Background: an optimization exercise with open tools, aiming at small area, a short achievable clock period and few clock cycles. Do not read the settings as production practice.
In this exercise RTL edits were held to simulation tests only and were not proved equivalent to the original.
The series may have gaps, and a smaller design here may also do less where the tests do not look.

==> flow/design.v <==
module lm32_adder (
    adder_op_x,
    adder_op_x_n,
    operand_0_x,
    operand_1_x,
    adder_result_x,
    adder_carry_n_x,
    adder_overflow_x
    );
input adder_op_x;                                        
input adder_op_x_n;                                      
input [(32-1):0] operand_0_x;                      
input [(32-1):0] operand_1_x;                      
output [(32-1):0] adder_result_x;                  
wire   [(32-1):0] adder_result_x;
output adder_carry_n_x;                                  
wire   adder_carry_n_x;
output adder_overflow_x;                                 
reg    adder_overflow_x;
wire a_sign;                                             
wire b_sign;                                             
wire result_sign;                                        
lm32_addsub addsub (
    .DataA          (operand_0_x), 
    .DataB          (operand_1_x), 
    .Cin            (adder_op_x), 
    .Add_Sub        (adder_op_x_n), 
    .Result         (adder_result_x), 
    .Cout           (adder_carry_n_x)
    );
assign a_sign = operand_0_x[32-1];
assign b_sign = operand_1_x[32-1];
assign result_sign = adder_result_x[32-1];
always @(*)
begin    
    if  (   (!a_sign & b_sign & result_sign)
         || (a_sign & !b_sign & !result_sign)
        )
        adder_overflow_x = 1'b1;
    else
        adder_overflow_x = 1'b0;
end
endmodule
module lm32_addsub (
    DataA, 
    DataB, 
    Cin, 
    Add_Sub, 
    Result, 
    Cout
    );
input [31:0] DataA;
input [31:0] DataB;
input Cin;
input Add_Sub;
output [31:0] Result;
wire   [31:0] Result;
output Cout;
wire   Cout;
	     wire [32:0] tmp_addResult = DataA + DataB + Cin;
	     wire [32:0] tmp_subResult = DataA - DataB - !Cin;   
	     assign  Result = (Add_Sub == 1) ? tmp_addResult[31:0] : tmp_subResult[31:0];
	     assign  Cout = (Add_Sub == 1) ? tmp_addResult[32] : !tmp_subResult[32];
endmodule
module lm32_logic_op (
    logic_op_x,
    operand_0_x,
    operand_1_x,
    logic_result_x
    );
input [3:0] logic_op_x;
input [(32-1):0] operand_0_x;
input [(32-1):0] operand_1_x;
output [(32-1):0] logic_result_x;
reg    [(32-1):0] logic_result_x;
integer logic_idx;
always @(*)
begin
    for(logic_idx = 0; logic_idx < 32; logic_idx = logic_idx + 1)
        logic_result_x[logic_idx] = logic_op_x[{operand_1_x[logic_idx], operand_0_x[logic_idx]}];
end
endmodule
module lm32_shifter (
    clk_i,
    rst_i,
    stall_x,
    direction_x,
    sign_extend_x,
    operand_0_x,
    operand_1_x,
    shifter_result_m
    );
input clk_i;                                 
input rst_i;                                 
input stall_x;                               
input direction_x;                           
input sign_extend_x;                         
input [(32-1):0] operand_0_x;          
input [(32-1):0] operand_1_x;          
output [(32-1):0] shifter_result_m;    
wire   [(32-1):0] shifter_result_m;
reg direction_m;
wire [32*2-1:0] right_shift_result_x;
reg [(32-1):0] left_shift_result;
reg [(32-1):0] right_shift_result_m;
reg [(32-1):0] left_shift_operand;
wire [(32-1):0] right_shift_operand;
wire fill_value;
wire [(32-1):0] right_shift_in;
integer shift_idx_0;
integer shift_idx_1;
always @(*)
begin
    for (shift_idx_0 = 0; shift_idx_0 < 32; shift_idx_0 = shift_idx_0 + 1)
        left_shift_operand[32-1-shift_idx_0] = operand_0_x[shift_idx_0];
end
assign right_shift_operand = direction_x == 1'b1 ? left_shift_operand : operand_0_x;
assign fill_value = (sign_extend_x == 1'b1) && (direction_x == 1'b0) 
                      ? operand_0_x[32-1] 
                      : 1'b0;
assign right_shift_in = {32{fill_value}};
assign right_shift_result_x = {right_shift_in, right_shift_operand} >> operand_1_x[(5-1):0];
always @(*)
begin
    for (shift_idx_1 = 0; shift_idx_1 < 32; shift_idx_1 = shift_idx_1 + 1)
        left_shift_result[32-1-shift_idx_1] = right_shift_result_m[shift_idx_1];
end
assign shifter_result_m = direction_m == 1'b1 ? left_shift_result : right_shift_result_m;
always @(posedge clk_i )
begin
    if (rst_i == 1'b1)
    begin
        right_shift_result_m <= {32{1'b0}};
        direction_m <= 1'b0;
    end
    else
    begin
        if (stall_x == 1'b0)
        begin
            right_shift_result_m <= right_shift_result_x[(32-1):0];
            direction_m <= direction_x;
        end
    end
end 
endmodule
module lm32_multiplier (
    clk_i,
    rst_i,
    stall_x,
    stall_m,
    operand_0,
    operand_1,
    result
    );
input clk_i;                             
input rst_i;                             
input stall_x;                           
input stall_m;                           
input [(32-1):0] operand_0;     	 
input [(32-1):0] operand_1;     	 
output [(32-1):0] result;       	 
wire   [(32-1):0] result;
reg [((32/2)-1):0] a0, a1, b0, b1;
reg [((32/2)-1):0] c0, c1;
reg [((32/2)-1):0] d1, e1;
reg [((32/2)-1):0] result0, result1;
assign result = {result1, result0};
always @(posedge clk_i )
begin
    if (rst_i == 1'b1)
    begin
        a0 <= {(32/2){1'b0}};
        a1 <= {(32/2){1'b0}};
        b0 <= {(32/2){1'b0}};
        b1 <= {(32/2){1'b0}};
		  c0 <= {(32/2){1'b0}};
		  c1 <= {(32/2){1'b0}};
		  d1 <= {(32/2){1'b0}};
		  e1 <= {(32/2){1'b0}};
        result0 <= {(32/2){1'b0}};
        result1 <= {(32/2){1'b0}};
    end
    else
    begin
        if (stall_x == 1'b0)
        begin    
            {a1, a0} <= operand_0;
            {b1, b0} <= operand_1;
        end
        if (stall_m == 1'b0)
		  begin
            {c1, c0} <= a0 * b0;
				d1 <= a0 * b1;
				e1 <= a1 * b0;
		  end
        result0 <= c0;
		  result1 <= c1 + d1 + e1;
    end
end
endmodule
module lm32_dp_ram(
	clk_i,
	rst_i,
	we_i,
	waddr_i,
	wdata_i,
	raddr_i,
	rdata_o);
parameter addr_width = 32;
parameter addr_depth = 1024;
parameter data_width = 8;
input clk_i;
input rst_i;
input we_i;
input [addr_width-1:0] waddr_i;
input [data_width-1:0] wdata_i;
input [addr_width-1:0] raddr_i;
output [data_width-1:0] rdata_o;
reg [data_width-1:0] ram[addr_depth-1:0];
reg [addr_width-1:0] raddr_r;
assign rdata_o = ram[raddr_r];
always @ (posedge clk_i)
begin
	if (we_i)
		ram[waddr_i] <= wdata_i;
	raddr_r <= raddr_i;
end
endmodule
module lm32_top_medium (
    clk_i,
    rst_i,
    interrupt,
    I_DAT_I,
    I_ACK_I,
    I_ERR_I,
    I_RTY_I,
    D_DAT_I,
    D_ACK_I,
    D_ERR_I,
    D_RTY_I,
    I_DAT_O,
    I_ADR_O,
    I_CYC_O,
    I_SEL_O,
    I_STB_O,
    I_WE_O,
    I_CTI_O,
    I_LOCK_O,
    I_BTE_O,
    D_DAT_O,
    D_ADR_O,
    D_CYC_O,
    D_SEL_O,
    D_STB_O,
    D_WE_O,
    D_CTI_O,
    D_LOCK_O,
    D_BTE_O
    );
parameter eba_reset = 32'h00000000;
parameter sdb_address = 32'h00000000;
input clk_i;
input rst_i;
input [31:0] interrupt;
input [31:0] I_DAT_I;
input I_ACK_I;
input I_ERR_I;
input I_RTY_I;
input [31:0] D_DAT_I;
input D_ACK_I;
input D_ERR_I;
input D_RTY_I;
output [31:0] I_DAT_O;
output [31:0] I_ADR_O;
output I_CYC_O;
output [3:0] I_SEL_O;
output I_STB_O;
output I_WE_O;
output [2:0] I_CTI_O;
output I_LOCK_O;
output [1:0] I_BTE_O;
output [31:0] D_DAT_O;
output [31:0] D_ADR_O;
output D_CYC_O;
output [3:0] D_SEL_O;
output D_STB_O;
output D_WE_O;
output [2:0] D_CTI_O;
output D_LOCK_O;
output [1:0] D_BTE_O;
reg        ireq;             
reg [31:2] iadr;             
reg        ikill;            
reg [31:2] fpc;              
reg        fvalid;           
reg        ibuf_v;           
reg [31:0] ibuf;
reg [31:2] ibuf_pc;
reg        ex_v;             
reg        mem_v;            
reg        mul_v;            
reg [31:0] ir;
reg [31:2] pc_e;
reg [31:0] opa, opb;
reg        e_exc;            
reg        e_load, e_store, e_mul;
reg        ie, eie;
reg [31:0] im, ip;
reg [31:8] eba;
reg [3:0]  edly;
reg [31:0] macc;
reg [31:0] rf [0:31];
wire        iack   = ireq & I_ACK_I;
wire        arrive = iack & ~ikill;
wire [31:0] dinst  = ibuf_v ? ibuf : I_DAT_I;
wire [31:2] dpc    = ibuf_v ? ibuf_pc : iadr;
wire        davail = ibuf_v | arrive;
wire        mem_done  = (ex_v | mem_v) & (e_load | e_store) & D_ACK_I;
wire        ld_done   = mem_done & e_load;
wire        core_free = ~ex_v & ~mul_v & (~mem_v | D_ACK_I);
wire        dec       = davail & core_free;
wire        irq       = ie & (|(ip & im));
wire        dec_irq   = dec & irq;
wire [5:0]  dop = dinst[31:26];
wire [4:0]  dra = dinst[25:21];
wire [4:0]  drb = dinst[20:16];
wire [1:0]  ladr = opa[1:0] + ir[1:0];
reg  [31:0] ld_data;
always @(*)
begin
    casez ({ir[27:26], ladr})
    4'b00_11: ld_data = {{24{ir[28] & D_DAT_I[7]}},  D_DAT_I[7:0]};
    4'b00_10: ld_data = {{24{ir[28] & D_DAT_I[15]}}, D_DAT_I[15:8]};
    4'b00_01: ld_data = {{24{ir[28] & D_DAT_I[23]}}, D_DAT_I[23:16]};
    4'b00_00: ld_data = {{24{ir[28] & D_DAT_I[31]}}, D_DAT_I[31:24]};
    4'b11_1?: ld_data = {{16{ir[28] & D_DAT_I[15]}}, D_DAT_I[15:0]};
    4'b11_0?: ld_data = {{16{ir[28] & D_DAT_I[31]}}, D_DAT_I[31:16]};
    default:  ld_data = D_DAT_I;
    endcase
end
wire [4:0]  e_widx = ir[31] ? ir[15:11] : ir[20:16];
wire        byp_a  = ld_done & (e_widx == dra);
wire        byp_b  = ld_done & (e_widx == drb);
wire [31:0] rfa    = byp_a ? ld_data : rf[dra];
wire [31:0] rfb    = byp_b ? ld_data : rf[drb];
wire d_zext = (dop[4:0] == 5'b01000) | (dop[4:0] == 5'b11100) | (dop[4:0] == 5'b11101)
            | (dop[4:0] == 5'b00001) | (dop[4:0] == 5'b01110) | (dop[4:0] == 5'b01001)
            | (dop[4:0] == 5'b00110);
wire d_hi   = (dop == 6'h18) | (dop == 6'h1e);
wire [31:0] dimm = d_hi ? {dinst[15:0], 16'h0000}
                        : {{16{~d_zext & dinst[15]}}, dinst[15:0]};
wire d_store  = (dop == 6'h03) | (dop == 6'h0c) | (dop == 6'h16);
wire d_condbr = (dop == 6'h11) | (dop == 6'h12) | (dop == 6'h13) | (dop == 6'h14)
              | (dop == 6'h15) | (dop == 6'h17);
wire d_load   = (dop == 6'h04) | (dop == 6'h07) | (dop == 6'h0a) | (dop == 6'h0b) | (dop == 6'h10);
wire d_useimm = ~dop[5] & ~d_store & ~d_condbr;
wire d_breg  = (dop == 6'h30) | (dop == 6'h36);
wire d_redir  = dec & ~irq & d_breg;
wire [5:0]  aop     = I_DAT_I[31:26];
wire        a_jmp   = (aop == 6'h38) | (aop == 6'h3e);
wire        a_cond  = (aop == 6'h11) | (aop == 6'h12) | (aop == 6'h13) | (aop == 6'h14)
                    | (aop == 6'h15) | (aop == 6'h17);
wire        a_take  = a_cond & (I_DAT_I[15] | (aop == 6'h17));
wire        a_fall  = a_cond & ~I_DAT_I[15] & (aop == 6'h11);
wire        a_stop  = (a_cond & ~a_take & ~a_fall) | (aop == 6'h30) | (aop == 6'h36) | (aop == 6'h2b);
wire [31:2] a_off   = a_jmp ? {{4{I_DAT_I[25]}}, I_DAT_I[25:0]}
                            : a_take ? {{14{I_DAT_I[15]}}, I_DAT_I[15:0]} : 30'd1;
wire [31:2] a_next  = iadr + a_off;
wire [5:0]  op = ir[31:26];
wire        e_condbr = (op == 6'h11) | (op == 6'h12) | (op == 6'h13) | (op == 6'h14)
                     | (op == 6'h15) | (op == 6'h17);
wire        e_sub  = (op == 6'h32) | (op[4:0] == 5'b11001) | (op[4:0] == 5'b11010)
                   | (op[4:0] == 5'b11011) | (op[4:0] == 5'b11100) | (op[4:0] == 5'b11101)
                   | (op[4:0] == 5'b11111) | e_condbr;
wire [32:0] sum    = {1'b0, opa} + {1'b0, e_sub ? ~opb : opb} + {32'd0, e_sub};
wire        eq     = (opa == opb);
wire        ovf    = (opa[31] == ~opb[31]) & (sum[31] != opa[31]);
wire        ge_s   = sum[31] == ovf;
wire        ge_u   = sum[32];
reg         cond;
always @(*)
begin
    case (ir[28:26])
    3'b001:  cond = eq;
    3'b111:  cond = ~eq;
    3'b010:  cond = ge_s & ~eq;
    3'b011:  cond = ge_s;
    3'b100:  cond = ge_u;
    3'b101:  cond = ge_u & ~eq;
    default: cond = 1'b1;
    endcase
end
wire        sh_left = (op[4:0] == 5'b01111);
wire        sh_arith = (op[4:0] == 5'b00101);
wire [31:0] sh_rev;
genvar k;
generate
for (k = 0; k < 32; k = k + 1)
begin : g_rev
    assign sh_rev[k] = opa[31-k];
end
endgenerate
wire [31:0] sh_x   = sh_left ? sh_rev : opa;
wire [63:0] sh_ext = {{32{sh_arith & opa[31]}}, sh_x};
wire [31:0] sh_y   = sh_ext >> opb[4:0];
wire [31:0] sh_out;
generate
for (k = 0; k < 32; k = k + 1)
begin : g_sho
    assign sh_out[k] = sh_left ? sh_y[31-k] : sh_y[k];
end
endgenerate
wire [31:0] lg;
generate
for (k = 0; k < 32; k = k + 1)
begin : g_lg
    assign lg[k] = op[{opb[k], opa[k]}];
end
endgenerate
wire [31:0] sext = ir[27] ? {{16{opa[15]}}, opa[15:0]} : {{24{opa[7]}}, opa[7:0]};
reg  [31:0] csr_rd;
always @(*)
begin
    case (ir[24:21])
    4'h0:    csr_rd = {29'd0, 1'b0, eie, ie};
    4'h1:    csr_rd = im;
    4'h2:    csr_rd = ip;
    4'h6:    csr_rd = {6'h02, 4'd0, 4'd0, 6'd32, 8'd0, 4'b1101};
    4'h7:    csr_rd = {eba, 8'h00};
    4'hb:    csr_rd = sdb_address;
    default: csr_rd = 32'd0;
    endcase
end
wire        o_logic = (op[4:0] == 5'b01000) | (op == 6'h18) | (op[4:0] == 5'b00001)
                    | (op[4:0] == 5'b01110) | (op == 6'h1e) | (op[4:0] == 5'b00110)
                    | (op[4:0] == 5'b01001);
wire        o_cmp   = (op[4:0] == 5'b11001) | (op[4:0] == 5'b11010) | (op[4:0] == 5'b11011)
                    | (op[4:0] == 5'b11100) | (op[4:0] == 5'b11101) | (op[4:0] == 5'b11111);
wire        o_shift = sh_left | sh_arith | (op[4:0] == 5'b00000);
wire        o_sext  = (op == 6'h2c) | (op == 6'h37);
wire        o_rcsr  = (op == 6'h24);
wire        o_wcsr  = (op == 6'h34);
wire        o_call  = (op == 6'h36) | (op == 6'h3e);
wire        o_raise = (op == 6'h2b);
wire        o_scall = o_raise & ir[2];
wire        o_bra   = (op == 6'h30) | (op == 6'h38) | e_condbr;
wire        o_eret  = (op == 6'h30) & (ir[25:21] == 5'd30);
wire [31:2] pc_inc = pc_e + 30'd1;
wire [31:2] br_tgt = pc_e + {{14{ir[15]}}, ir[15:0]};
reg  [31:0] ex_res;
always @(*)
begin
    if (e_exc | o_scall)
        ex_res = {pc_e, 2'b00};
    else if (o_call)
        ex_res = {pc_inc, 2'b00};
    else if (o_rcsr)
        ex_res = csr_rd;
    else if (o_sext)
        ex_res = sext;
    else if (o_logic)
        ex_res = lg;
    else if (o_cmp)
        ex_res = {31'd0, cond};
    else if (o_shift)
        ex_res = sh_out;
    else
        ex_res = sum[31:0];
end
wire [15:0] mul_b   = mul_v ? opb[31:16] : opb[15:0];
wire [31:0] mul_p   = opa * mul_b;
wire [31:0] mul_res = {macc[31:16] + mul_p[15:0], macc[15:0]};
wire        ex_wen  = ex_v & (e_exc | o_scall |
                              ~(o_bra | o_raise | e_store | o_wcsr | e_load | e_mul));
wire        wen     = ex_wen | mul_v | ld_done;
wire [4:0]  widx    = (e_exc | o_scall) ? 5'd30 : o_call ? 5'd29 : e_widx;
wire [31:0] wdata   = ld_done ? ld_data : mul_v ? mul_res : ex_res;
always @(posedge clk_i)
    if (wen)
        rf[widx] <= wdata;
wire        p_take  = e_condbr & (ir[15] | (op == 6'h17));
wire        p_fall  = e_condbr & ~ir[15] & (op == 6'h11);
wire        exc     = ex_v & (e_exc | o_scall);
wire        br_red  = ex_v & ~e_exc & e_condbr &
                      ((~p_take & ~p_fall) | (p_take & ~cond) | (p_fall & cond));
wire        brk_red = ex_v & ~e_exc & o_raise & ~ir[2];
wire        ex_red  = exc | br_red | brk_red;
wire [31:2] ex_tgt  = exc ? {eba, e_exc ? 3'd6 : 3'd7, 3'b000}
                          : (e_condbr & cond) ? br_tgt : pc_inc;
wire [31:0] ea = opa + {{16{ir[15]}}, ir[15:0]};
reg  [3:0]  bsel;
always @(*)
begin
    casez ({ir[27:26], ea[1:0]})
    4'b00_11: bsel = 4'b0001;
    4'b00_10: bsel = 4'b0010;
    4'b00_01: bsel = 4'b0100;
    4'b00_00: bsel = 4'b1000;
    4'b11_1?: bsel = 4'b0011;
    4'b11_0?: bsel = 4'b1100;
    default:  bsel = 4'b1111;
    endcase
end
wire d_act = (ex_v | mem_v) & (e_load | e_store);
assign D_STB_O  = d_act;
assign D_CYC_O  = d_act;
assign D_ADR_O  = ea;
assign D_WE_O   = e_store;
assign D_SEL_O  = bsel;
assign D_DAT_O  = (ir[27:26] == 2'b00) ? {4{opb[7:0]}}
                : (ir[27:26] == 2'b11) ? {2{opb[15:0]}} : opb;
assign D_CTI_O  = 3'b111;
assign D_LOCK_O = 1'b0;
assign D_BTE_O  = 2'b00;
assign I_STB_O  = ireq;
assign I_CYC_O  = ireq;
assign I_ADR_O  = {iadr, 2'b00};
assign I_DAT_O  = 32'd0;
assign I_SEL_O  = 4'b1111;
assign I_WE_O   = 1'b0;
assign I_CTI_O  = 3'b111;
assign I_LOCK_O = 1'b0;
assign I_BTE_O  = 2'b00;
wire ex_v_n  = dec;
wire mem_v_n = (ex_v | mem_v) & (e_load | e_store) & ~D_ACK_I;
wire mul_v_n = ex_v & e_mul;
reg        ireq_n, ikill_n, fvalid_n, ibuf_v_n;
reg [31:2] fpc_n, iadr_n;
reg        ibuf_ld;
always @(*)
begin
    ireq_n   = ireq;
    ikill_n  = ikill;
    iadr_n   = iadr;
    fpc_n    = fpc;
    fvalid_n = fvalid;
    ibuf_ld  = 1'b0;
    ibuf_v_n = ibuf_v & ~dec;
    if (iack)
    begin
        ireq_n  = 1'b0;
        ikill_n = 1'b0;
    end
    if (arrive)
    begin
        if (ibuf_v & ~dec)
        begin
            fpc_n    = iadr;
            fvalid_n = 1'b1;
        end
        else
        begin
            fpc_n    = a_next;
            fvalid_n = ~a_stop;
            if (ibuf_v | ~dec)
            begin
                ibuf_ld  = 1'b1;
                ibuf_v_n = 1'b1;
            end
        end
    end
    if (ex_red | d_redir)
    begin
        fpc_n    = ex_red ? ex_tgt : rfa[31:2];
        fvalid_n = 1'b1;
        ibuf_v_n = 1'b0;
        if (ireq & ~I_ACK_I)
            ikill_n = 1'b1;
    end
    if (~ireq_n & fvalid_n & (~ibuf_v_n | (~ex_v_n & ~mul_v_n)))
    begin
        ireq_n   = 1'b1;
        iadr_n   = fpc_n;
        fvalid_n = 1'b0;
        ikill_n  = 1'b0;
    end
end
always @(posedge clk_i)
begin
    if (rst_i)
    begin
        ireq   <= 1'b0;
        ikill  <= 1'b0;
        iadr   <= 30'd0;
        fpc    <= 30'd0;
        fvalid <= 1'b1;
        ibuf_v <= 1'b0;
        ex_v   <= 1'b0;
        mem_v  <= 1'b0;
        mul_v  <= 1'b0;
        e_load <= 1'b0;
        e_store <= 1'b0;
        e_mul  <= 1'b0;
        e_exc  <= 1'b0;
    end
    else
    begin
        ireq   <= ireq_n;
        ikill  <= ikill_n;
        iadr   <= iadr_n;
        fpc    <= fpc_n;
        fvalid <= fvalid_n;
        ibuf_v <= ibuf_v_n;
        ex_v   <= ex_v_n;
        mem_v  <= mem_v_n;
        mul_v  <= mul_v_n;
        if (dec)
        begin
            e_exc   <= irq;
            e_load  <= ~irq & d_load;
            e_store <= ~irq & d_store;
            e_mul   <= ~irq & (dop[4:0] == 5'b00010);
        end
    end
end
always @(posedge clk_i)
begin
    if (ibuf_ld)
    begin
        ibuf    <= I_DAT_I;
        ibuf_pc <= iadr;
    end
    if (dec)
    begin
        ir   <= dinst;
        pc_e <= dpc;
        opa  <= rfa;
        opb  <= d_useimm ? dimm : rfb;
    end
    if (ex_v)
        macc <= mul_p;
end
always @(posedge clk_i)
begin
    if (rst_i)
    begin
        ie   <= 1'b0;
        eie  <= 1'b0;
        im   <= 32'd0;
        ip   <= 32'd0;
        eba  <= eba_reset[31:8];
        edly <= 4'd0;
    end
    else
    begin
        ip <= ip | interrupt;
        if (edly != 4'd0)
            edly <= edly - 4'd1;
        if (edly == 4'd1)
            ie <= eie;
        if (exc)
        begin
            eie <= ie;
            ie  <= 1'b0;
        end
        else if (ex_v & o_eret)
            edly <= 4'd11;
        else if (ex_v & o_wcsr)
        begin
            case (ir[24:21])
            4'h0: begin ie <= opb[0]; eie <= opb[1]; end
            4'h1: im <= opb;
            4'h2: ip <= (ip | interrupt) & ~opb;
            4'h7: eba <= opb[31:8];
            default: ;
            endcase
        end
    end
end
endmodule
==> flow/run.sh <==
#!/bin/bash
# synth_recipe.tcl (not shown) runs the flow's synth.tcl, then flattens the netlist and writes it again
# the make line also repeats each setting of config.mk as NAME=value (left out here)
make -C /OpenROAD-flow-scripts/flow DESIGN_CONFIG=/design/flow/config.mk WORK_HOME=/design/flow/orfs CLKGATE_MAP_FILE= SYNTH_SCRIPT=/design/flow/synth_recipe.tcl finish
==> flow/config.mk <==
export PLATFORM = sky130hd
export DESIGN_NAME = lm32_top_medium
export DESIGN_NICKNAME = lm32_top_medium
export VERILOG_FILES = /design/flow/design.v
export SDC_FILE = /design/flow/constraint.sdc
export NUM_CORES = 4
export LEC_CHECK = 0
export CAP_MARGIN = 20
export CORE_MARGIN = 2
export CORE_UTILIZATION = 40
export SLEW_MARGIN = 20
==> flow/constraint.sdc <==
create_clock -name core_clock -period 10.0 [get_ports {clk_i}]
set_input_delay 2.0000 -clock core_clock [delete_from_list [all_inputs] [get_ports {clk_i}]]
set_output_delay 2.0000 -clock core_clock [all_outputs]
set_load 0.01 [all_outputs]
==> results_tabular.tex, run 1 <==
\begin{tabular}{lr}
\hline
Metric & Value \\
\hline
\multicolumn{2}{l}{\textbf{Yosys}} \\
Top cells by count, synth & 2677 x sky130\_fd\_sc\_hd\_\_nand2\_1, 1244 x sky130\_fd\_sc\_hd\_\_edfxtp\_1, 1098 x sky130\_fd\_sc\_hd\_\_nand3\_1 \\
Combinational family with the most area after synthesis & simple AND/OR/NAND/NOR gates \\
Compound-Gate Fraction of Synth Area & 12.35\% \\
Largest area contributor in the synthesized netlist & sky130\_fd\_sc\_hd\_\_edfxtp\_1 \\
Number of library cell types mapped by synthesis & 92 \\
Simple-gate share of the synthesized area & 22.19\% \\
Average cell area after synthesis & 9.172 sq um \\
Syn Inst Count & 10130 \\
Synth Register Bits & 1409 \\
Mux cell area share after synthesis & 4.176\% \\
\multicolumn{2}{l}{\textbf{Timing}} \\
Worst slew margin relative to its limit & 10.29\% \\
Worst-case clock skew & 0.03519 ns \\
Least setup slack across all paths after layout & 1.231 ns \\
Final-report max-slew violation count & 0 \\
Setup violations, final & 0 \\
Part of the cycle the worst path needs & 87.69\% \\
Final-report hold violation count & 0 \\
Total negative slack & 0 ns \\
Worst Tran Pin Value & 1.308 ns \\
Final critical-path required period & 8.769 ns \\
\multicolumn{2}{l}{\textbf{Drt}} \\
Post-DR wirelength/cell & 30.74 um \\
Number of vias per cell & 6.368 \\
Remaining antenna violation count & 0 \\
TritonRoute pass-1 iters & 8 \\
DRC violations left & 0 \\
\multicolumn{2}{l}{\textbf{Placement}} \\
HPWL after detailed placement & 270000 um \\
Gpl congestion & 1.028 \\
\# port buffers & 202 \\
Cell Area, Placed & 98660 sq um \\
Worst slack at placement & 1.357 ns \\
\multicolumn{2}{l}{\textbf{Critical path}} \\
Library cell appearing most often on the critical path & sky130\_fd\_sc\_hd\_\_a21oi\_1 \\
Crit. path cell count & 14 \\
Worst path required time & 8.00 ns \\
End of the worst register-to-register path & macc[30] \\
Data arrival time of the worst path & 6.77 ns \\
Worst path slowest cell & sky130\_fd\_sc\_hd\_\_a41oi\_1 \\
Crit path launch type & flip-flop \\
Maximum fanout along the worst path & 9 \\
Series of cell instances along the critical path & ha\_1 > a21o\_1 > a21oi\_1 > o21ai\_0 > a41oi\_1 > nor3\_1 > a2111oi\_0 > o31ai\_1 > a21oi\_1 > nor2b\_1 > or2\_2 > a21oi\_1 > xnor2\_1 > clkdlybuf4s50\_1 \\
Classification of the worst setup path & reg2out \\
Buffering stage count on the worst path with inverters included & 1 \\
\multicolumn{2}{l}{\textbf{Global routing}} \\
Total routing usage reported by global routing & 33.25\% \\
Antenna violations before repair & 30 \\
First-pass GRT wire length & 571200 um \\
\multicolumn{2}{l}{\textbf{Clocking}} \\
H-Tree Depth & 4 \\
Number of buffers created by CTS & 160 \\
TritonCTS Sinks & 1409 \\
Buffer depth of the longest clock path & 3 \\
Clk\_lat worst skew & 0.84 ns \\
\multicolumn{2}{l}{\textbf{Layout}} \\
Max FFs per register & 1024 \\
Final std cells w/o fill & 13160 \\
Leading cell type in the layout, fill and taps excluded & sky130\_fd\_sc\_hd\_\_nand2\_1 \\
Final instance area & 103900 sq um \\
Commonest non-fill, non-tap cells in the layout & 2675 x sky130\_fd\_sc\_hd\_\_nand2\_1, 1244 x sky130\_fd\_sc\_hd\_\_edfxtp\_1, 1097 x sky130\_fd\_sc\_hd\_\_nand3\_1, 401 x sky130\_fd\_sc\_hd\_\_a21oi\_1, 376 x sky130\_fd\_sc\_hd\_\_inv\_1 \\
Reg with most FFs & rf \\
Ratio of cells with drive above 1 in the final layout & 8.018\% \\
\multicolumn{2}{l}{\textbf{Floorplan}} \\
Number of cell rows & 176 \\
Die Span X & 485.9 um \\
Die Y-Extent & 485.9 um \\
\multicolumn{2}{l}{\textbf{Outcome}} \\
Outcome & finished clean \\
\multicolumn{2}{l}{\textbf{Min path}} \\
Worst Hold Launch & eba[29] \\
\hline
\end{tabular}
Testbench counts for the RTL of run 1, summed over its fixed seeds: cycles 146,751.
==> run 1: area by class of cell <==
type	instances	area (sq um)	area share (%)
tap	3026	3786	3.644
multi-input combinational	7536	48090	46.28
timing repair buffer	506	4695	4.518
antenna	7	17.52	0.01686
inverter	386	1488	1.432
clock buffer	205	4372	4.207
clock inverter	85	799.5	0.7694
sequential	1409	40670	39.13
==> run 1: tightest hold or removal path: cells and delay by family, from the launching register on <==
family,cells,cell delay (ns)
DFF,1,0.32
and+or+nand+nor,1,0.05
AOI/OAI and AO/OA,1,0.05
==> run 1: routing by layer <==
layer	vias to the layer above	share of wire, %	GRT usage [%]	wire [um]
li1	35600	-	-	-
met1	41370	38	43.72	154400
met2	5647	44	50.46	176500
met3	1182	11	7.382	45750
met4	12	6.9	19.21	27910
met5	-	0.022	0	87
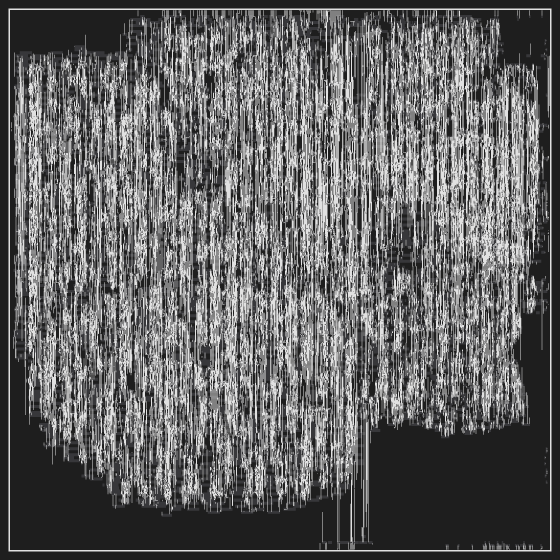
Figure 1: run 1, M2 wires.
nets with wire on the layer: 8679
wire length on this layer: 176 mm
main direction: vertical
via count of the routed design: 83800
Global Route met2 Usage: 50.46%

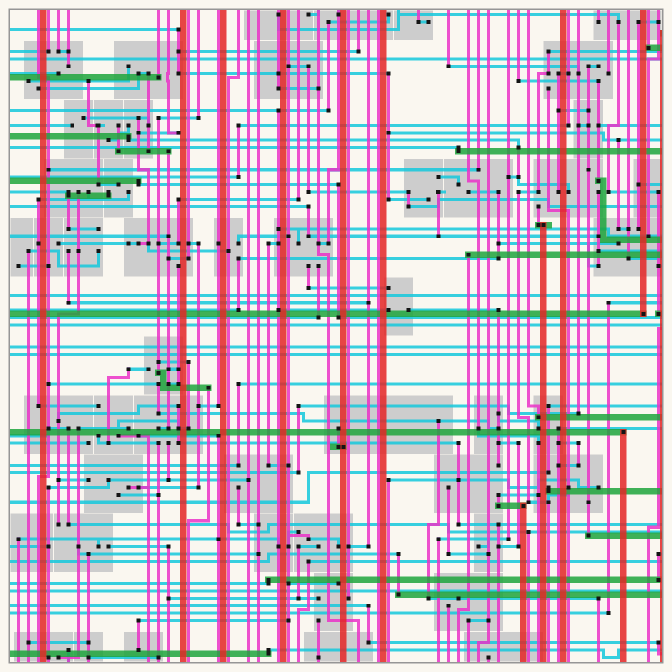
Figure 2: run 1, a small window of the routed layout.
Region (228, 325) to (258, 355) um. Cells in grey, sequential cells in the stronger grey; small squares are vias.
| colour | layer |
|---|---|
| cyan | metal 1 |
| magenta | metal 2 |
| green | metal 3 |
| red | metal 4 |
sequential cells in the window: 0
cells with their middle in the window: 48
most frequent: nand2_1 (8), xnor2_1 (7)

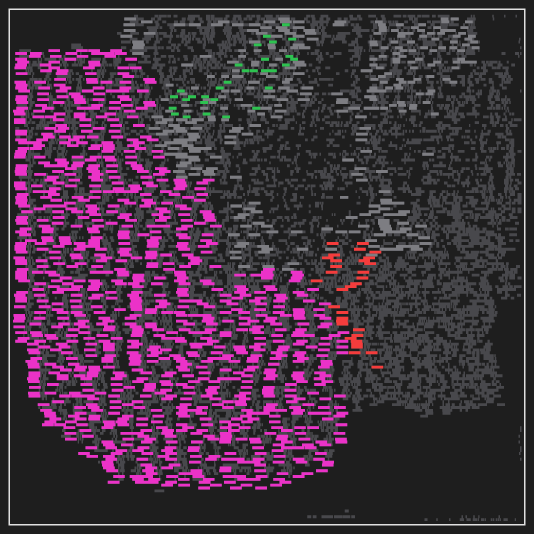
Figure 3: run 1, sequential cells grouped by signal name.
| colour | signal | placed flops |
|---|---|---|
| magenta | rf | 1024 |
| green | iadr | 30 |
| red | macc | 32 |
not coloured: 323

Figure 4. Top view of the die (run 1).
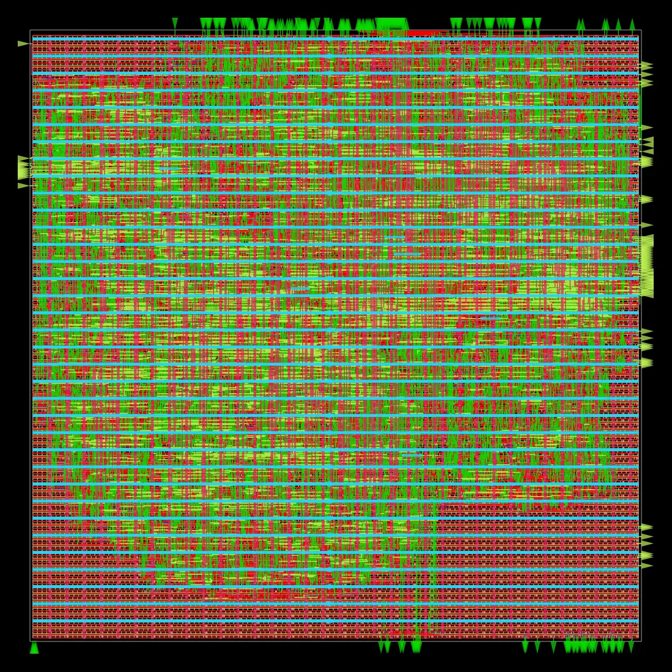

==> run 2: too many edits to list; what changed since run 1 <==
flow/design.v: 670 -> 2463 lines; modules unchanged: 6
  lm32_top_medium: edited, 442 -> 526 lines
  lm32_pfx_add: new, 37 lines
  lm32_mul_csa: new, 1672 lines
==> module lm32_pfx_add as of run 2 <==
module lm32_pfx_add (a, b, ci, s, co);
parameter N = 32;
input  [N-1:0] a;
input  [N-1:0] b;
input          ci;
output [N-1:0] s;
output         co;
localparam L = (N <= 2) ? 1 : (N <= 4) ? 2 : (N <= 8) ? 3 : (N <= 16) ? 4 : (N <= 32) ? 5 : 6;
wire [N-1:0] p0 = a ^ b;
wire [N-1:0] g0 = (a & b) | {{(N-1){1'b0}}, p0[0] & ci};
wire [N*(L+1)-1:0] gg;
wire [N*(L+1)-1:0] pp;
assign gg[N-1:0] = g0;
assign pp[N-1:0] = p0;
genvar l, i;
generate
for (l = 0; l < L; l = l + 1)
begin : g_lvl
    for (i = 0; i < N; i = i + 1)
    begin : g_bit
        if ((i >> l) & 1)
        begin : g_op
            assign gg[N*(l+1)+i] = gg[N*l+i] | (pp[N*l+i] & gg[N*l+((i>>l)<<l)-1]);
            assign pp[N*(l+1)+i] = pp[N*l+i] & pp[N*l+((i>>l)<<l)-1];
        end
        else
        begin : g_pass
            assign gg[N*(l+1)+i] = gg[N*l+i];
            assign pp[N*(l+1)+i] = pp[N*l+i];
        end
    end
end
endgenerate
wire [N-1:0] gl = gg[N*(L+1)-1:N*L];
assign s  = p0 ^ {gl[N-2:0], ci};
assign co = gl[N-1];
endmodule
--- a/flow/config.mk
+++ b/flow/config.mk
@@ -7,5 +7,8 @@
 export LEC_CHECK = 0
 export CAP_MARGIN = 20
+export CELL_PAD_IN_SITES_DETAIL_PLACEMENT = 1
+export CELL_PAD_IN_SITES_GLOBAL_PLACEMENT = 2
 export CORE_MARGIN = 2
-export CORE_UTILIZATION = 40
+export CORE_UTILIZATION = 35
+export SETUP_SLACK_MARGIN = 5
 export SLEW_MARGIN = 20
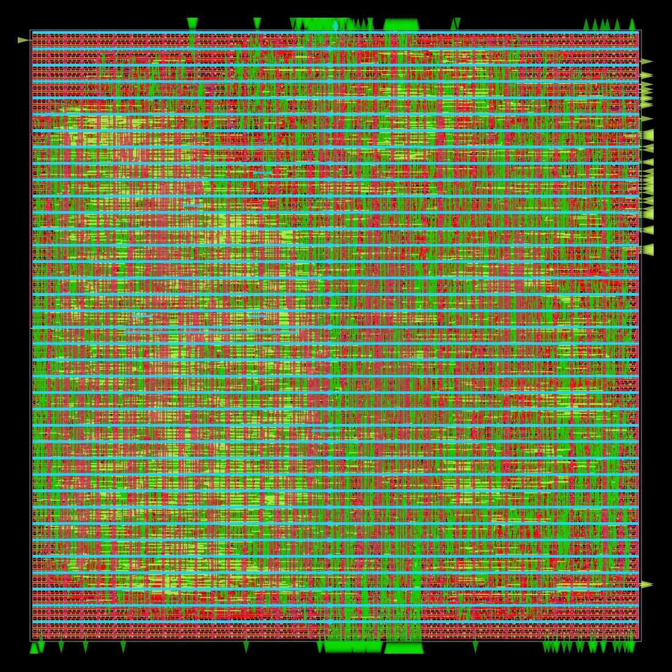
Figure 5: run 2, top view of the die.
WL final: 508200 um
number of cell rows: 185

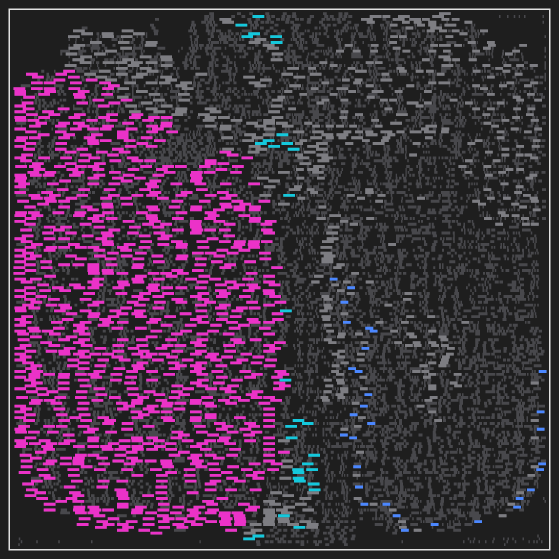
Figure 6: run 2, sequential cells grouped by signal name.
| colour | signal | placed flops |
|---|---|---|
| magenta | rf | 1024 |
| cyan | dadr | 32 |
| blue | mc | 31 |

==> run 2 against run 1 <==
Largest cell class is now sequential cells. Wire length up 26%. Global-route usage up 4.9 points. Final cell count down 11%. Still clean. Maximum frequency up 65%. Highest routed layer unchanged. Sequential cell count up 210. Core utilization down 3.3 points.
==> results_tabular.tex, run 2 <==
\begin{tabular}{lr}
\hline
Metric & Value \\
\hline
\multicolumn{2}{l}{\textbf{Yosys}} \\
Register area share after synthesis & 50.67\% \\
Average cell area after synthesis & 11.34 sq um (+24\%) \\
Syn Inst Count & 7835 (-23\%) \\
Synth Register Bits & 1619 (+15\%) \\
Largest area contributor in the synthesized netlist & sky130\_fd\_sc\_hd\_\_edfxtp\_1 \\
Most common cell in the synthesized netlist & sky130\_fd\_sc\_hd\_\_edfxtp\_1 \\
Post-synth EDFFs & 1261 \\
Share of async-settable or async-resettable flops after synthesis & 0\% \\
Yosys warning total & 1 \\
Number of library cell types mapped by synthesis & 98 (+6.5\%) \\
Top cells by count, synth & 1261 x sky130\_fd\_sc\_hd\_\_edfxtp\_1, 1099 x sky130\_fd\_sc\_hd\_\_a22oi\_1, 488 x sky130\_fd\_sc\_hd\_\_nand2\_1 \\
\multicolumn{2}{l}{\textbf{Placement}} \\
Placed instance count & 11170 \\
Worst slack at placement & 2.467 ns (+1.110 ns) \\
HPWL after detailed placement & 328400 um (+22\%) \\
Cell Area, Placed & 96110 sq um (-2.6\%) \\
\# port buffers & 202 (unchanged) \\
Gpl congestion & 0.9100 (-11\%) \\
\multicolumn{2}{l}{\textbf{Layout}} \\
Max FFs per register & 1024 (unchanged) \\
Commonest non-fill, non-tap cells in the layout & 1261 x sky130\_fd\_sc\_hd\_\_edfxtp\_1, 1094 x sky130\_fd\_sc\_hd\_\_a22oi\_1, 486 x sky130\_fd\_sc\_hd\_\_nand2\_1, 385 x sky130\_fd\_sc\_hd\_\_xnor2\_1, 385 x sky130\_fd\_sc\_hd\_\_nor2\_1 \\
Final nets & 8709 \\
Register area & 45070 sq um (+11\%) \\
Final instance area & 105900 sq um (+1.9\%) \\
Reg with most FFs & rf \\
Ratio of cells with drive above 1 in the final layout & 14.17\% (+6.2 points) \\
Leading cell type in the layout, fill and taps excluded & sky130\_fd\_sc\_hd\_\_edfxtp\_1 \\
Final std cells w/o fill & 11690 (-11\%) \\
Fillcell total & 26730 \\
Multi-input combinational cell area & 41700 sq um (-13\%) \\
\multicolumn{2}{l}{\textbf{Drt}} \\
Highest routed layer & met5 \\
Post-DR wirelength/cell & 43.47 um (+41\%) \\
Drt initial violations & 11110 \\
Via count of the routed design & 77980 (-6.9\%) \\
DR WL met3 & 47940 um (+4.8\%) \\
Remaining antenna violation count & 0 (unchanged) \\
DR WL met2 & 230700 um (+31\%) \\
TritonRoute pass-1 iters & 9 (+1) \\
DRC violations left & 0 (unchanged) \\
DRT met1 WL & 186200 um (+21\%) \\
Number of vias per cell & 6.670 (+4.8\%) \\
\multicolumn{2}{l}{\textbf{Critical path}} \\
Data arrival time of the worst path & 5.86 ns (-0.91 ns) \\
Element type at the critical path end & flip-flop \\
Buffering stage count on the worst path with inverters included & 3 (+2) \\
Maximum fanout along the worst path & 23 (+14) \\
Crit-path leading delay family & compound AO/OA/AOI/OAI gates \\
Critical path endpoint & dadr[31] \\
Classification of the worst setup path & reg2reg \\
End of the worst register-to-register path & dadr[31] \\
Crit path launch type & flip-flop \\
Library cell appearing most often on the critical path & sky130\_fd\_sc\_hd\_\_buf\_4 \\
Worst path slowest cell & sky130\_fd\_sc\_hd\_\_or4\_4 \\
Setup slack, reg-to-reg & 4.68 ns \\
Crit. path cell count & 20 (+6) \\
Worst path required time & 10.54 ns (+2.54 ns) \\
Series of cell instances along the critical path & buf\_4 > buf\_12 > a22oi\_1 > nand3\_1 > or4\_4 > ha\_4 > fa\_2 > a21o\_1 > a21o\_4 > a2111oi\_4 > o21bai\_2 > o31a\_1 > o2bb2ai\_1 > buf\_4 > a221o\_1 > nand4\_1 > a31oi\_2 > a21oi\_2 > o21bai\_1 > xnor2\_1 \\
\multicolumn{2}{l}{\textbf{Clocking}} \\
CTS Hold Buffers Added & 0 \\
Number of buffers created by CTS & 190 (+19\%) \\
Buffer depth of the longest clock path & 3 (unchanged) \\
H-Tree Depth & 4 (unchanged) \\
Clk\_lat worst skew & 0.89 ns (+0.05 ns) \\
TritonCTS Sinks & 1619 (+15\%) \\
CTS tree & built \\
\multicolumn{2}{l}{\textbf{Global routing}} \\
First-pass GRT wire length & 675700 um (+18\%) \\
Global Route met2 Usage & 60.61\% (+10 points) \\
Antenna violations before repair & 28 (-6.7\%) \\
GR Layer Usage met1 & 46.21\% (+2.5 points) \\
GR met3 Demand/Resource & 8.124\% (+0.74 points) \\
Number of global-route vias before repair & 76400 \\
Pin count of the biggest net entering global routing & 73 \\
Total routing usage reported by global routing & 38.15\% (+4.9 points) \\
Busiest layer in global routing & met2 \\
\multicolumn{2}{l}{\textbf{Timing}} \\
Final-report hold violation count & 0 (unchanged) \\
Setup violations, final & 0 (unchanged) \\
Total negative slack & 0 ns (unchanged) \\
Final-report max-slew violation count & 0 (unchanged) \\
Part of the cycle the worst path needs & 53.22\% (-34 points) \\
Worst-case clock skew & 0.1131 ns (+0.07793 ns) \\
Maximum frequency from static timing analysis & 187.9 MHz \\
Least setup slack across all paths after layout & 4.678 ns (+3.447 ns) \\
Final critical-path required period & 5.322 ns (-3.447 ns) \\
Worst Tran Pin Value & 1.235 ns (-0.07283 ns) \\
Worst slew margin relative to its limit & 17.24\% (+6.9 points) \\
Worst hold slack across all endpoints & 0.3275 ns \\
\multicolumn{2}{l}{\textbf{Floorplan}} \\
Total core area & 253200 sq um \\
Die Span X & 507.9 um (+4.5\%) \\
Die Area & 258000 sq um \\
Count of pins on the block boundary & 258 \\
Die Y-Extent & 507.9 um (+4.5\%) \\
\multicolumn{2}{l}{\textbf{Outcome}} \\
Outcome & finished clean \\
\multicolumn{2}{l}{\textbf{Min path}} \\
Worst Hold Launch & ibuf\_pc[10] \\
\hline
\end{tabular}
Testbench counts for the RTL of run 2, summed over its fixed seeds: cycles 149,204.
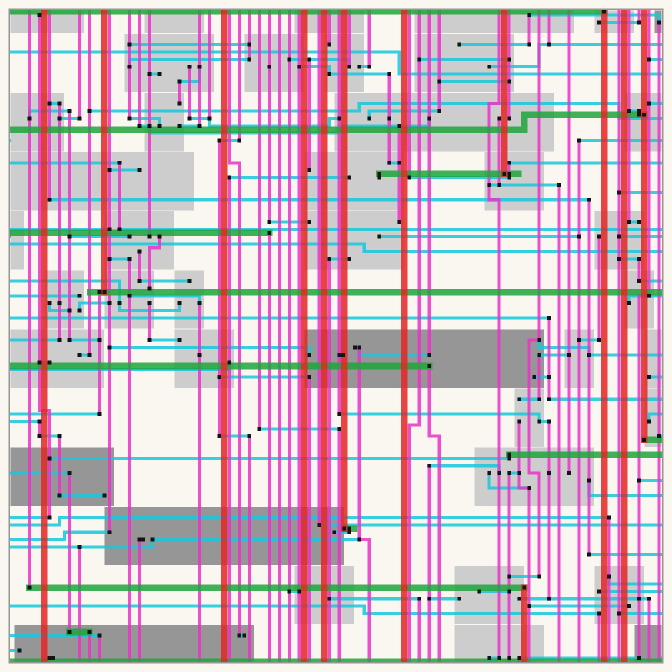
Figure 7: run 2, a small window of the routed layout.
Region (239, 341) to (269, 371) um. Cells in grey, sequential cells in the stronger grey; small squares are vias.
| colour | layer |
|---|---|
| cyan | metal 1 |
| green | metal 3 |
| red | metal 4 |
| magenta | metal 2 |
netlist names of flops here include: dsel (2), ir (1)
sequential cells in the window: 3
cells with their middle in the window: 30
most frequent: ha_1 (4), nor2_1 (3), edfxtp_1 (3)

[run 2: area by class of cell]
| class | instances | share of cell area, % |
|---|---|---|
| diodes | 17 | 0.04017 |
| repair inverters | 3 | 0.01654 |
| repair buffers | 699 | 6.537 |
| clock buffers | 228 | 4.710 |
| inverters | 322 | 1.167 |
| flip-flops and latches | 1619 | 42.57 |
| clock inverters | 122 | 1.602 |
| multi-input cells | 5314 | 39.38 |
| well taps | 3366 | 3.977 |
[run 2: cell families after synthesis]
group / after synthesis / synth area share, %
xor+xnor: 524 / 5.164
mux: 205 / 3.166
other cells: 2 / 0.008450
flops: 1619 / 50.67
buf+inv: 957 / 4.343
simple gates: 1616 / 8.652
compound gates: 2456 / 19.80
fa+ha+maj: 456 / 8.201
[run 2: repair_timing]
action | in CTS | in global routing
pin swaps | 52 | 28
setup buffers | 99 | 38
gates resized for setup | 224 | 106
endpoints found under the setup margin | 1806 | 538
cloned | 10 | 7
Figure 8. Routed metal, one colour a layer (run 2).
Two of the layers only.
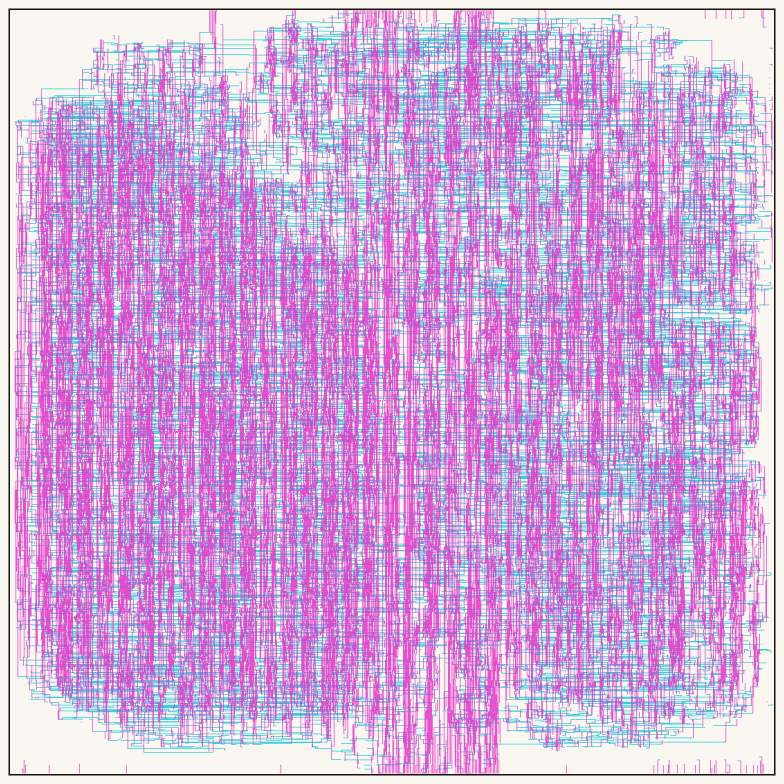

--- run 3 (diff from run 2) ---
--- a/flow/design.v
+++ b/flow/design.v
@@ -400,8 +400,12 @@
              | (dop[4:0] == 5'b11100) | (dop[4:0] == 5'b11101) | (dop[4:0] == 5'b11111);
 wire d_shift = (dop[4:0] == 5'b01111) | (dop[4:0] == 5'b00101) | (dop[4:0] == 5'b00000);
 wire [31:0] d_base = rf_ra;
-wire [31:0] d_ea;
-lm32_pfx_add #(.N(32)) u_ea (.a(d_base), .b({{16{dinst[15]}}, dinst[15:0]}), .ci(1'b0), .s(d_ea), .co());
+wire [15:0] ea_lo, ea_inc, ea_dec;
+wire        ea_c;
+lm32_pfx_add #(.N(16)) u_eal (.a(d_base[15:0]), .b(dinst[15:0]), .ci(1'b0), .s(ea_lo), .co(ea_c));
+lm32_pfx_add #(.N(16)) u_eai (.a(d_base[31:16]), .b(16'h0000), .ci(1'b1), .s(ea_inc), .co());
+lm32_pfx_add #(.N(16)) u_ead (.a(d_base[31:16]), .b(16'hffff), .ci(1'b0), .s(ea_dec), .co());
+wire [31:0] d_ea = {(dinst[15] == ea_c) ? d_base[31:16] : ea_c ? ea_inc : ea_dec, ea_lo};
 reg  [3:0]  d_bsel;
 always @(*)
 begin
@@ -695,6 +699,13 @@
         ibuf_sa <= 32'd1 << I_DAT_I[25:21];
         ibuf_sb <= 32'd1 << I_DAT_I[20:16];
     end
+    if (dec & (dop[4:0] == 5'b00010))
+    begin
+        mopa   <= rfa;
+        mb_one <= d_bone;
+        mb_two <= d_btwo;
+        mb_neg <= d_bneg;
+    end
     if (dec)
     begin
         ir   <= dinst;
@@ -707,10 +718,6 @@
     pc_e <= dpc;
     opa  <= rfa;
     opb  <= d_opb;
-    mopa <= rfa;
-    mb_one <= d_bone;
-    mb_two <= d_btwo;
-    mb_neg <= d_bneg;
     ms   <= mul_s;
     mc   <= mul_c;
 end
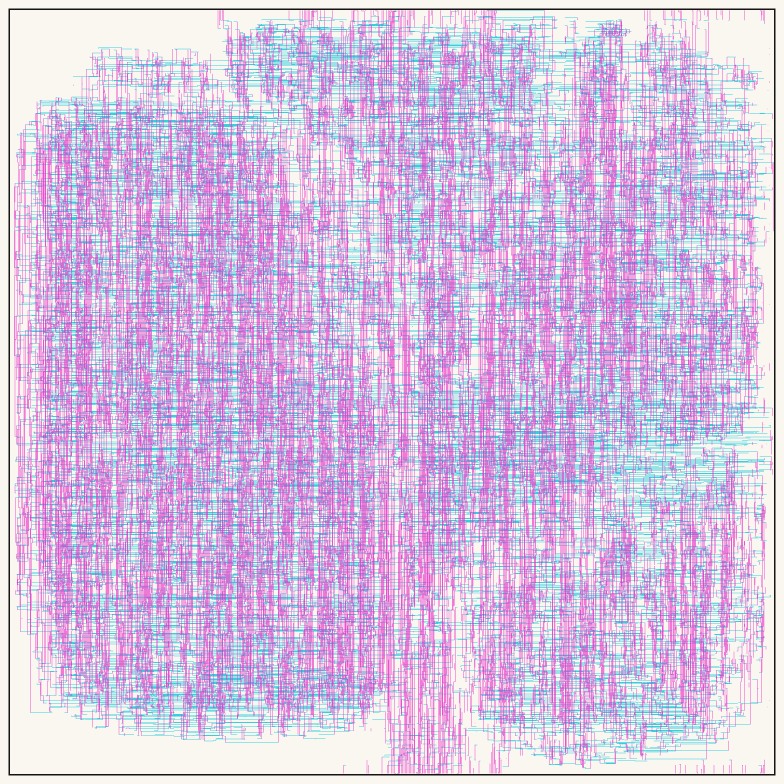
Figure 9: run 3, routed metal, one colour a layer.
Two of the layers only.
| colour | layer | wire length |
|---|---|---|
| cyan | metal 1 | 194 mm |
| magenta | metal 2 | 229 mm |
WL final: 510800 um
via count of the routed design: 79220

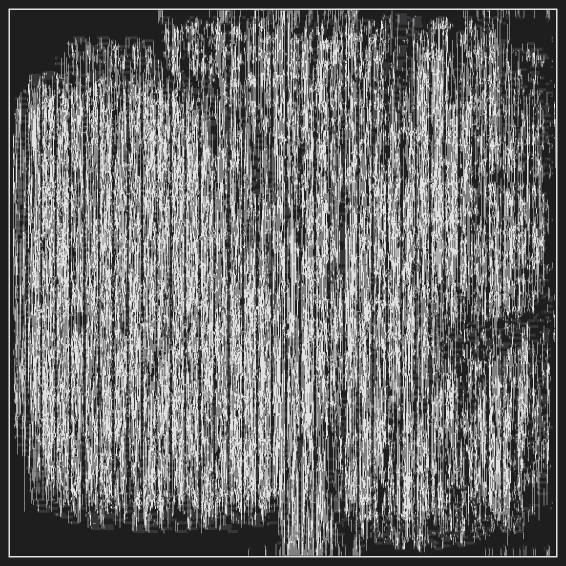
Figure 10: run 3, M2 wires.
longest straight run: 207 um
nets with wire on the layer: 7731
share of all routed wire: 45%
main direction: vertical
Global Route met2 Usage: 58.53%

==> run 3 against run 2 <==
Critical path depth down 9. Critical endpoint is now iadr[15]. Hold slack got worse by 0.022 ns.
==> results_tabular.tex, run 3 <==
\begin{tabular}{lr}
\hline
Metric & Value \\
\hline
\multicolumn{2}{l}{\textbf{Outcome}} \\
Outcome & finished clean \\
\multicolumn{2}{l}{\textbf{Critical path}} \\
Crit. Startpoint & D\_DAT\_I[15] \\
Worst path slowest cell & sky130\_fd\_sc\_hd\_\_a21oi\_2 \\
End of the worst register-to-register path & rf[9][2] \\
Worst path required time & 10.77 ns (+0.23 ns) \\
FF-to-FF Start & ir[27] \\
Number of cell instances on the worst register-to-register path & 10 \\
Element type at the critical path end & flip-flop \\
Series of cell instances along the critical path & clkdlybuf4s50\_1 > mux2\_2 > a2bb2oi\_1 > o32ai\_1 > and2\_1 > or3\_1 > o21ai\_0 > a21oi\_2 > and2\_1 > o21ai\_0 > a31oi\_1 \\
Data arrival time of the worst path & 5.88 ns (+0.02 ns) \\
Maximum fanout along the worst path & 8 (-65\%) \\
Classification of the worst setup path & in2reg \\
Slowest cell delay on critical path & 1.02 ns \\
Crit-path leading delay family & compound AO/OA/AOI/OAI gates \\
Buffering stage count on the worst path with inverters included & 1 (-2) \\
Crit. path cell count & 11 (-45\%) \\
Setup slack, reg-to-reg & 4.94 ns (+0.26 ns) \\
Crit path launch type & input pin \\
Critical path endpoint & iadr[15] \\
\multicolumn{2}{l}{\textbf{Job}} \\
Max-Cap Viols & 0 \\
\multicolumn{2}{l}{\textbf{Layout}} \\
Utilization of the core after routing & 41.41\% \\
Final std cells w/o fill & 11830 (+1.2\%) \\
Post-synthesis to final-layout area growth & 17.76\% \\
Register area & 46830 sq um (+3.9\%) \\
Final nets & 8797 (+1.0\%) \\
Number of inserted diodes & 21 (+4) \\
Multi-input gate share of total cell area & 39.15\% (-0.24 points) \\
Fraction of area in non-clock buffers & 5.879\% (-0.66 points) \\
Commonest non-fill, non-tap cells in the layout & 1341 x sky130\_fd\_sc\_hd\_\_edfxtp\_1, 1074 x sky130\_fd\_sc\_hd\_\_a22oi\_1, 483 x sky130\_fd\_sc\_hd\_\_nand2\_1, 393 x sky130\_fd\_sc\_hd\_\_nor2\_1, 380 x sky130\_fd\_sc\_hd\_\_buf\_4 \\
Non-CTS inverters & 331 (+1.8\%) \\
Largest cell class by area & sequential cells \\
Multi-input combinational cell area & 42030 sq um (+0.77\%) \\
Max FFs per register & 1024 (unchanged) \\
Portion of the layout cell area used by clock cells & 6.156\% (-0.16 points) \\
Multi-input logic cell count & 5392 (+1.5\%) \\
Leading cell type in the layout, fill and taps excluded & sky130\_fd\_sc\_hd\_\_edfxtp\_1 \\
Register fraction of the total cell area & 43.62\% (+1.1 points) \\
Final instance area & 107400 sq um (+1.4\%) \\
Signal buffers & 665 (-4.9\%) \\
Flip-flop and latch count & 1668 (+3.0\%) \\
Fillcell total & 27280 (+2.1\%) \\
Ratio of cells with drive above 1 in the final layout & 13.29\% (-0.88 points) \\
Number of clock-tree buffers in the layout & 229 (+0.44\%) \\
Reg with most FFs & rf \\
\multicolumn{2}{l}{\textbf{Placement}} \\
Gpl congestion & 0.9363 (+2.9\%) \\
HPWL after detailed placement & 328900 um (+0.14\%) \\
Placed instance count & 11330 (+1.5\%) \\
\# port buffers & 202 (unchanged) \\
Worst slack at placement & 2.616 ns (+0.1493 ns) \\
Cell Area, Placed & 98360 sq um (+2.3\%) \\
\multicolumn{2}{l}{\textbf{Yosys}} \\
Synth Register Bits & 1668 (+3.0\%) \\
Mapped Area & 91160 sq um \\
Share of async-settable or async-resettable flops after synthesis & 0\% (unchanged) \\
Largest area contributor in the synthesized netlist & sky130\_fd\_sc\_hd\_\_edfxtp\_1 \\
Most common cell in the synthesized netlist & sky130\_fd\_sc\_hd\_\_edfxtp\_1 \\
Share of Yosys cell area claimed by the top area cell type & 44.17\% \\
Register area share after synthesis & 51.35\% (+0.69 points) \\
Area contributors post-synth & sky130\_fd\_sc\_hd\_\_edfxtp\_1 44\%, sky130\_fd\_sc\_hd\_\_a22oi\_1 8.9\%, sky130\_fd\_sc\_hd\_\_dfxtp\_1 7.2\%, sky130\_fd\_sc\_hd\_\_fa\_1 4.6\%, sky130\_fd\_sc\_hd\_\_ha\_1 3.3\% \\
Syn Inst Count & 7955 (+1.5\%) \\
Top cells by count, synth & 1341 x sky130\_fd\_sc\_hd\_\_edfxtp\_1, 1085 x sky130\_fd\_sc\_hd\_\_a22oi\_1, 485 x sky130\_fd\_sc\_hd\_\_nand2\_1 \\
Yosys warning total & 1 (unchanged) \\
Number of library cell types mapped by synthesis & 110 (+12\%) \\
Most used DFF post-synth & sky130\_fd\_sc\_hd\_\_edfxtp\_1 \\
Post-synth EDFFs & 1341 (+6.3\%) \\
Average cell area after synthesis & 11.46 sq um (+1.0\%) \\
\multicolumn{2}{l}{\textbf{Clocking}} \\
H-Tree Depth & 4 (unchanged) \\
TritonCTS Sinks & 1668 (+3.0\%) \\
Buffer depth of the longest clock path & 3 (unchanged) \\
CTS Root Cell & sky130\_fd\_sc\_hd\_\_clkbuf\_16 \\
Clk\_lat worst skew & 0.91 ns (+0.02 ns) \\
Number of buffers created by CTS & 188 (-1.1\%) \\
CTS tree & built \\
Clock-pin slew of the registers on the worst-case setup and hold paths & 0.06 ns \\
\multicolumn{2}{l}{\textbf{Timing}} \\
Final-report max-slew violation count & 0 (unchanged) \\
Worst slew margin relative to its limit & 8.649\% (-8.6 points) \\
RSZ-0062 raised after global routing & yes \\
Least setup slack across all paths after layout & 4.885 ns (+0.2066 ns) \\
Final critical-path required period & 5.115 ns (-0.2066 ns) \\
Maximum frequency from static timing analysis & 195.5 MHz (+4.0\%) \\
Worst-case clock skew & 0.07863 ns (-0.03448 ns) \\
Part of the cycle the worst path needs & 51.15\% (-2.1 points) \\
Worst Tran Pin Value & 1.361 ns (+0.1258 ns) \\
Final-report hold violation count & 0 (unchanged) \\
Total negative slack & 0 ns (unchanged) \\
Setup violations, final & 0 (unchanged) \\
Worst hold slack across all endpoints & 0.3056 ns (-0.02192 ns) \\
\multicolumn{2}{l}{\textbf{Drt}} \\
TritonRoute pass-1 iters & 10 (+1) \\
Drt initial violations & 11790 (+6.2\%) \\
Post-DR wirelength/cell & 43.17 um (-0.69\%) \\
Remaining antenna violation count & 0 (unchanged) \\
Number of vias per cell & 6.695 (+0.36\%) \\
DRC violations left & 0 (unchanged) \\
\multicolumn{2}{l}{\textbf{Global routing}} \\
Total congestion overflow & 0 \\
First-pass GRT wire length & 679700 um (+0.60\%) \\
Pin count of the biggest net entering global routing & 87 (+19\%) \\
Number of global-route vias before repair & 77260 (+1.1\%) \\
Total routing usage reported by global routing & 37.42\% (-0.73 points) \\
Antenna violations before repair & 30 (+7.1\%) \\
\multicolumn{2}{l}{\textbf{Floorplan}} \\
Initial Utilization & 35.16\% \\
Die Y-Extent & 514.4 um (+1.3\%) \\
Die Area & 264600 sq um (+2.5\%) \\
Count of pins on the block boundary & 258 (unchanged) \\
Total core area & 259200 sq um (+2.4\%) \\
Die Span X & 514.4 um (+1.3\%) \\
Tapcells inserted & 3402 (+1.1\%) \\
Number of cell rows & 187 (+1.1\%) \\
\multicolumn{2}{l}{\textbf{Min path}} \\
Worst Hold Launch & ibuf\_pc[2] \\
Classification of the worst-slack hold path & reg2reg \\
Min-Delay Endpoint & pc\_e[2] \\
Cell count of the worst hold path & 0 \\
\hline
\end{tabular}
Testbench counts for the RTL of run 3, summed over its fixed seeds: cycles 149,204.
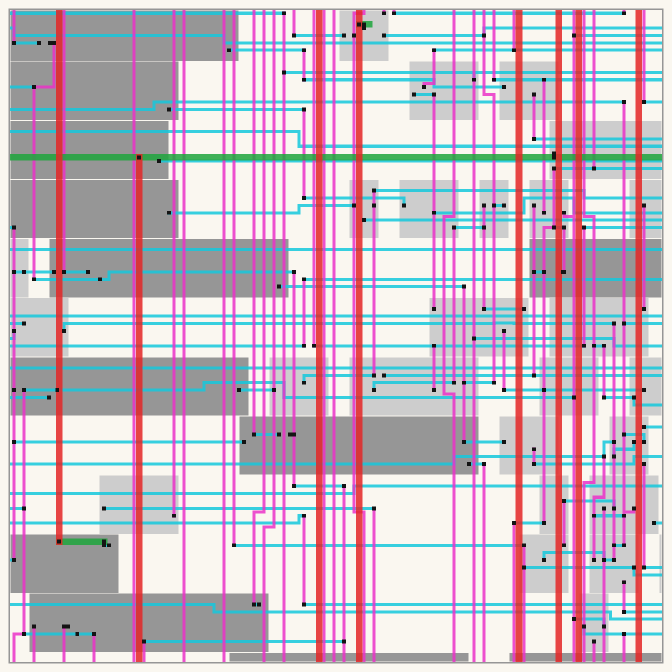
Figure 11: run 3, a small window of the routed layout.
Region (242, 345) to (272, 375) um. Cells in grey, sequential cells in the stronger grey; small squares are vias.
| colour | layer |
|---|---|
| magenta | metal 2 |
| red | metal 4 |
| cyan | metal 1 |
| green | metal 3 |
sequential cells in the window: 9
netlist names of flops here include: ibuf (4), ir (3)
cells with their middle in the window: 33
most frequent: edfxtp_1 (8), buf_4 (5)

-- run 3: repair_timing --
item                        CTS  global route
resized for setup           114           119
cloned                       10             5
setup buffers                67            45
hold buffers                  0             0
pin swaps                    22            22
setup endpoints to repair  1371           505
-- run 3: per-layer routing --
metal  up-vias  global-route usage (%)  share of wire (%)
met5         -                       0              0.016
met4        14                   22.50                7.2
met3      1506                   8.590                 10
met2      5370                   58.53                 45
met1     41080                   47.08                 38
li1      31240                       -                  -
-- run 3: cell families after synthesis --
kind of cell	count (synthesis)	synth area share, %
other cells	2	0.008238
fa+ha+maj	447	7.864
flops	1668	51.35
xor+xnor	515	4.948
mux	206	3.176
simple gates	1665	8.768
buf+inv	950	4.225
compound gates	2502	19.66
Figure 12. Top view of the die (run 3).
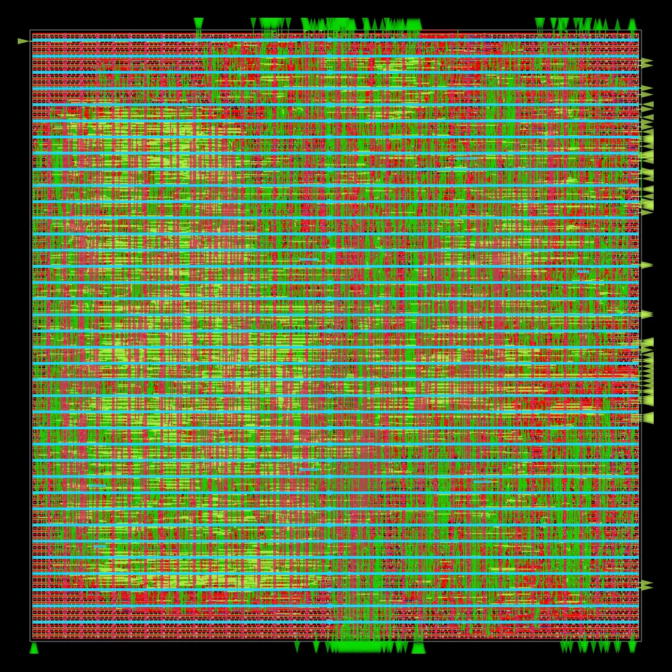

--- run 4 (diff from run 3) ---
--- a/flow/design.v
+++ b/flow/design.v
@@ -378,6 +378,9 @@
 wire d_useimm = ~dop[5] & ~d_store & ~d_condbr;
 wire d_breg  = (dop == 6'h30) | (dop == 6'h36);
 wire [31:0] d_opb = d_useimm ? dimm : rfb;
+wire d_sub = (dop == 6'h32) | (dop[4:0] == 5'b11001) | (dop[4:0] == 5'b11010)
+           | (dop[4:0] == 5'b11011) | (dop[4:0] == 5'b11100) | (dop[4:0] == 5'b11101)
+           | (dop[4:0] == 5'b11111) | d_condbr;
 wire [32:0] d_bx  = {d_opb, 1'b0};
 wire [15:0] d_bone, d_btwo, d_bneg;
 genvar bk;
@@ -436,11 +439,11 @@
 wire [5:0]  op = ir[31:26];
 reg         e_condbr, e_sub, p_take, p_fall;
 wire [32:0] sum;
-lm32_pfx_add #(.N(32)) u_sum (.a(opa), .b(e_sub ? ~opb : opb), .ci(e_sub), .s(sum[31:0]), .co(sum[32]));
-wire        eq     = (opa == opb);
+lm32_pfx_add #(.N(32)) u_sum (.a(opa), .b(opb), .ci(e_sub), .s(sum[31:0]), .co(sum[32]));
+wire        eq     = &(opa ^ opb);
 wire        ge_u;
-lm32_pfx_add #(.N(32)) u_cmp (.a(opa), .b(~opb), .ci(1'b1), .s(), .co(ge_u));
-wire        ge_s   = (opa[31] ^ opb[31]) ? ~opa[31] : ge_u;
+lm32_pfx_add #(.N(32)) u_cmp (.a(opa), .b(opb), .ci(1'b1), .s(), .co(ge_u));
+wire        ge_s   = (opa[31] == opb[31]) ? ~opa[31] : ge_u;
 reg         cond;
 always @(*)
 begin
@@ -672,9 +675,7 @@
             e_store <= ~irq & d_store;
             e_mul   <= ~irq & (dop[4:0] == 5'b00010);
             e_condbr <= d_condbr;
-            e_sub   <= (dop == 6'h32) | (dop[4:0] == 5'b11001) | (dop[4:0] == 5'b11010)
-                     | (dop[4:0] == 5'b11011) | (dop[4:0] == 5'b11100) | (dop[4:0] == 5'b11101)
-                     | (dop[4:0] == 5'b11111) | d_condbr;
+            e_sub   <= d_sub;
             p_take  <= d_condbr & (dinst[15] | (dop == 6'h17));
             sh_left <= (dop[4:0] == 5'b01111);
             sh_arith <= (dop[4:0] == 5'b00101);
@@ -717,7 +718,7 @@
     end
     pc_e <= dpc;
     opa  <= rfa;
-    opb  <= d_opb;
+    opb  <= d_sub ? ~d_opb : d_opb;
     ms   <= mul_s;
     mc   <= mul_c;
 end
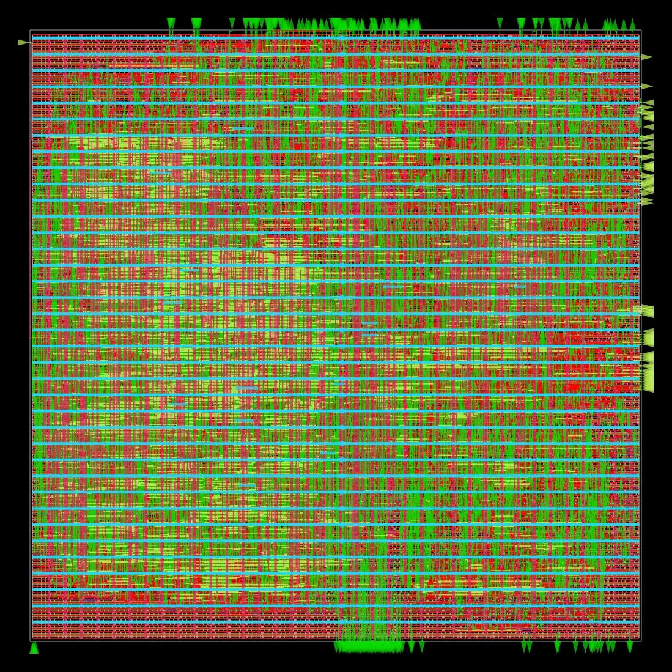
Figure 13: run 4, top view of the die.
count of pins on the block boundary: 258
final std cells w/o fill: 11710
Die Y-Extent: 512.7 um
number of cell rows: 186

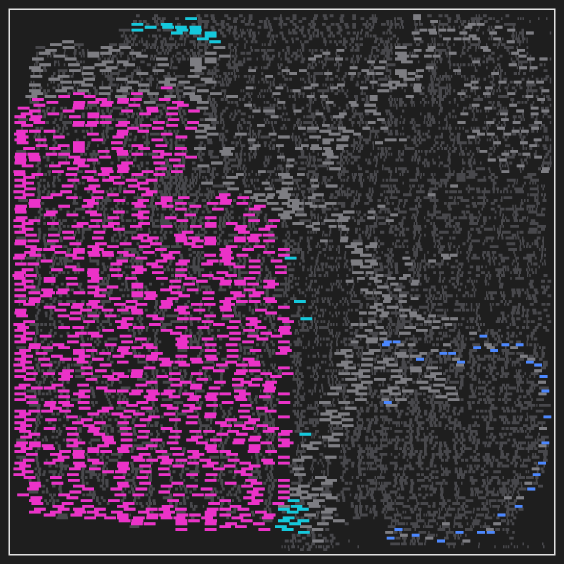
Figure 14: run 4, sequential cells grouped by signal name.
| colour | signal | placed flops |
|---|---|---|
| magenta | rf | 1024 |
| cyan | dadr | 32 |
| blue | mc | 31 |
register fraction of the total cell area: 43.93%
utilization of the core after routing: 41.45%
register area: 46830 sq um

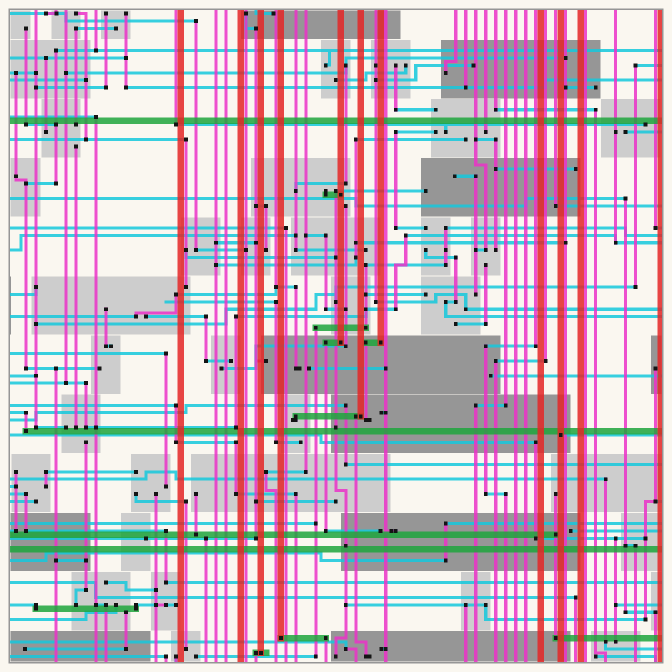
Figure 15: run 4, a small window of the routed layout.
Region (241, 344) to (271, 374) um. Cells in grey, sequential cells in the stronger grey; small squares are vias.
| colour | layer |
|---|---|
| cyan | metal 1 |
| magenta | metal 2 |
| red | metal 4 |
| green | metal 3 |
netlist names of flops here include: ibuf (3), fpc (2), iadr (2)
sequential cells in the window: 8
cells with their middle in the window: 38

==> run 4 against run 3 <==
Largest cell class unchanged. Non-clock buffer count up 1. Maximum frequency is 1.0% higher. Worst setup slack gained 0.051 ns. Count of clock-buffer cells in the layout is 13 higher. Wire length is 0.94% higher.
==> results_tabular.tex, run 4 <==
\begin{tabular}{lr}
\hline
Metric & Value \\
\hline
\multicolumn{2}{l}{\textbf{Outcome}} \\
Outcome & finished clean \\
\multicolumn{2}{l}{\textbf{Critical path}} \\
Classification of the worst setup path & reg2reg \\
Maximum fanout along the worst path & 18 (+10) \\
End of the worst register-to-register path & dadr[31] \\
Data arrival time of the worst path & 5.72 ns (-0.16 ns) \\
Worst path required time & 10.65 ns (-0.12 ns) \\
Series of cell instances along the critical path & buf\_4 > a22oi\_1 > nand3\_1 > or4\_4 > ha\_4 > fa\_2 > a21o\_1 > a21o\_1 > a2111oi\_4 > or3\_4 > and3\_4 > nor3\_4 > or3\_4 > buf\_6 > or3\_1 > o21ai\_1 > nand2\_1 > xnor2\_1 \\
Crit. path cell count & 18 (+7) \\
Slowest cell delay on critical path & 0.53 ns (-0.49 ns) \\
Crit-path leading delay family & simple AND/OR/NAND/NOR gates \\
Critical path endpoint & dadr[31] \\
FF-to-FF Start & ibuf\_sa[20] \\
Crit path launch type & flip-flop \\
Worst path slowest cell & sky130\_fd\_sc\_hd\_\_or4\_4 \\
Crit. Startpoint & ibuf\_sa[20] \\
Number of cell instances on the worst register-to-register path & 18 (+8) \\
\multicolumn{2}{l}{\textbf{Yosys}} \\
Number of library cell types mapped by synthesis & 100 (-9.1\%) \\
Synth Register Bits & 1668 (unchanged) \\
Top cells by count, synth & 1341 x sky130\_fd\_sc\_hd\_\_edfxtp\_1, 1098 x sky130\_fd\_sc\_hd\_\_a22oi\_1, 486 x sky130\_fd\_sc\_hd\_\_nor2\_1 \\
Share of async-settable or async-resettable flops after synthesis & 0\% (unchanged) \\
Largest area contributor in the synthesized netlist & sky130\_fd\_sc\_hd\_\_edfxtp\_1 \\
Most used DFF post-synth & sky130\_fd\_sc\_hd\_\_edfxtp\_1 \\
Most common cell in the synthesized netlist & sky130\_fd\_sc\_hd\_\_edfxtp\_1 \\
Syn Inst Count & 7860 (-1.2\%) \\
Post-synth EDFFs & 1341 (unchanged) \\
Average cell area after synthesis & 11.52 sq um (+0.55\%) \\
Register area share after synthesis & 51.69\% (+0.34 points) \\
Mapped Area & 90570 sq um (-0.65\%) \\
Area contributors post-synth & sky130\_fd\_sc\_hd\_\_edfxtp\_1 44\%, sky130\_fd\_sc\_hd\_\_a22oi\_1 9.1\%, sky130\_fd\_sc\_hd\_\_dfxtp\_1 7.2\%, sky130\_fd\_sc\_hd\_\_fa\_1 4.7\%, sky130\_fd\_sc\_hd\_\_xnor2\_1 2.9\% \\
Share of Yosys cell area claimed by the top area cell type & 44.46\% (+0.29 points) \\
Yosys warning total & 1 (unchanged) \\
\multicolumn{2}{l}{\textbf{Clocking}} \\
H-Tree Depth & 4 (unchanged) \\
CTS Root Cell & sky130\_fd\_sc\_hd\_\_clkbuf\_16 \\
Number of buffers created by CTS & 199 (+5.9\%) \\
Cells resized by post-CTS repair & 151 (+32\%) \\
TritonCTS Sinks & 1668 (unchanged) \\
Total setup buffers inserted after CTS & 101 (+51\%) \\
Clk\_lat worst skew & 0.94 ns (+0.03 ns) \\
CTS tree & built \\
Clock-pin slew of the registers on the worst-case setup and hold paths & 0.06 ns (about the same) \\
CTS Hold Buffers Added & 0 (unchanged) \\
Buffer depth of the longest clock path & 4 (+1) \\
\multicolumn{2}{l}{\textbf{Min path}} \\
Worst Hold Launch & ibuf\_pc[10] \\
Min-Delay Endpoint & pc\_e[10] \\
Classification of the worst-slack hold path & reg2reg \\
\multicolumn{2}{l}{\textbf{Timing}} \\
Worst Tran Pin Value & 1.253 ns (-0.1076 ns) \\
Final critical-path required period & 5.065 ns (-0.05083 ns) \\
Worst hold slack across all endpoints & 0.3130 ns (+0.007381 ns) \\
Total negative slack & 0 ns (unchanged) \\
Worst-case clock skew & 0.1152 ns (+0.03659 ns) \\
Setup violations, final & 0 (unchanged) \\
Worst slew margin relative to its limit & 15.55\% (+6.9 points) \\
RSZ-0062 raised after global routing & yes \\
Final-report hold violation count & 0 (unchanged) \\
Maximum frequency from static timing analysis & 197.4 MHz (+1.0\%) \\
Final-report max-slew violation count & 0 (unchanged) \\
Part of the cycle the worst path needs & 50.65\% (-0.51 points) \\
\multicolumn{2}{l}{\textbf{Layout}} \\
Final nets & 8677 (-1.4\%) \\
Max FFs per register & 1024 (unchanged) \\
Reg with most FFs & rf \\
Leading cell type in the layout, fill and taps excluded & sky130\_fd\_sc\_hd\_\_edfxtp\_1 \\
Fillcell total & 27010 (-1.0\%) \\
Ratio of cells with drive above 1 in the final layout & 13.14\% (-0.16 points) \\
Post-synthesis to final-layout area growth & 17.69\% (about the same) \\
Commonest non-fill, non-tap cells in the layout & 1341 x sky130\_fd\_sc\_hd\_\_edfxtp\_1, 1097 x sky130\_fd\_sc\_hd\_\_a22oi\_1, 445 x sky130\_fd\_sc\_hd\_\_nor2\_1, 434 x sky130\_fd\_sc\_hd\_\_nand2\_1, 374 x sky130\_fd\_sc\_hd\_\_buf\_4 \\
\multicolumn{2}{l}{\textbf{Drt}} \\
DRT met1 WL & 194200 um (+0.18\%) \\
DRC violations left & 0 (unchanged) \\
TritonRoute pass-1 iters & 6 (-4) \\
Drt initial violations & 11370 (-3.6\%) \\
Via count of the routed design & 78530 (-0.86\%) \\
Remaining antenna violation count & 0 (unchanged) \\
Highest routed layer & met5 \\
Post-DR wirelength/cell & 44.05 um (+2.0\%) \\
WL final & 515700 um (+0.94\%) \\
DR WL met2 & 228200 um (-0.34\%) \\
Number of vias per cell & 6.709 (+0.22\%) \\
DR WL met3 & 50520 um (-0.89\%) \\
\multicolumn{2}{l}{\textbf{Placement}} \\
HPWL after detailed placement & 331300 um (+0.75\%) \\
Cell Area, Placed & 97580 sq um (-0.80\%) \\
Gpl congestion & 0.9102 (-2.8\%) \\
Worst slack at placement & 2.876 ns (+0.2597 ns) \\
Placed instance count & 11190 (-1.2\%) \\
\# port buffers & 202 (unchanged) \\
\multicolumn{2}{l}{\textbf{Global routing}} \\
First-pass GRT wire length & 683800 um (+0.60\%) \\
Pin count of the biggest net entering global routing & 96 (+10\%) \\
Total routing usage reported by global routing & 37.88\% (+0.46 points) \\
GR Layer Usage met1 & 47.27\% (+0.19 points) \\
Global Route met2 Usage & 58.45\% (-0.085 points) \\
Number of global-route vias before repair & 77100 (-0.22\%) \\
GR met3 Demand/Resource & 8.445\% (-0.14 points) \\
Antenna violations before repair & 33 (+10\%) \\
Total congestion overflow & 0 (unchanged) \\
Busiest layer in global routing & met2 \\
\multicolumn{2}{l}{\textbf{Floorplan}} \\
Initial Utilization & 35.22\% (+0.055 points) \\
Die Area & 262900 sq um (-0.64\%) \\
Die Span X & 512.7 um (-0.32\%) \\
Total core area & 257200 sq um (-0.80\%) \\
\multicolumn{2}{l}{\textbf{Job}} \\
Max-Cap Viols & 0 (unchanged) \\
\hline
\end{tabular}
Testbench counts for the RTL of run 4, summed over its fixed seeds: cycles 149,204.
-- run 4: cell types whose count changed after synthesis, sizes merged, moves of 21 or more --
cell / previous run / this run
nor2: 435 / 487
nand2: 486 / 440
o21ai: 272 / 232
ha: 237 / 203
inv: 326 / 296
xor2: 231 / 207
a222oi: 40 / 19
-- run 4: area by class of cell --
cell class | instances | area (sq um) | area share [%]
Timing Repair inverter | 1 | 16.27 | 0.01526
Sequential cell | 1668 | 46830 | 43.93
Antenna cell | 9 | 22.52 | 0.02113
Multi-Input combinational cell | 5321 | 41340 | 38.78
Tap cell | 3384 | 4234 | 3.972
Clock inverter | 112 | 1303 | 1.222
Clock buffer | 242 | 5298 | 4.970
Inverter | 302 | 1169 | 1.096
Timing Repair Buffer | 666 | 6385 | 5.990
-- run 4: cells by family after synthesis --
family / count (synthesis) / share of synthesized area [%]
muxes: 247 / 3.767
adders and majority gates: 414 / 7.468
DFF: 1668 / 51.69
xor gates and xnor gates: 504 / 4.874
AOI/OAI and AO/OA: 2428 / 19.19
other: 2 / 0.008292
and+or+nand+nor: 1675 / 8.910
buffers and inverters: 922 / 4.091
Figure 16. Routed metal, one colour a layer (run 4).
Two of the layers only.
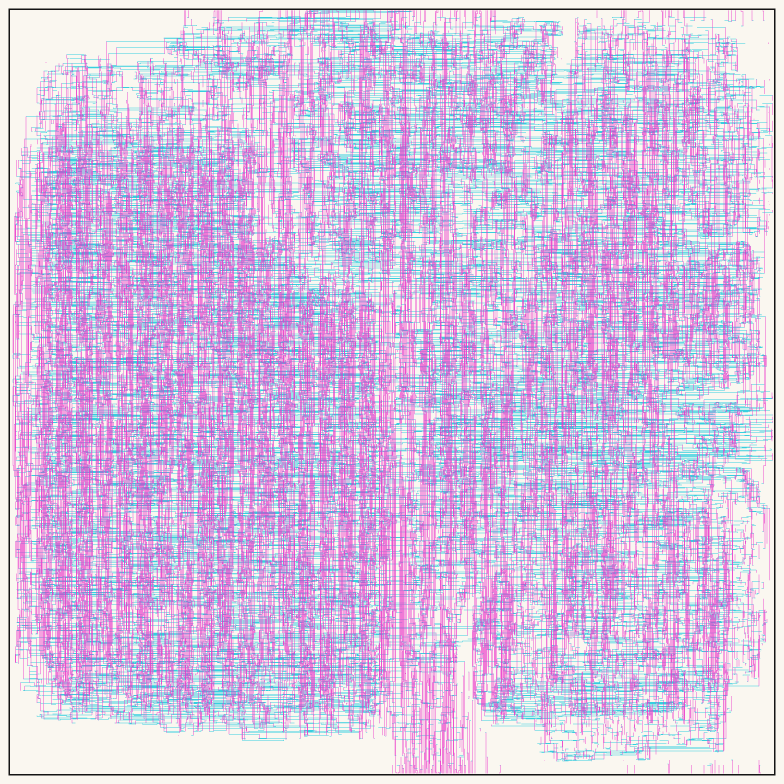

--- run 5 (diff from run 4) ---
--- a/flow/design.v
+++ b/flow/design.v
@@ -524,10 +524,10 @@
                    | ({32{r_shift}} & sh_out)
                    | ({32{r_add}}   & sum[31:0]);
 reg  [31:0] ms, mc;
-reg  [31:0] mopa;                  
+reg  [31:0] mopa_n;                  
 reg  [15:0] mb_one, mb_two, mb_neg;
 wire [31:0] mul_s, mul_c, mul_res;
-lm32_mul_csa u_mul (.a(mopa), .bone(mb_one), .btwo(mb_two), .bneg(mb_neg), .s(mul_s), .c(mul_c));
+lm32_mul_csa u_mul (.a(~mopa_n), .bone(mb_one), .btwo(mb_two), .bneg(mb_neg), .s(mul_s), .c(mul_c));
 lm32_pfx_add #(.N(32)) u_madd (.a(ms), .b(mc), .ci(1'b0), .s(mul_res), .co());
 wire        ex_wen  = ex_v & (e_exc | o_scall |
                               ~(o_bra | o_raise | e_store | o_wcsr | e_load | e_mul));
@@ -700,13 +700,6 @@
         ibuf_sa <= 32'd1 << I_DAT_I[25:21];
         ibuf_sb <= 32'd1 << I_DAT_I[20:16];
     end
-    if (dec & (dop[4:0] == 5'b00010))
-    begin
-        mopa   <= rfa;
-        mb_one <= d_bone;
-        mb_two <= d_btwo;
-        mb_neg <= d_bneg;
-    end
     if (dec)
     begin
         ir   <= dinst;
@@ -719,6 +712,10 @@
     pc_e <= dpc;
     opa  <= rfa;
     opb  <= d_sub ? ~d_opb : d_opb;
+    mopa_n <= ~rfa;
+    mb_one <= d_bone;
+    mb_two <= d_btwo;
+    mb_neg <= d_bneg;
     ms   <= mul_s;
     mc   <= mul_c;
 end
--- a/flow/config.mk
+++ b/flow/config.mk
@@ -10,5 +10,7 @@
 export CELL_PAD_IN_SITES_GLOBAL_PLACEMENT = 2
 export CORE_MARGIN = 2
 export CORE_UTILIZATION = 35
+export CTS_BUF_LIST = sky130_fd_sc_hd__clkbuf_8
+export CTS_CLUSTER_SIZE = 20
 export SETUP_SLACK_MARGIN = 5
 export SLEW_MARGIN = 20
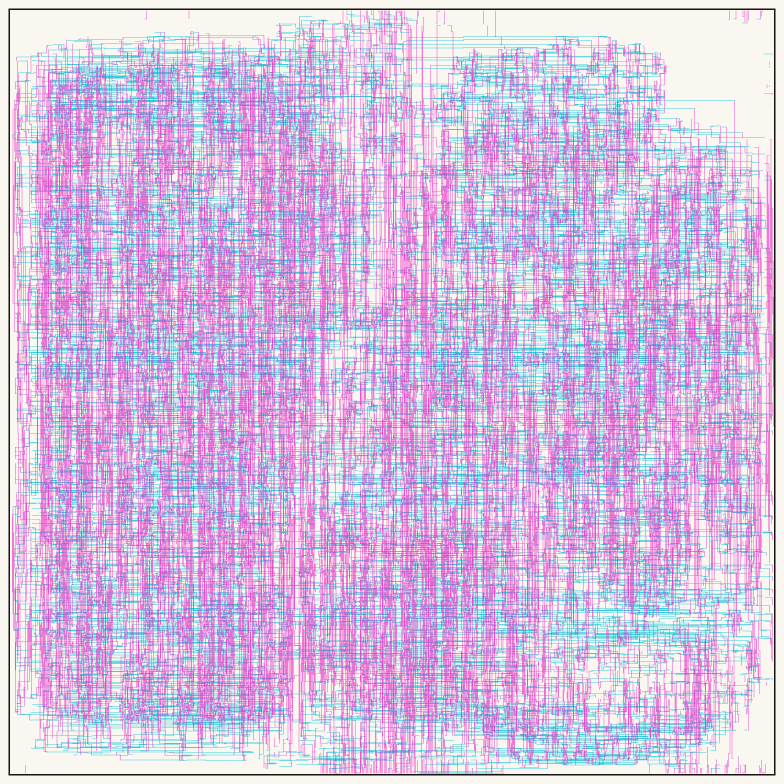
Figure 17: run 5, routed metal, one colour a layer.
Two of the layers only.
| colour | layer | wire length |
|---|---|---|
| magenta | metal 2 | 235 mm |
| cyan | metal 1 | 197 mm |
WL final: 527600 um
total routing usage reported by global routing: 38.98%
post-DR wirelength/cell: 44.17 um

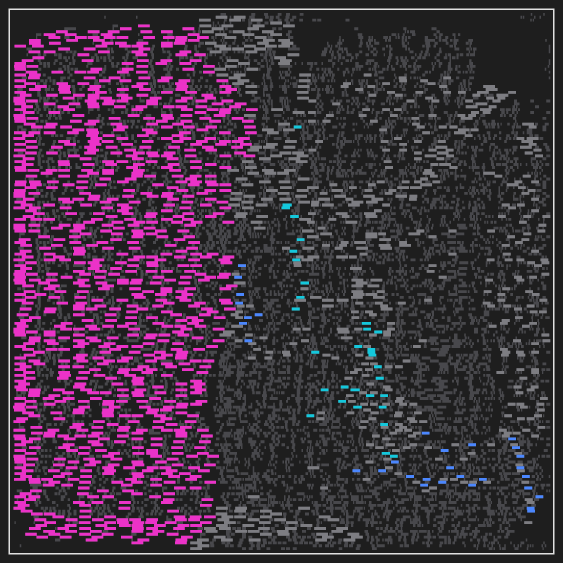
Figure 18: run 5, sequential cells grouped by signal name.
| colour | signal | placed flops |
|---|---|---|
| magenta | rf | 1024 |
| blue | mc | 31 |
| cyan | mopa_n | 32 |

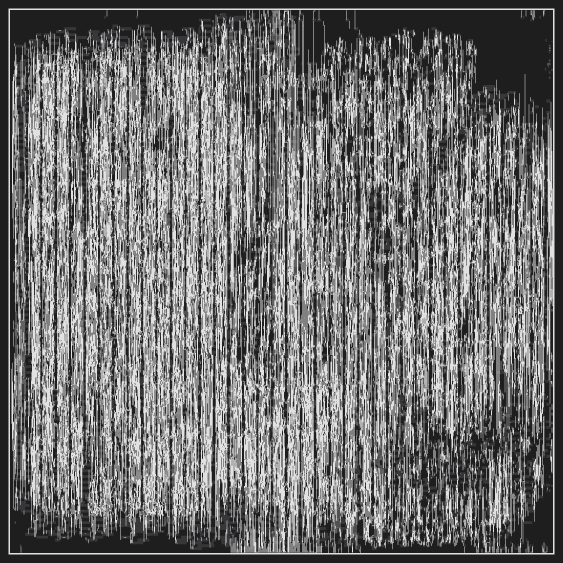
Figure 19: run 5, M2 wires.
share of all routed wire: 45%
main direction: vertical
wire length on this layer: 235 mm
longest straight run: 191 um

==> run 5 against run 4 <==
Final cell count rose by 2.0%. Critical path type unchanged. Synthesized cell count is 1.0% higher. Via count increased by 2.0%. Still clean. Count of clock-buffer cells in the layout grew 93. Critical endpoint is now rf[3][25].
==> results_tabular.tex, run 5 <==
\begin{tabular}{lr}
\hline
Metric & Value \\
\hline
\multicolumn{2}{l}{\textbf{Outcome}} \\
Outcome & finished clean \\
\multicolumn{2}{l}{\textbf{Placement}} \\
Gpl congestion & 0.9675 (+6.3\%) \\
\# port buffers & 202 (unchanged) \\
HPWL after detailed placement & 346700 um (+4.7\%) \\
Cell Area, Placed & 97230 sq um (-0.35\%) \\
Worst slack at placement & 3.311 ns (+0.4346 ns) \\
Placed instance count & 11300 (+0.99\%) \\
\multicolumn{2}{l}{\textbf{Yosys}} \\
Adder-cell area share of the yosys netlist & 7.576\% (+0.11 points) \\
Share of async-settable or async-resettable flops after synthesis & 0\% (unchanged) \\
Number of library cell types mapped by synthesis & 101 (+1.0\%) \\
Synth Register Bits & 1668 (unchanged) \\
Top cells by count, synth & 1261 x sky130\_fd\_sc\_hd\_\_edfxtp\_1, 848 x sky130\_fd\_sc\_hd\_\_a22oi\_1, 445 x sky130\_fd\_sc\_hd\_\_clkbuf\_1 \\
Simple-gate share of the synthesized area & 8.926\% (+0.016 points) \\
Area share of xor/xnor cells in the synthesized design & 4.753\% (-0.12 points) \\
Compound-Gate Fraction of Synth Area & 19.40\% (+0.21 points) \\
Share of Yosys cell area claimed by the top area cell type & 42.03\% (-2.4 points) \\
Largest area contributor in the synthesized netlist & sky130\_fd\_sc\_hd\_\_edfxtp\_1 \\
Post-synth EDFFs & 1261 (-6.0\%) \\
Register area share after synthesis & 51.07\% (-0.62 points) \\
Average cell area after synthesis & 11.35 sq um (-1.5\%) \\
Combinational family with the most area after synthesis & compound AO/OA/AOI/OAI gates \\
Most common cell in the synthesized netlist & sky130\_fd\_sc\_hd\_\_edfxtp\_1 \\
Mux cell area share after synthesis & 3.823\% (+0.056 points) \\
Area contributors post-synth & sky130\_fd\_sc\_hd\_\_edfxtp\_1 42\%, sky130\_fd\_sc\_hd\_\_dfxtp\_1 9.0\%, sky130\_fd\_sc\_hd\_\_a22oi\_1 7.1\%, sky130\_fd\_sc\_hd\_\_fa\_1 4.7\%, sky130\_fd\_sc\_hd\_\_xnor2\_1 2.9\% \\
Yosys warning total & 1 (unchanged) \\
Most used DFF post-synth & sky130\_fd\_sc\_hd\_\_edfxtp\_1 \\
Syn Inst Count & 7941 (+1.0\%) \\
Mapped Area & 90100 sq um (-0.52\%) \\
\multicolumn{2}{l}{\textbf{Layout}} \\
Leading cell type in the layout, fill and taps excluded & sky130\_fd\_sc\_hd\_\_edfxtp\_1 \\
Ratio of cells with drive above 1 in the final layout & 13.87\% (+0.74 points) \\
Fillcell total & 27320 (+1.1\%) \\
Reg with most FFs & rf \\
Multi-input gate share of total cell area & 39.49\% (+0.71 points) \\
Final nets & 8813 (+1.6\%) \\
Largest cell class by area & sequential cells \\
Signal buffers & 587 (-12\%) \\
Multi-input logic cell count & 5331 (+0.19\%) \\
Final std cells w/o fill & 11940 (+2.0\%) \\
Post-synthesis to final-layout area growth & 15.96\% \\
Non-CTS inverters & 388 (+28\%) \\
Register area & 46050 sq um (-1.7\%) \\
Multi-input combinational cell area & 41260 sq um (-0.18\%) \\
Number of inserted diodes & 26 (+17) \\
Register fraction of the total cell area & 44.07\% (+0.14 points) \\
Portion of the layout cell area used by clock cells & 5.785\% (-0.41 points) \\
Commonest non-fill, non-tap cells in the layout & 1261 x sky130\_fd\_sc\_hd\_\_edfxtp\_1, 847 x sky130\_fd\_sc\_hd\_\_a22oi\_1, 452 x sky130\_fd\_sc\_hd\_\_inv\_1, 416 x sky130\_fd\_sc\_hd\_\_nand2\_1, 389 x sky130\_fd\_sc\_hd\_\_dfxtp\_1 \\
Number of clock-tree buffers in the layout & 335 (+38\%) \\
Fraction of area in non-clock buffers & 5.101\% (-0.89 points) \\
Final instance area & 104500 sq um \\
Max FFs per register & 1024 (unchanged) \\
Flip-flop and latch count & 1668 (unchanged) \\
Utilization of the core after routing & 40.74\% (-0.71 points) \\
\multicolumn{2}{l}{\textbf{Global routing}} \\
Antenna violations before repair & 39 (+18\%) \\
First-pass GRT wire length & 700300 um (+2.4\%) \\
Pin count of the biggest net entering global routing & 59 (-39\%) \\
Number of global-route vias before repair & 79230 (+2.8\%) \\
Total congestion overflow & 0 (unchanged) \\
\multicolumn{2}{l}{\textbf{Timing}} \\
Setup violations, final & 0 (unchanged) \\
Part of the cycle the worst path needs & 50.05\% (-0.60 points) \\
Worst Tran Pin Value & 1.252 ns (-0.001825 ns) \\
Worst-case clock skew & 0.1381 ns (+0.02289 ns) \\
Final critical-path required period & 5.005 ns (-0.06012 ns) \\
Total negative slack & 0 ns (unchanged) \\
Final-report hold violation count & 0 (unchanged) \\
Worst hold slack across all endpoints & 0.3358 ns (+0.02277 ns) \\
Least setup slack across all paths after layout & 4.995 ns \\
Maximum frequency from static timing analysis & 199.8 MHz (+1.2\%) \\
Worst slew margin relative to its limit & 16.56\% (+1.0 points) \\
RSZ-0062 raised after global routing & yes \\
Final-report max-slew violation count & 0 (unchanged) \\
\multicolumn{2}{l}{\textbf{Floorplan}} \\
Total core area & 256500 sq um (-0.27\%) \\
Die Area & 261500 sq um (-0.51\%) \\
Die Y-Extent & 511.4 um (-0.26\%) \\
Count of pins on the block boundary & 258 (unchanged) \\
Die Span X & 511.4 um (-0.26\%) \\
Number of cell rows & 186 (unchanged) \\
Initial Utilization & 35.13\% (-0.086 points) \\
Tapcells inserted & 3384 (unchanged) \\
\multicolumn{2}{l}{\textbf{Drt}} \\
Number of vias per cell & 6.705 (about the same) \\
Drt initial violations & 11440 (+0.57\%) \\
Via count of the routed design & 80080 (+2.0\%) \\
DRC violations left & 0 (unchanged) \\
Remaining antenna violation count & 0 (unchanged) \\
TritonRoute pass-1 iters & 7 (+1) \\
\multicolumn{2}{l}{\textbf{Clocking}} \\
Buffer depth of the longest clock path & 4 (unchanged) \\
H-Tree Depth & 5 (+1) \\
Clock-pin slew of the registers on the worst-case setup and hold paths & 0.06 ns (about the same) \\
TritonCTS Sinks & 1668 (unchanged) \\
Number of buffers created by CTS & 314 (+58\%) \\
CTS tree & built \\
Clk\_lat worst skew & 1.05 ns (+0.11 ns) \\
CTS Hold Buffers Added & 0 (unchanged) \\
CTS Root Cell & sky130\_fd\_sc\_hd\_\_clkbuf\_8 \\
\multicolumn{2}{l}{\textbf{Critical path}} \\
Classification of the worst setup path & reg2reg \\
Maximum fanout along the worst path & 33 (+15) \\
Crit path launch type & flip-flop \\
Worst path required time & 10.75 ns (+0.10 ns) \\
Slowest cell delay on critical path & 0.74 ns (+0.21 ns) \\
Library cell appearing most often on the critical path & sky130\_fd\_sc\_hd\_\_mux2i\_1 \\
Series of cell instances along the critical path & buf\_4 > buf\_6 > mux4\_2 > mux2\_2 > mux2i\_1 > nor2\_1 > o31ai\_1 > mux2i\_1 > a221o\_1 > a31oi\_1 > a211oi\_4 > buf\_8 \\
Worst path slowest cell & sky130\_fd\_sc\_hd\_\_a31oi\_1 \\
Element type at the critical path end & flip-flop \\
Data arrival time of the worst path & 5.76 ns (+0.04 ns) \\
Buffering stage count on the worst path with inverters included & 3 \\
Crit-path leading delay family & compound AO/OA/AOI/OAI gates \\
\multicolumn{2}{l}{\textbf{Min path}} \\
Classification of the worst-slack hold path & reg2reg \\
\multicolumn{2}{l}{\textbf{Job}} \\
Max-Cap Viols & 0 (unchanged) \\
\hline
\end{tabular}
Testbench counts for the RTL of run 5, summed over its fixed seeds: cycles 149,204.
[run 5: worst paths after layout]
check,startpoint,endpoint,slack (ns),cells past startpoint
worst min-delay path,ibuf_pc[7],pc_e[7],0.34,0
worst max-delay path,sh_left,rf[3][25],5.00,12
worst max register to register,sh_left,rf[3][25],5.00,12
worst min register to register,ibuf_pc[7],pc_e[7],0.34,0
[run 5: routing by layer]
layer | part of all wire (%) | vias to the layer above | GRT usage [%] | wire, um
li1 | - | 31350 | - | -
met3 | 9.6 | 1674 | 8.423 | 50560
met4 | 8.4 | 14 | 27.34 | 44090
met1 | 37 | 41450 | 48.02 | 197400
met2 | 45 | 5591 | 60.80 | 235400
met5 | 0.016 | - | 0 | 83
[run 5: repair_timing]
| item | CTS | global route |
|---|---|---|
| gates resized for setup | 114 | 80 |
| gates cloned | 4 | 2 |
| endpoints found under the setup margin | 361 | 603 |
| setup buffers | 31 | 20 |
| pin swaps | 15 | 21 |
Figure 20. A small window of the routed layout (run 5).
Region (241, 343) to (271, 373) um. Cells in grey, sequential cells in the stronger grey; small squares are vias.
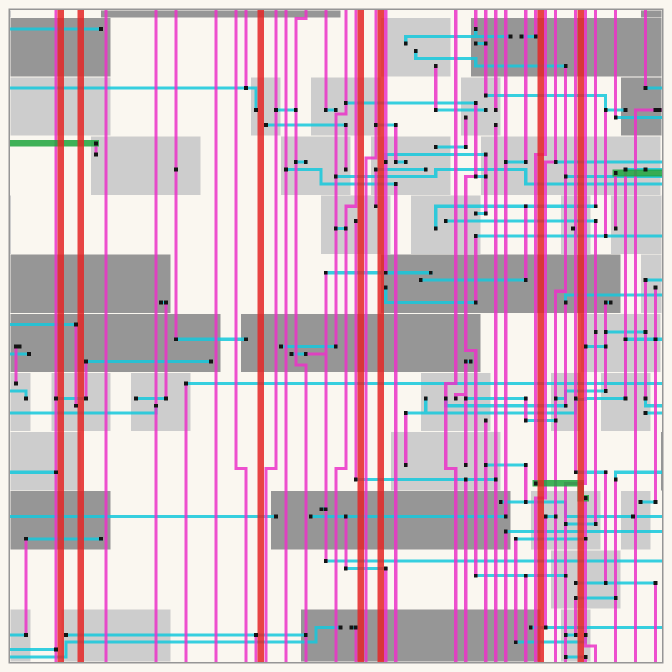

--- run 6 (diff from run 5) ---
--- a/flow/config.mk
+++ b/flow/config.mk
@@ -10,7 +10,5 @@
 export CELL_PAD_IN_SITES_GLOBAL_PLACEMENT = 2
 export CORE_MARGIN = 2
 export CORE_UTILIZATION = 35
-export CTS_BUF_LIST = sky130_fd_sc_hd__clkbuf_8
-export CTS_CLUSTER_SIZE = 20
 export SETUP_SLACK_MARGIN = 5
 export SLEW_MARGIN = 20
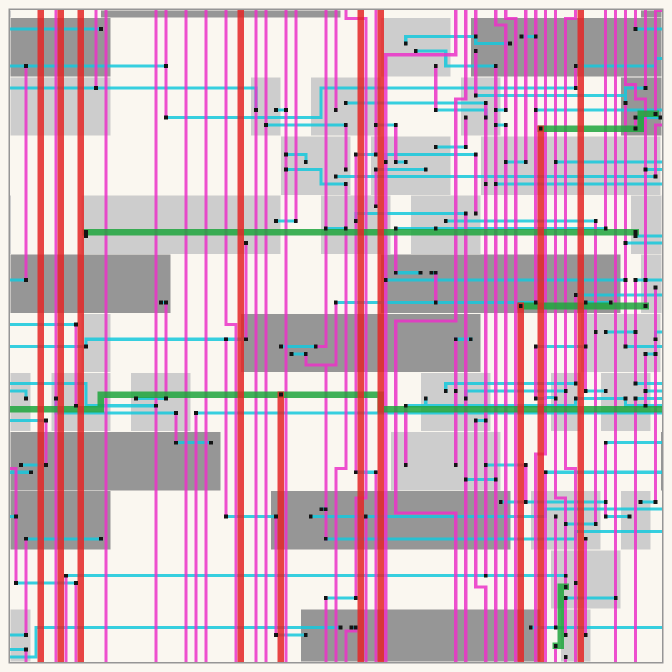
Figure 21: run 6, a small window of the routed layout.
Region (241, 343) to (271, 373) um. Cells in grey, sequential cells in the stronger grey; small squares are vias.
| colour | layer |
|---|---|
| cyan | metal 1 |
| red | metal 4 |
| magenta | metal 2 |
| green | metal 3 |
sequential cells in the window: 7
netlist names of flops here include: ir (4), ibuf_sa (2)
most frequent: edfxtp_1 (7), xnor2_1 (6), nor2_1 (4)
cells with their middle in the window: 32

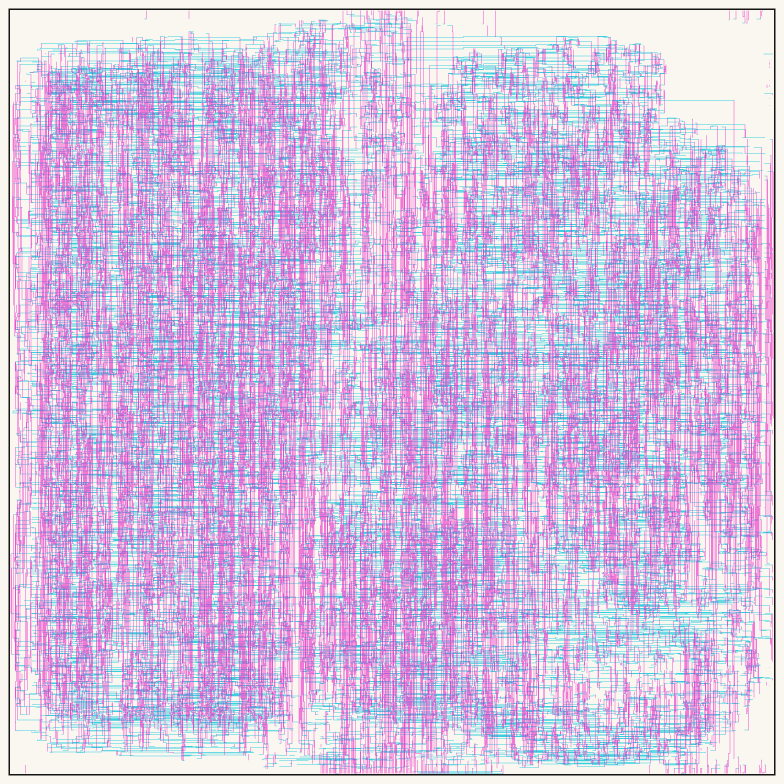
Figure 22: run 6, routed metal, one colour a layer.
Two of the layers only.
| colour | layer | wire length |
|---|---|---|
| cyan | metal 1 | 195 mm |
| magenta | metal 2 | 234 mm |

==> run 6 against run 5 <==
Wire length decreased by 0.46%. Clock skew decreased by 0.046 ns. Core utilization increased by 0.20 points. Sequential cell count unchanged. Critical endpoint is now dadr[25]. Via count decreased by 1.0%. Sequential share of layout area decreased by 0.21 points. Design area increased by 0.48%. First-iteration DRC count decreased by 2.3%.
==> results_tabular.tex, run 6 <==
\begin{tabular}{lr}
\hline
Metric & Value \\
\hline
\multicolumn{2}{l}{\textbf{Timing}} \\
Final-report max-slew violation count & 0 (unchanged) \\
Worst slew margin relative to its limit & 17.30\% (+0.75 points) \\
Total negative slack & 0 ns (unchanged) \\
Least setup slack across all paths after layout & 5.017 ns (+0.02174 ns) \\
Final-report hold violation count & 0 (unchanged) \\
Worst Tran Pin Value & 1.240 ns (-0.01121 ns) \\
Part of the cycle the worst path needs & 49.83\% (-0.22 points) \\
Worst hold slack across all endpoints & 0.3391 ns (+0.003304 ns) \\
Maximum frequency from static timing analysis & 200.7 MHz (+0.44\%) \\
Worst-case clock skew & 0.09177 ns (-0.04634 ns) \\
Final critical-path required period & 4.983 ns (-0.02174 ns) \\
Setup violations, final & 0 (unchanged) \\
RSZ-0062 raised after global routing & yes \\
\multicolumn{2}{l}{\textbf{Global routing}} \\
Busiest layer in global routing & met2 \\
Pin count of the biggest net entering global routing & 59 (unchanged) \\
Global Route met2 Usage & 60.71\% (-0.095 points) \\
Antenna violations before repair & 39 (unchanged) \\
Number of global-route vias before repair & 77950 (-1.6\%) \\
First-pass GRT wire length & 696100 um (-0.59\%) \\
GR met3 Demand/Resource & 8.951\% (+0.53 points) \\
Total routing usage reported by global routing & 38.86\% (-0.12 points) \\
GR Layer Usage met1 & 47.70\% (-0.33 points) \\
Total congestion overflow & 0 (unchanged) \\
\multicolumn{2}{l}{\textbf{Placement}} \\
Worst slack at placement & 3.311 ns (unchanged) \\
\# port buffers & 202 (unchanged) \\
Gpl congestion & 0.9675 (unchanged) \\
Cell Area, Placed & 97230 sq um (unchanged) \\
Placed instance count & 11300 (unchanged) \\
HPWL after detailed placement & 346700 um (unchanged) \\
\multicolumn{2}{l}{\textbf{Layout}} \\
Reg with most FFs & rf \\
Flip-flop and latch count & 1668 (unchanged) \\
Non-CTS inverters & 389 (+0.26\%) \\
Multi-input gate share of total cell area & 39.35\% (-0.14 points) \\
Final instance area & 105000 sq um (+0.48\%) \\
Multi-input combinational cell area & 41310 sq um (+0.12\%) \\
Number of inserted diodes & 23 (-12\%) \\
Signal buffers & 595 (+1.4\%) \\
Register fraction of the total cell area & 43.86\% (-0.21 points) \\
Commonest non-fill, non-tap cells in the layout & 1261 x sky130\_fd\_sc\_hd\_\_edfxtp\_1, 847 x sky130\_fd\_sc\_hd\_\_a22oi\_1, 416 x sky130\_fd\_sc\_hd\_\_nand2\_1, 390 x sky130\_fd\_sc\_hd\_\_dfxtp\_1, 376 x sky130\_fd\_sc\_hd\_\_nor2\_1 \\
Final std cells w/o fill & 11740 (-1.7\%) \\
Multi-input logic cell count & 5330 (-0.019\%) \\
Number of clock-tree buffers in the layout & 243 (-27\%) \\
Post-synthesis to final-layout area growth & 16.53\% \\
Fraction of area in non-clock buffers & 5.154\% (+0.053 points) \\
Final nets & 8697 (-1.3\%) \\
Leading cell type in the layout, fill and taps excluded & sky130\_fd\_sc\_hd\_\_edfxtp\_1 \\
Portion of the layout cell area used by clock cells & 6.121\% (+0.34 points) \\
Ratio of cells with drive above 1 in the final layout & 12.80\% (-1.1 points) \\
Fillcell total & 27150 (-0.63\%) \\
Largest cell class by area & sequential cells \\
Max FFs per register & 1024 (unchanged) \\
\multicolumn{2}{l}{\textbf{Yosys}} \\
Yosys warning total & 1 (unchanged) \\
Largest area contributor in the synthesized netlist & sky130\_fd\_sc\_hd\_\_edfxtp\_1 \\
Mapped Area & 90100 sq um (unchanged) \\
Synth Register Bits & 1668 (unchanged) \\
Most common cell in the synthesized netlist & sky130\_fd\_sc\_hd\_\_edfxtp\_1 \\
Most used DFF post-synth & sky130\_fd\_sc\_hd\_\_edfxtp\_1 \\
Syn Inst Count & 7941 (unchanged) \\
Average cell area after synthesis & 11.35 sq um (unchanged) \\
Number of library cell types mapped by synthesis & 101 (unchanged) \\
Area contributors post-synth & sky130\_fd\_sc\_hd\_\_edfxtp\_1 42\%, sky130\_fd\_sc\_hd\_\_dfxtp\_1 9.0\%, sky130\_fd\_sc\_hd\_\_a22oi\_1 7.1\%, sky130\_fd\_sc\_hd\_\_fa\_1 4.7\%, sky130\_fd\_sc\_hd\_\_xnor2\_1 2.9\% \\
Register area share after synthesis & 51.07\% (unchanged) \\
Share of Yosys cell area claimed by the top area cell type & 42.03\% (unchanged) \\
Top cells by count, synth & 1261 x sky130\_fd\_sc\_hd\_\_edfxtp\_1, 848 x sky130\_fd\_sc\_hd\_\_a22oi\_1, 445 x sky130\_fd\_sc\_hd\_\_clkbuf\_1 \\
Share of async-settable or async-resettable flops after synthesis & 0\% (unchanged) \\
Post-synth EDFFs & 1261 (unchanged) \\
\multicolumn{2}{l}{\textbf{Floorplan}} \\
Die Area & 261500 sq um (unchanged) \\
Initial Utilization & 35.13\% (unchanged) \\
Number of cell rows & 186 (unchanged) \\
Tapcells inserted & 3384 (unchanged) \\
Total core area & 256500 sq um (unchanged) \\
Die Y-Extent & 511.4 um (unchanged) \\
Count of pins on the block boundary & 258 (unchanged) \\
Die Span X & 511.4 um (unchanged) \\
\multicolumn{2}{l}{\textbf{Min path}} \\
Min-Delay Endpoint & pc\_e[7] \\
Classification of the worst-slack hold path & reg2reg \\
Cell count of the worst hold path & 0 (unchanged) \\
Worst Hold Launch & ibuf\_pc[7] \\
\multicolumn{2}{l}{\textbf{Clocking}} \\
CTS Hold Buffers Added & 0 (unchanged) \\
Clock-pin slew of the registers on the worst-case setup and hold paths & 0.06 ns (about the same) \\
Number of buffers created by CTS & 190 (-39\%) \\
CTS Root Cell & sky130\_fd\_sc\_hd\_\_clkbuf\_16 \\
CTS tree & built \\
H-Tree Depth & 4 (-1) \\
Clk\_lat worst skew & 0.91 ns (-0.14 ns) \\
Buffer depth of the longest clock path & 3 (-1) \\
Total setup buffers inserted after CTS & 36 (+16\%) \\
Cells resized by post-CTS repair & 114 (unchanged) \\
TritonCTS Sinks & 1668 (unchanged) \\
\multicolumn{2}{l}{\textbf{Critical path}} \\
Maximum fanout along the worst path & 21 (-36\%) \\
Setup slack, reg-to-reg & 5.02 ns (+0.02 ns) \\
Slowest cell delay on critical path & 0.68 ns (-0.06 ns) \\
Series of cell instances along the critical path & buf\_4 > buf\_4 > a22oi\_1 > nand3\_1 > or4\_4 > ha\_1 > o21ai\_1 > a21boi\_1 > o311a\_1 > o311ai\_2 > buf\_4 > a31oi\_4 > buf\_6 > bufbuf\_16 > o22ai\_1 > xor2\_1 \\
Classification of the worst setup path & reg2reg \\
Critical path endpoint & dadr[25] \\
Crit. Startpoint & ibuf\_sa[15] \\
Data arrival time of the worst path & 5.70 ns (-0.06 ns) \\
End of the worst register-to-register path & dadr[25] \\
Crit path launch type & flip-flop \\
Element type at the critical path end & flip-flop \\
Number of cell instances on the worst register-to-register path & 16 (+4) \\
Library cell appearing most often on the critical path & sky130\_fd\_sc\_hd\_\_buf\_4 \\
Worst path slowest cell & sky130\_fd\_sc\_hd\_\_or4\_4 \\
FF-to-FF Start & ibuf\_sa[15] \\
Worst path required time & 10.72 ns (-0.03 ns) \\
\multicolumn{2}{l}{\textbf{Drt}} \\
Number of vias per cell & 6.754 (+0.74\%) \\
TritonRoute pass-1 iters & 10 (+3) \\
Remaining antenna violation count & 0 (unchanged) \\
WL final & 525100 um (-0.46\%) \\
Drt initial violations & 11170 (-2.3\%) \\
Via count of the routed design & 79270 (-1.0\%) \\
DRC violations left & 0 (unchanged) \\
Post-DR wirelength/cell & 44.74 um (+1.3\%) \\
\multicolumn{2}{l}{\textbf{Job}} \\
Max-Cap Viols & 0 (unchanged) \\
\multicolumn{2}{l}{\textbf{Outcome}} \\
Outcome & finished clean \\
\hline
\end{tabular}
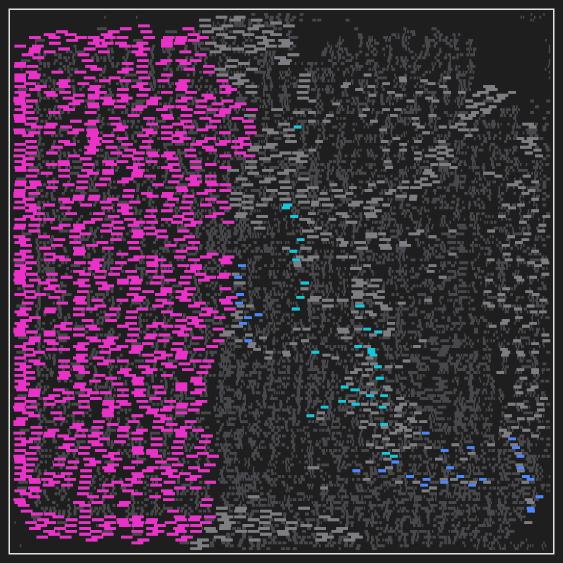
Figure 23: run 6, sequential cells grouped by signal name.
| colour | signal | placed flops |
|---|---|---|
| cyan | mopa_n | 32 |
| blue | mc | 31 |
| magenta | rf | 1024 |
not coloured: 581
utilization of the core after routing: 40.94%
register area: 46050 sq um

run 6: cell counts after synthesis:
No cell type changed its count.
run 6: worst max-delay path: cells and delay by family, from the launching register on:
kind / cells / cell delay, ns
compound gates: 7 / 1.53
buf+inv: 5 / 1.38
xor+xnor: 1 / 0.27
simple gates: 2 / 0.81
fa+ha+maj: 1 / 0.36
flops: 1 / 0.36
run 6: layer usage:
layer  part of all wire, %  up-vias
li1                      -    31050
met1                    37    41160
met2                    45     5464
met3                   9.9     1584
met4                   8.3       24
met5                 0.028        -
run 6: cells by family (layout without fill, tap and decap cells):
group	count (synthesis)	in the layout	synth area share (%)
fa+ha+maj	419	419	7.576
simple gates	1644	1646	8.926
other cells	2	74	0.008335
flops	1668	1668	51.07
buf+inv	996	1332	4.444
compound gates	2481	2483	19.40
mux	242	242	3.823
xor+xnor	489	489	4.753
Figure 24. M2 wires (run 6).
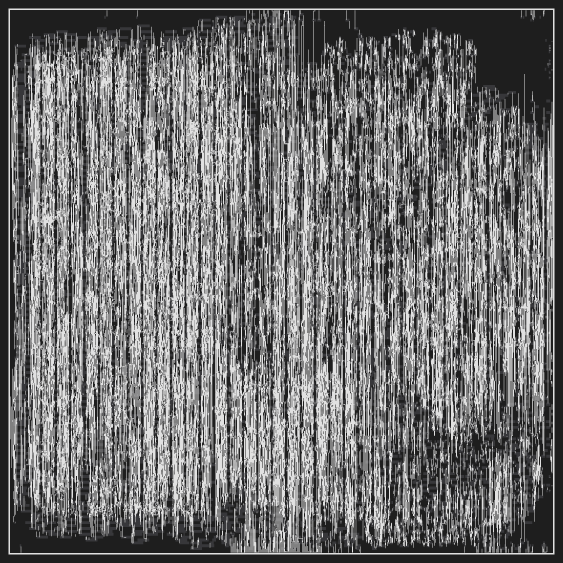

--- run 7 (diff from run 6) ---
--- a/flow/config.mk
+++ b/flow/config.mk
@@ -10,5 +10,8 @@
 export CELL_PAD_IN_SITES_GLOBAL_PLACEMENT = 2
 export CORE_MARGIN = 2
 export CORE_UTILIZATION = 35
+export CTS_BUF_LIST = sky130_fd_sc_hd__clkbuf_16
+export CTS_CLUSTER_DIAMETER = 80
+export CTS_CLUSTER_SIZE = 20
 export SETUP_SLACK_MARGIN = 5
 export SLEW_MARGIN = 20
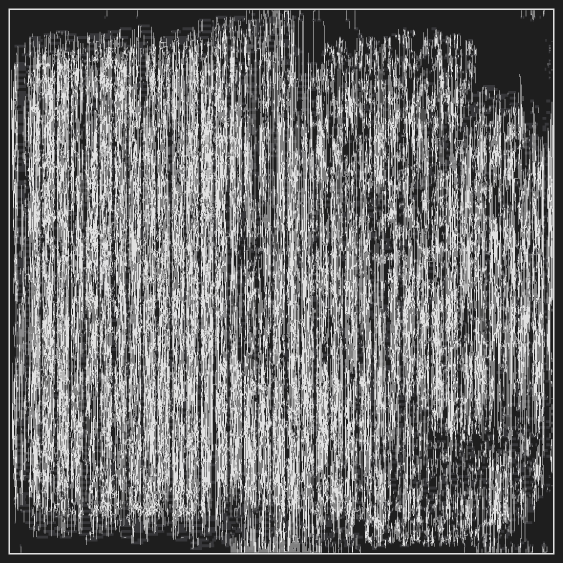
Figure 25: run 7, M2 wires.
longest straight run: 220 um
wire length on this layer: 235 mm
share of all routed wire: 45%
main direction: vertical
Global Route met2 Usage: 60.79%
via count of the routed design: 78750
WL final: 523200 um

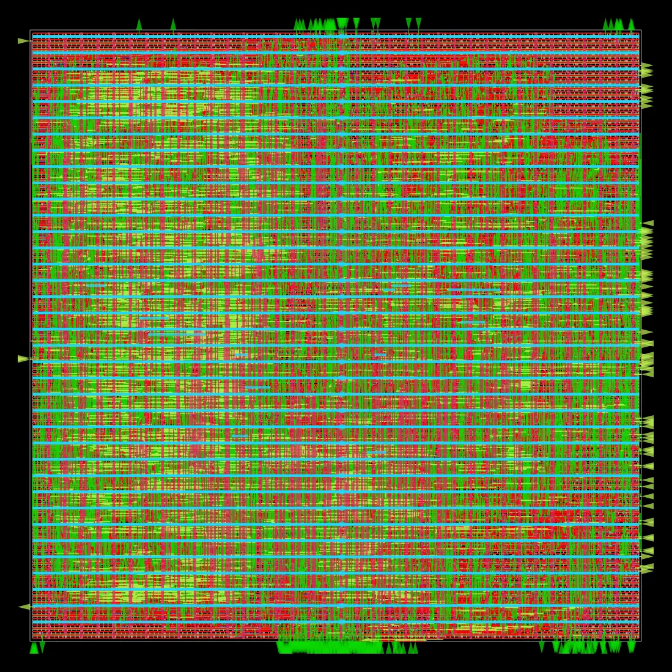
Figure 26: run 7, top view of the die.
Die Y-Extent: 511.4 um
Die Area: 261500 sq um

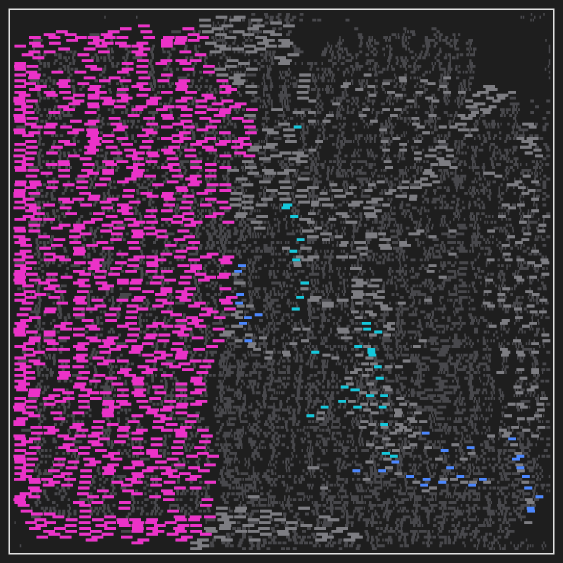
Figure 27: run 7, sequential cells grouped by signal name.
| colour | signal | placed flops |
|---|---|---|
| magenta | rf | 1024 |
| blue | mc | 31 |
| cyan | mopa_n | 32 |

==> run 7 against run 6 <==
Still clean on timing, DRC and antenna. First-iteration DRC count increased by 1.0%. Via count decreased by 0.65%. Highest routed layer unchanged.
==> results_tabular.tex, run 7 <==
\begin{tabular}{lr}
\hline
Metric & Value \\
\hline
\multicolumn{2}{l}{\textbf{Critical path}} \\
Worst path required time & 10.51 ns (-0.21 ns) \\
Setup slack, reg-to-reg & 5.03 ns (about the same) \\
Crit-path leading delay family & compound AO/OA/AOI/OAI gates \\
Buffering stage count on the worst path with inverters included & 6 (+1) \\
Critical path endpoint & dadr[20] \\
Crit. path cell count & 19 (+3) \\
Classification of the worst setup path & reg2reg \\
Slowest cell delay on critical path & 0.65 ns (-0.03 ns) \\
Crit path launch type & flip-flop \\
\multicolumn{2}{l}{\textbf{Yosys}} \\
Yosys warning total & 1 (unchanged) \\
Syn Inst Count & 7941 (unchanged) \\
Share of async-settable or async-resettable flops after synthesis & 0\% (unchanged) \\
Number of library cell types mapped by synthesis & 101 (unchanged) \\
Area contributors post-synth & sky130\_fd\_sc\_hd\_\_edfxtp\_1 42\%, sky130\_fd\_sc\_hd\_\_dfxtp\_1 9.0\%, sky130\_fd\_sc\_hd\_\_a22oi\_1 7.1\%, sky130\_fd\_sc\_hd\_\_fa\_1 4.7\%, sky130\_fd\_sc\_hd\_\_xnor2\_1 2.9\% \\
Post-synth EDFFs & 1261 (unchanged) \\
\multicolumn{2}{l}{\textbf{Outcome}} \\
Outcome & finished clean \\
\multicolumn{2}{l}{\textbf{Timing}} \\
Worst hold slack across all endpoints & 0.3127 ns (-0.02634 ns) \\
Least setup slack across all paths after layout & 5.029 ns (+0.01132 ns) \\
Final-report hold violation count & 0 (unchanged) \\
Worst-case clock skew & 0.1194 ns (+0.02766 ns) \\
Total negative slack & 0 ns (unchanged) \\
RSZ-0062 raised after global routing & yes \\
Worst Tran Pin Value & 1.243 ns (+0.002920 ns) \\
\multicolumn{2}{l}{\textbf{Clocking}} \\
Clock-pin slew of the registers on the worst-case setup and hold paths & 0.09 ns (+0.03 ns) \\
CTS tree & built \\
CTS Hold Buffers Added & 0 (unchanged) \\
H-Tree Depth & 3 (-1) \\
Number of buffers created by CTS & 121 (-36\%) \\
Cells resized by post-CTS repair & 125 (+9.6\%) \\
\multicolumn{2}{l}{\textbf{Global routing}} \\
Total routing usage reported by global routing & 38.68\% (-0.18 points) \\
Pin count of the biggest net entering global routing & 59 (unchanged) \\
\multicolumn{2}{l}{\textbf{Layout}} \\
Final std cells w/o fill & 11590 (-1.3\%) \\
Post-synthesis to final-layout area growth & 13.69\% \\
Ratio of cells with drive above 1 in the final layout & 11.87\% (-0.93 points) \\
Final instance area & 102400 sq um (-2.4\%) \\
Utilization of the core after routing & 39.94\% (-1.0 points) \\
Max FFs per register & 1024 (unchanged) \\
\multicolumn{2}{l}{\textbf{Job}} \\
Max-Cap Viols & 0 (unchanged) \\
\multicolumn{2}{l}{\textbf{Drt}} \\
TritonRoute pass-1 iters & 8 (-2) \\
Post-DR wirelength/cell & 45.15 um (+0.90\%) \\
Remaining antenna violation count & 0 (unchanged) \\
\multicolumn{2}{l}{\textbf{Placement}} \\
Cell Area, Placed & 97230 sq um (unchanged) \\
Placed instance count & 11300 (unchanged) \\
Worst slack at placement & 3.311 ns (unchanged) \\
Gpl congestion & 0.9675 (unchanged) \\
\multicolumn{2}{l}{\textbf{Floorplan}} \\
Initial Utilization & 35.13\% (unchanged) \\
\hline
\end{tabular}
-- run 7: cell counts after synthesis --
Identical to the previous run, type by type.
-- run 7: cell type report --
cell class	count	area, sq um	area share, %
timing repair buffer	592	5366	5.239
antenna	21	52.55	0.05130
tap	3384	4234	4.133
multi-input combinational	5330	41290	40.31
sequential	1668	46050	44.95
clock inverter	81	862.1	0.8416
timing repair inverter	1	5.005	0.004886
inverter	388	1500	1.464
clock buffer	123	3078	3.005
-- run 7: per-layer routing --
layer	wire length (um)	global-route usage (%)	vias up	share of wire (%)
met5	222	0	-	0.042
met4	42400	26.02	25	8.1
met3	49410	7.920	1481	9.4
met2	234600	60.79	5330	45
met1	196500	47.99	41110	38
li1	-	-	30810	-
-- run 7: cell families (layout without fill, tap and decap cells) --
kind of cell / after synthesis / in the layout / synth area share, %
fa+ha+maj: 419 / 419 / 7.576
flops: 1668 / 1668 / 51.07
simple gates: 1644 / 1646 / 8.926
other cells: 2 / 72 / 0.008335
buf+inv: 996 / 1185 / 4.444
mux: 242 / 242 / 3.823
compound gates: 2481 / 2483 / 19.40
xor+xnor: 489 / 489 / 4.753

[afterwards: timing with drivers on the ports]
Ports are ideal in the flow. The routed layouts listed here were re-timed in OpenROAD. Step 1 assumes that a clkbuf_16 drives the clock port and a buf_2 every other input. Step 2 moves the port delays by t, midway between the first and last clock arrival at a register: inputs arrive t later, outputs are due t later. That takes back most of the time a late clock gives input paths. Three values: ideal ports, drivers, drivers and shift; two values: the first two.
run	t (ns)	setup slack, ns	hold slack, ns	slew at the worst register clock pin (ns)
run 1	0.911	1.231 / 1.138 / 1.272	0.468 / 0.468 / 0.468	0.07 / 0.07
run 2	0.936	4.678 / 4.678 / 4.029	0.328 / 0.328 / 0.328	0.07 / 0.07
run 3	0.960	4.885 / 4.941 / 3.981	0.306 / 0.306 / 0.306	0.07 / 0.07
run 4	0.983	4.935 / 4.935 / 4.074	0.313 / 0.313 / 0.313	0.07 / 0.07
run 5	1.081	4.995 / 4.877 / 3.796	0.336 / 0.336 / 0.336	0.08 / 0.08
run 6	0.960	5.017 / 4.915 / 3.955	0.339 / 0.339 / 0.339	0.07 / 0.07
run 7	0.955	5.029 / 5.011 / 4.056	0.313 / 0.313 / 0.313	0.09 / 0.09
After both steps every run listed still meets setup and hold. For run 5, which loses most, drivers alone change the setup slack by -0.118 ns; drivers and shift together by -1.199 ns.
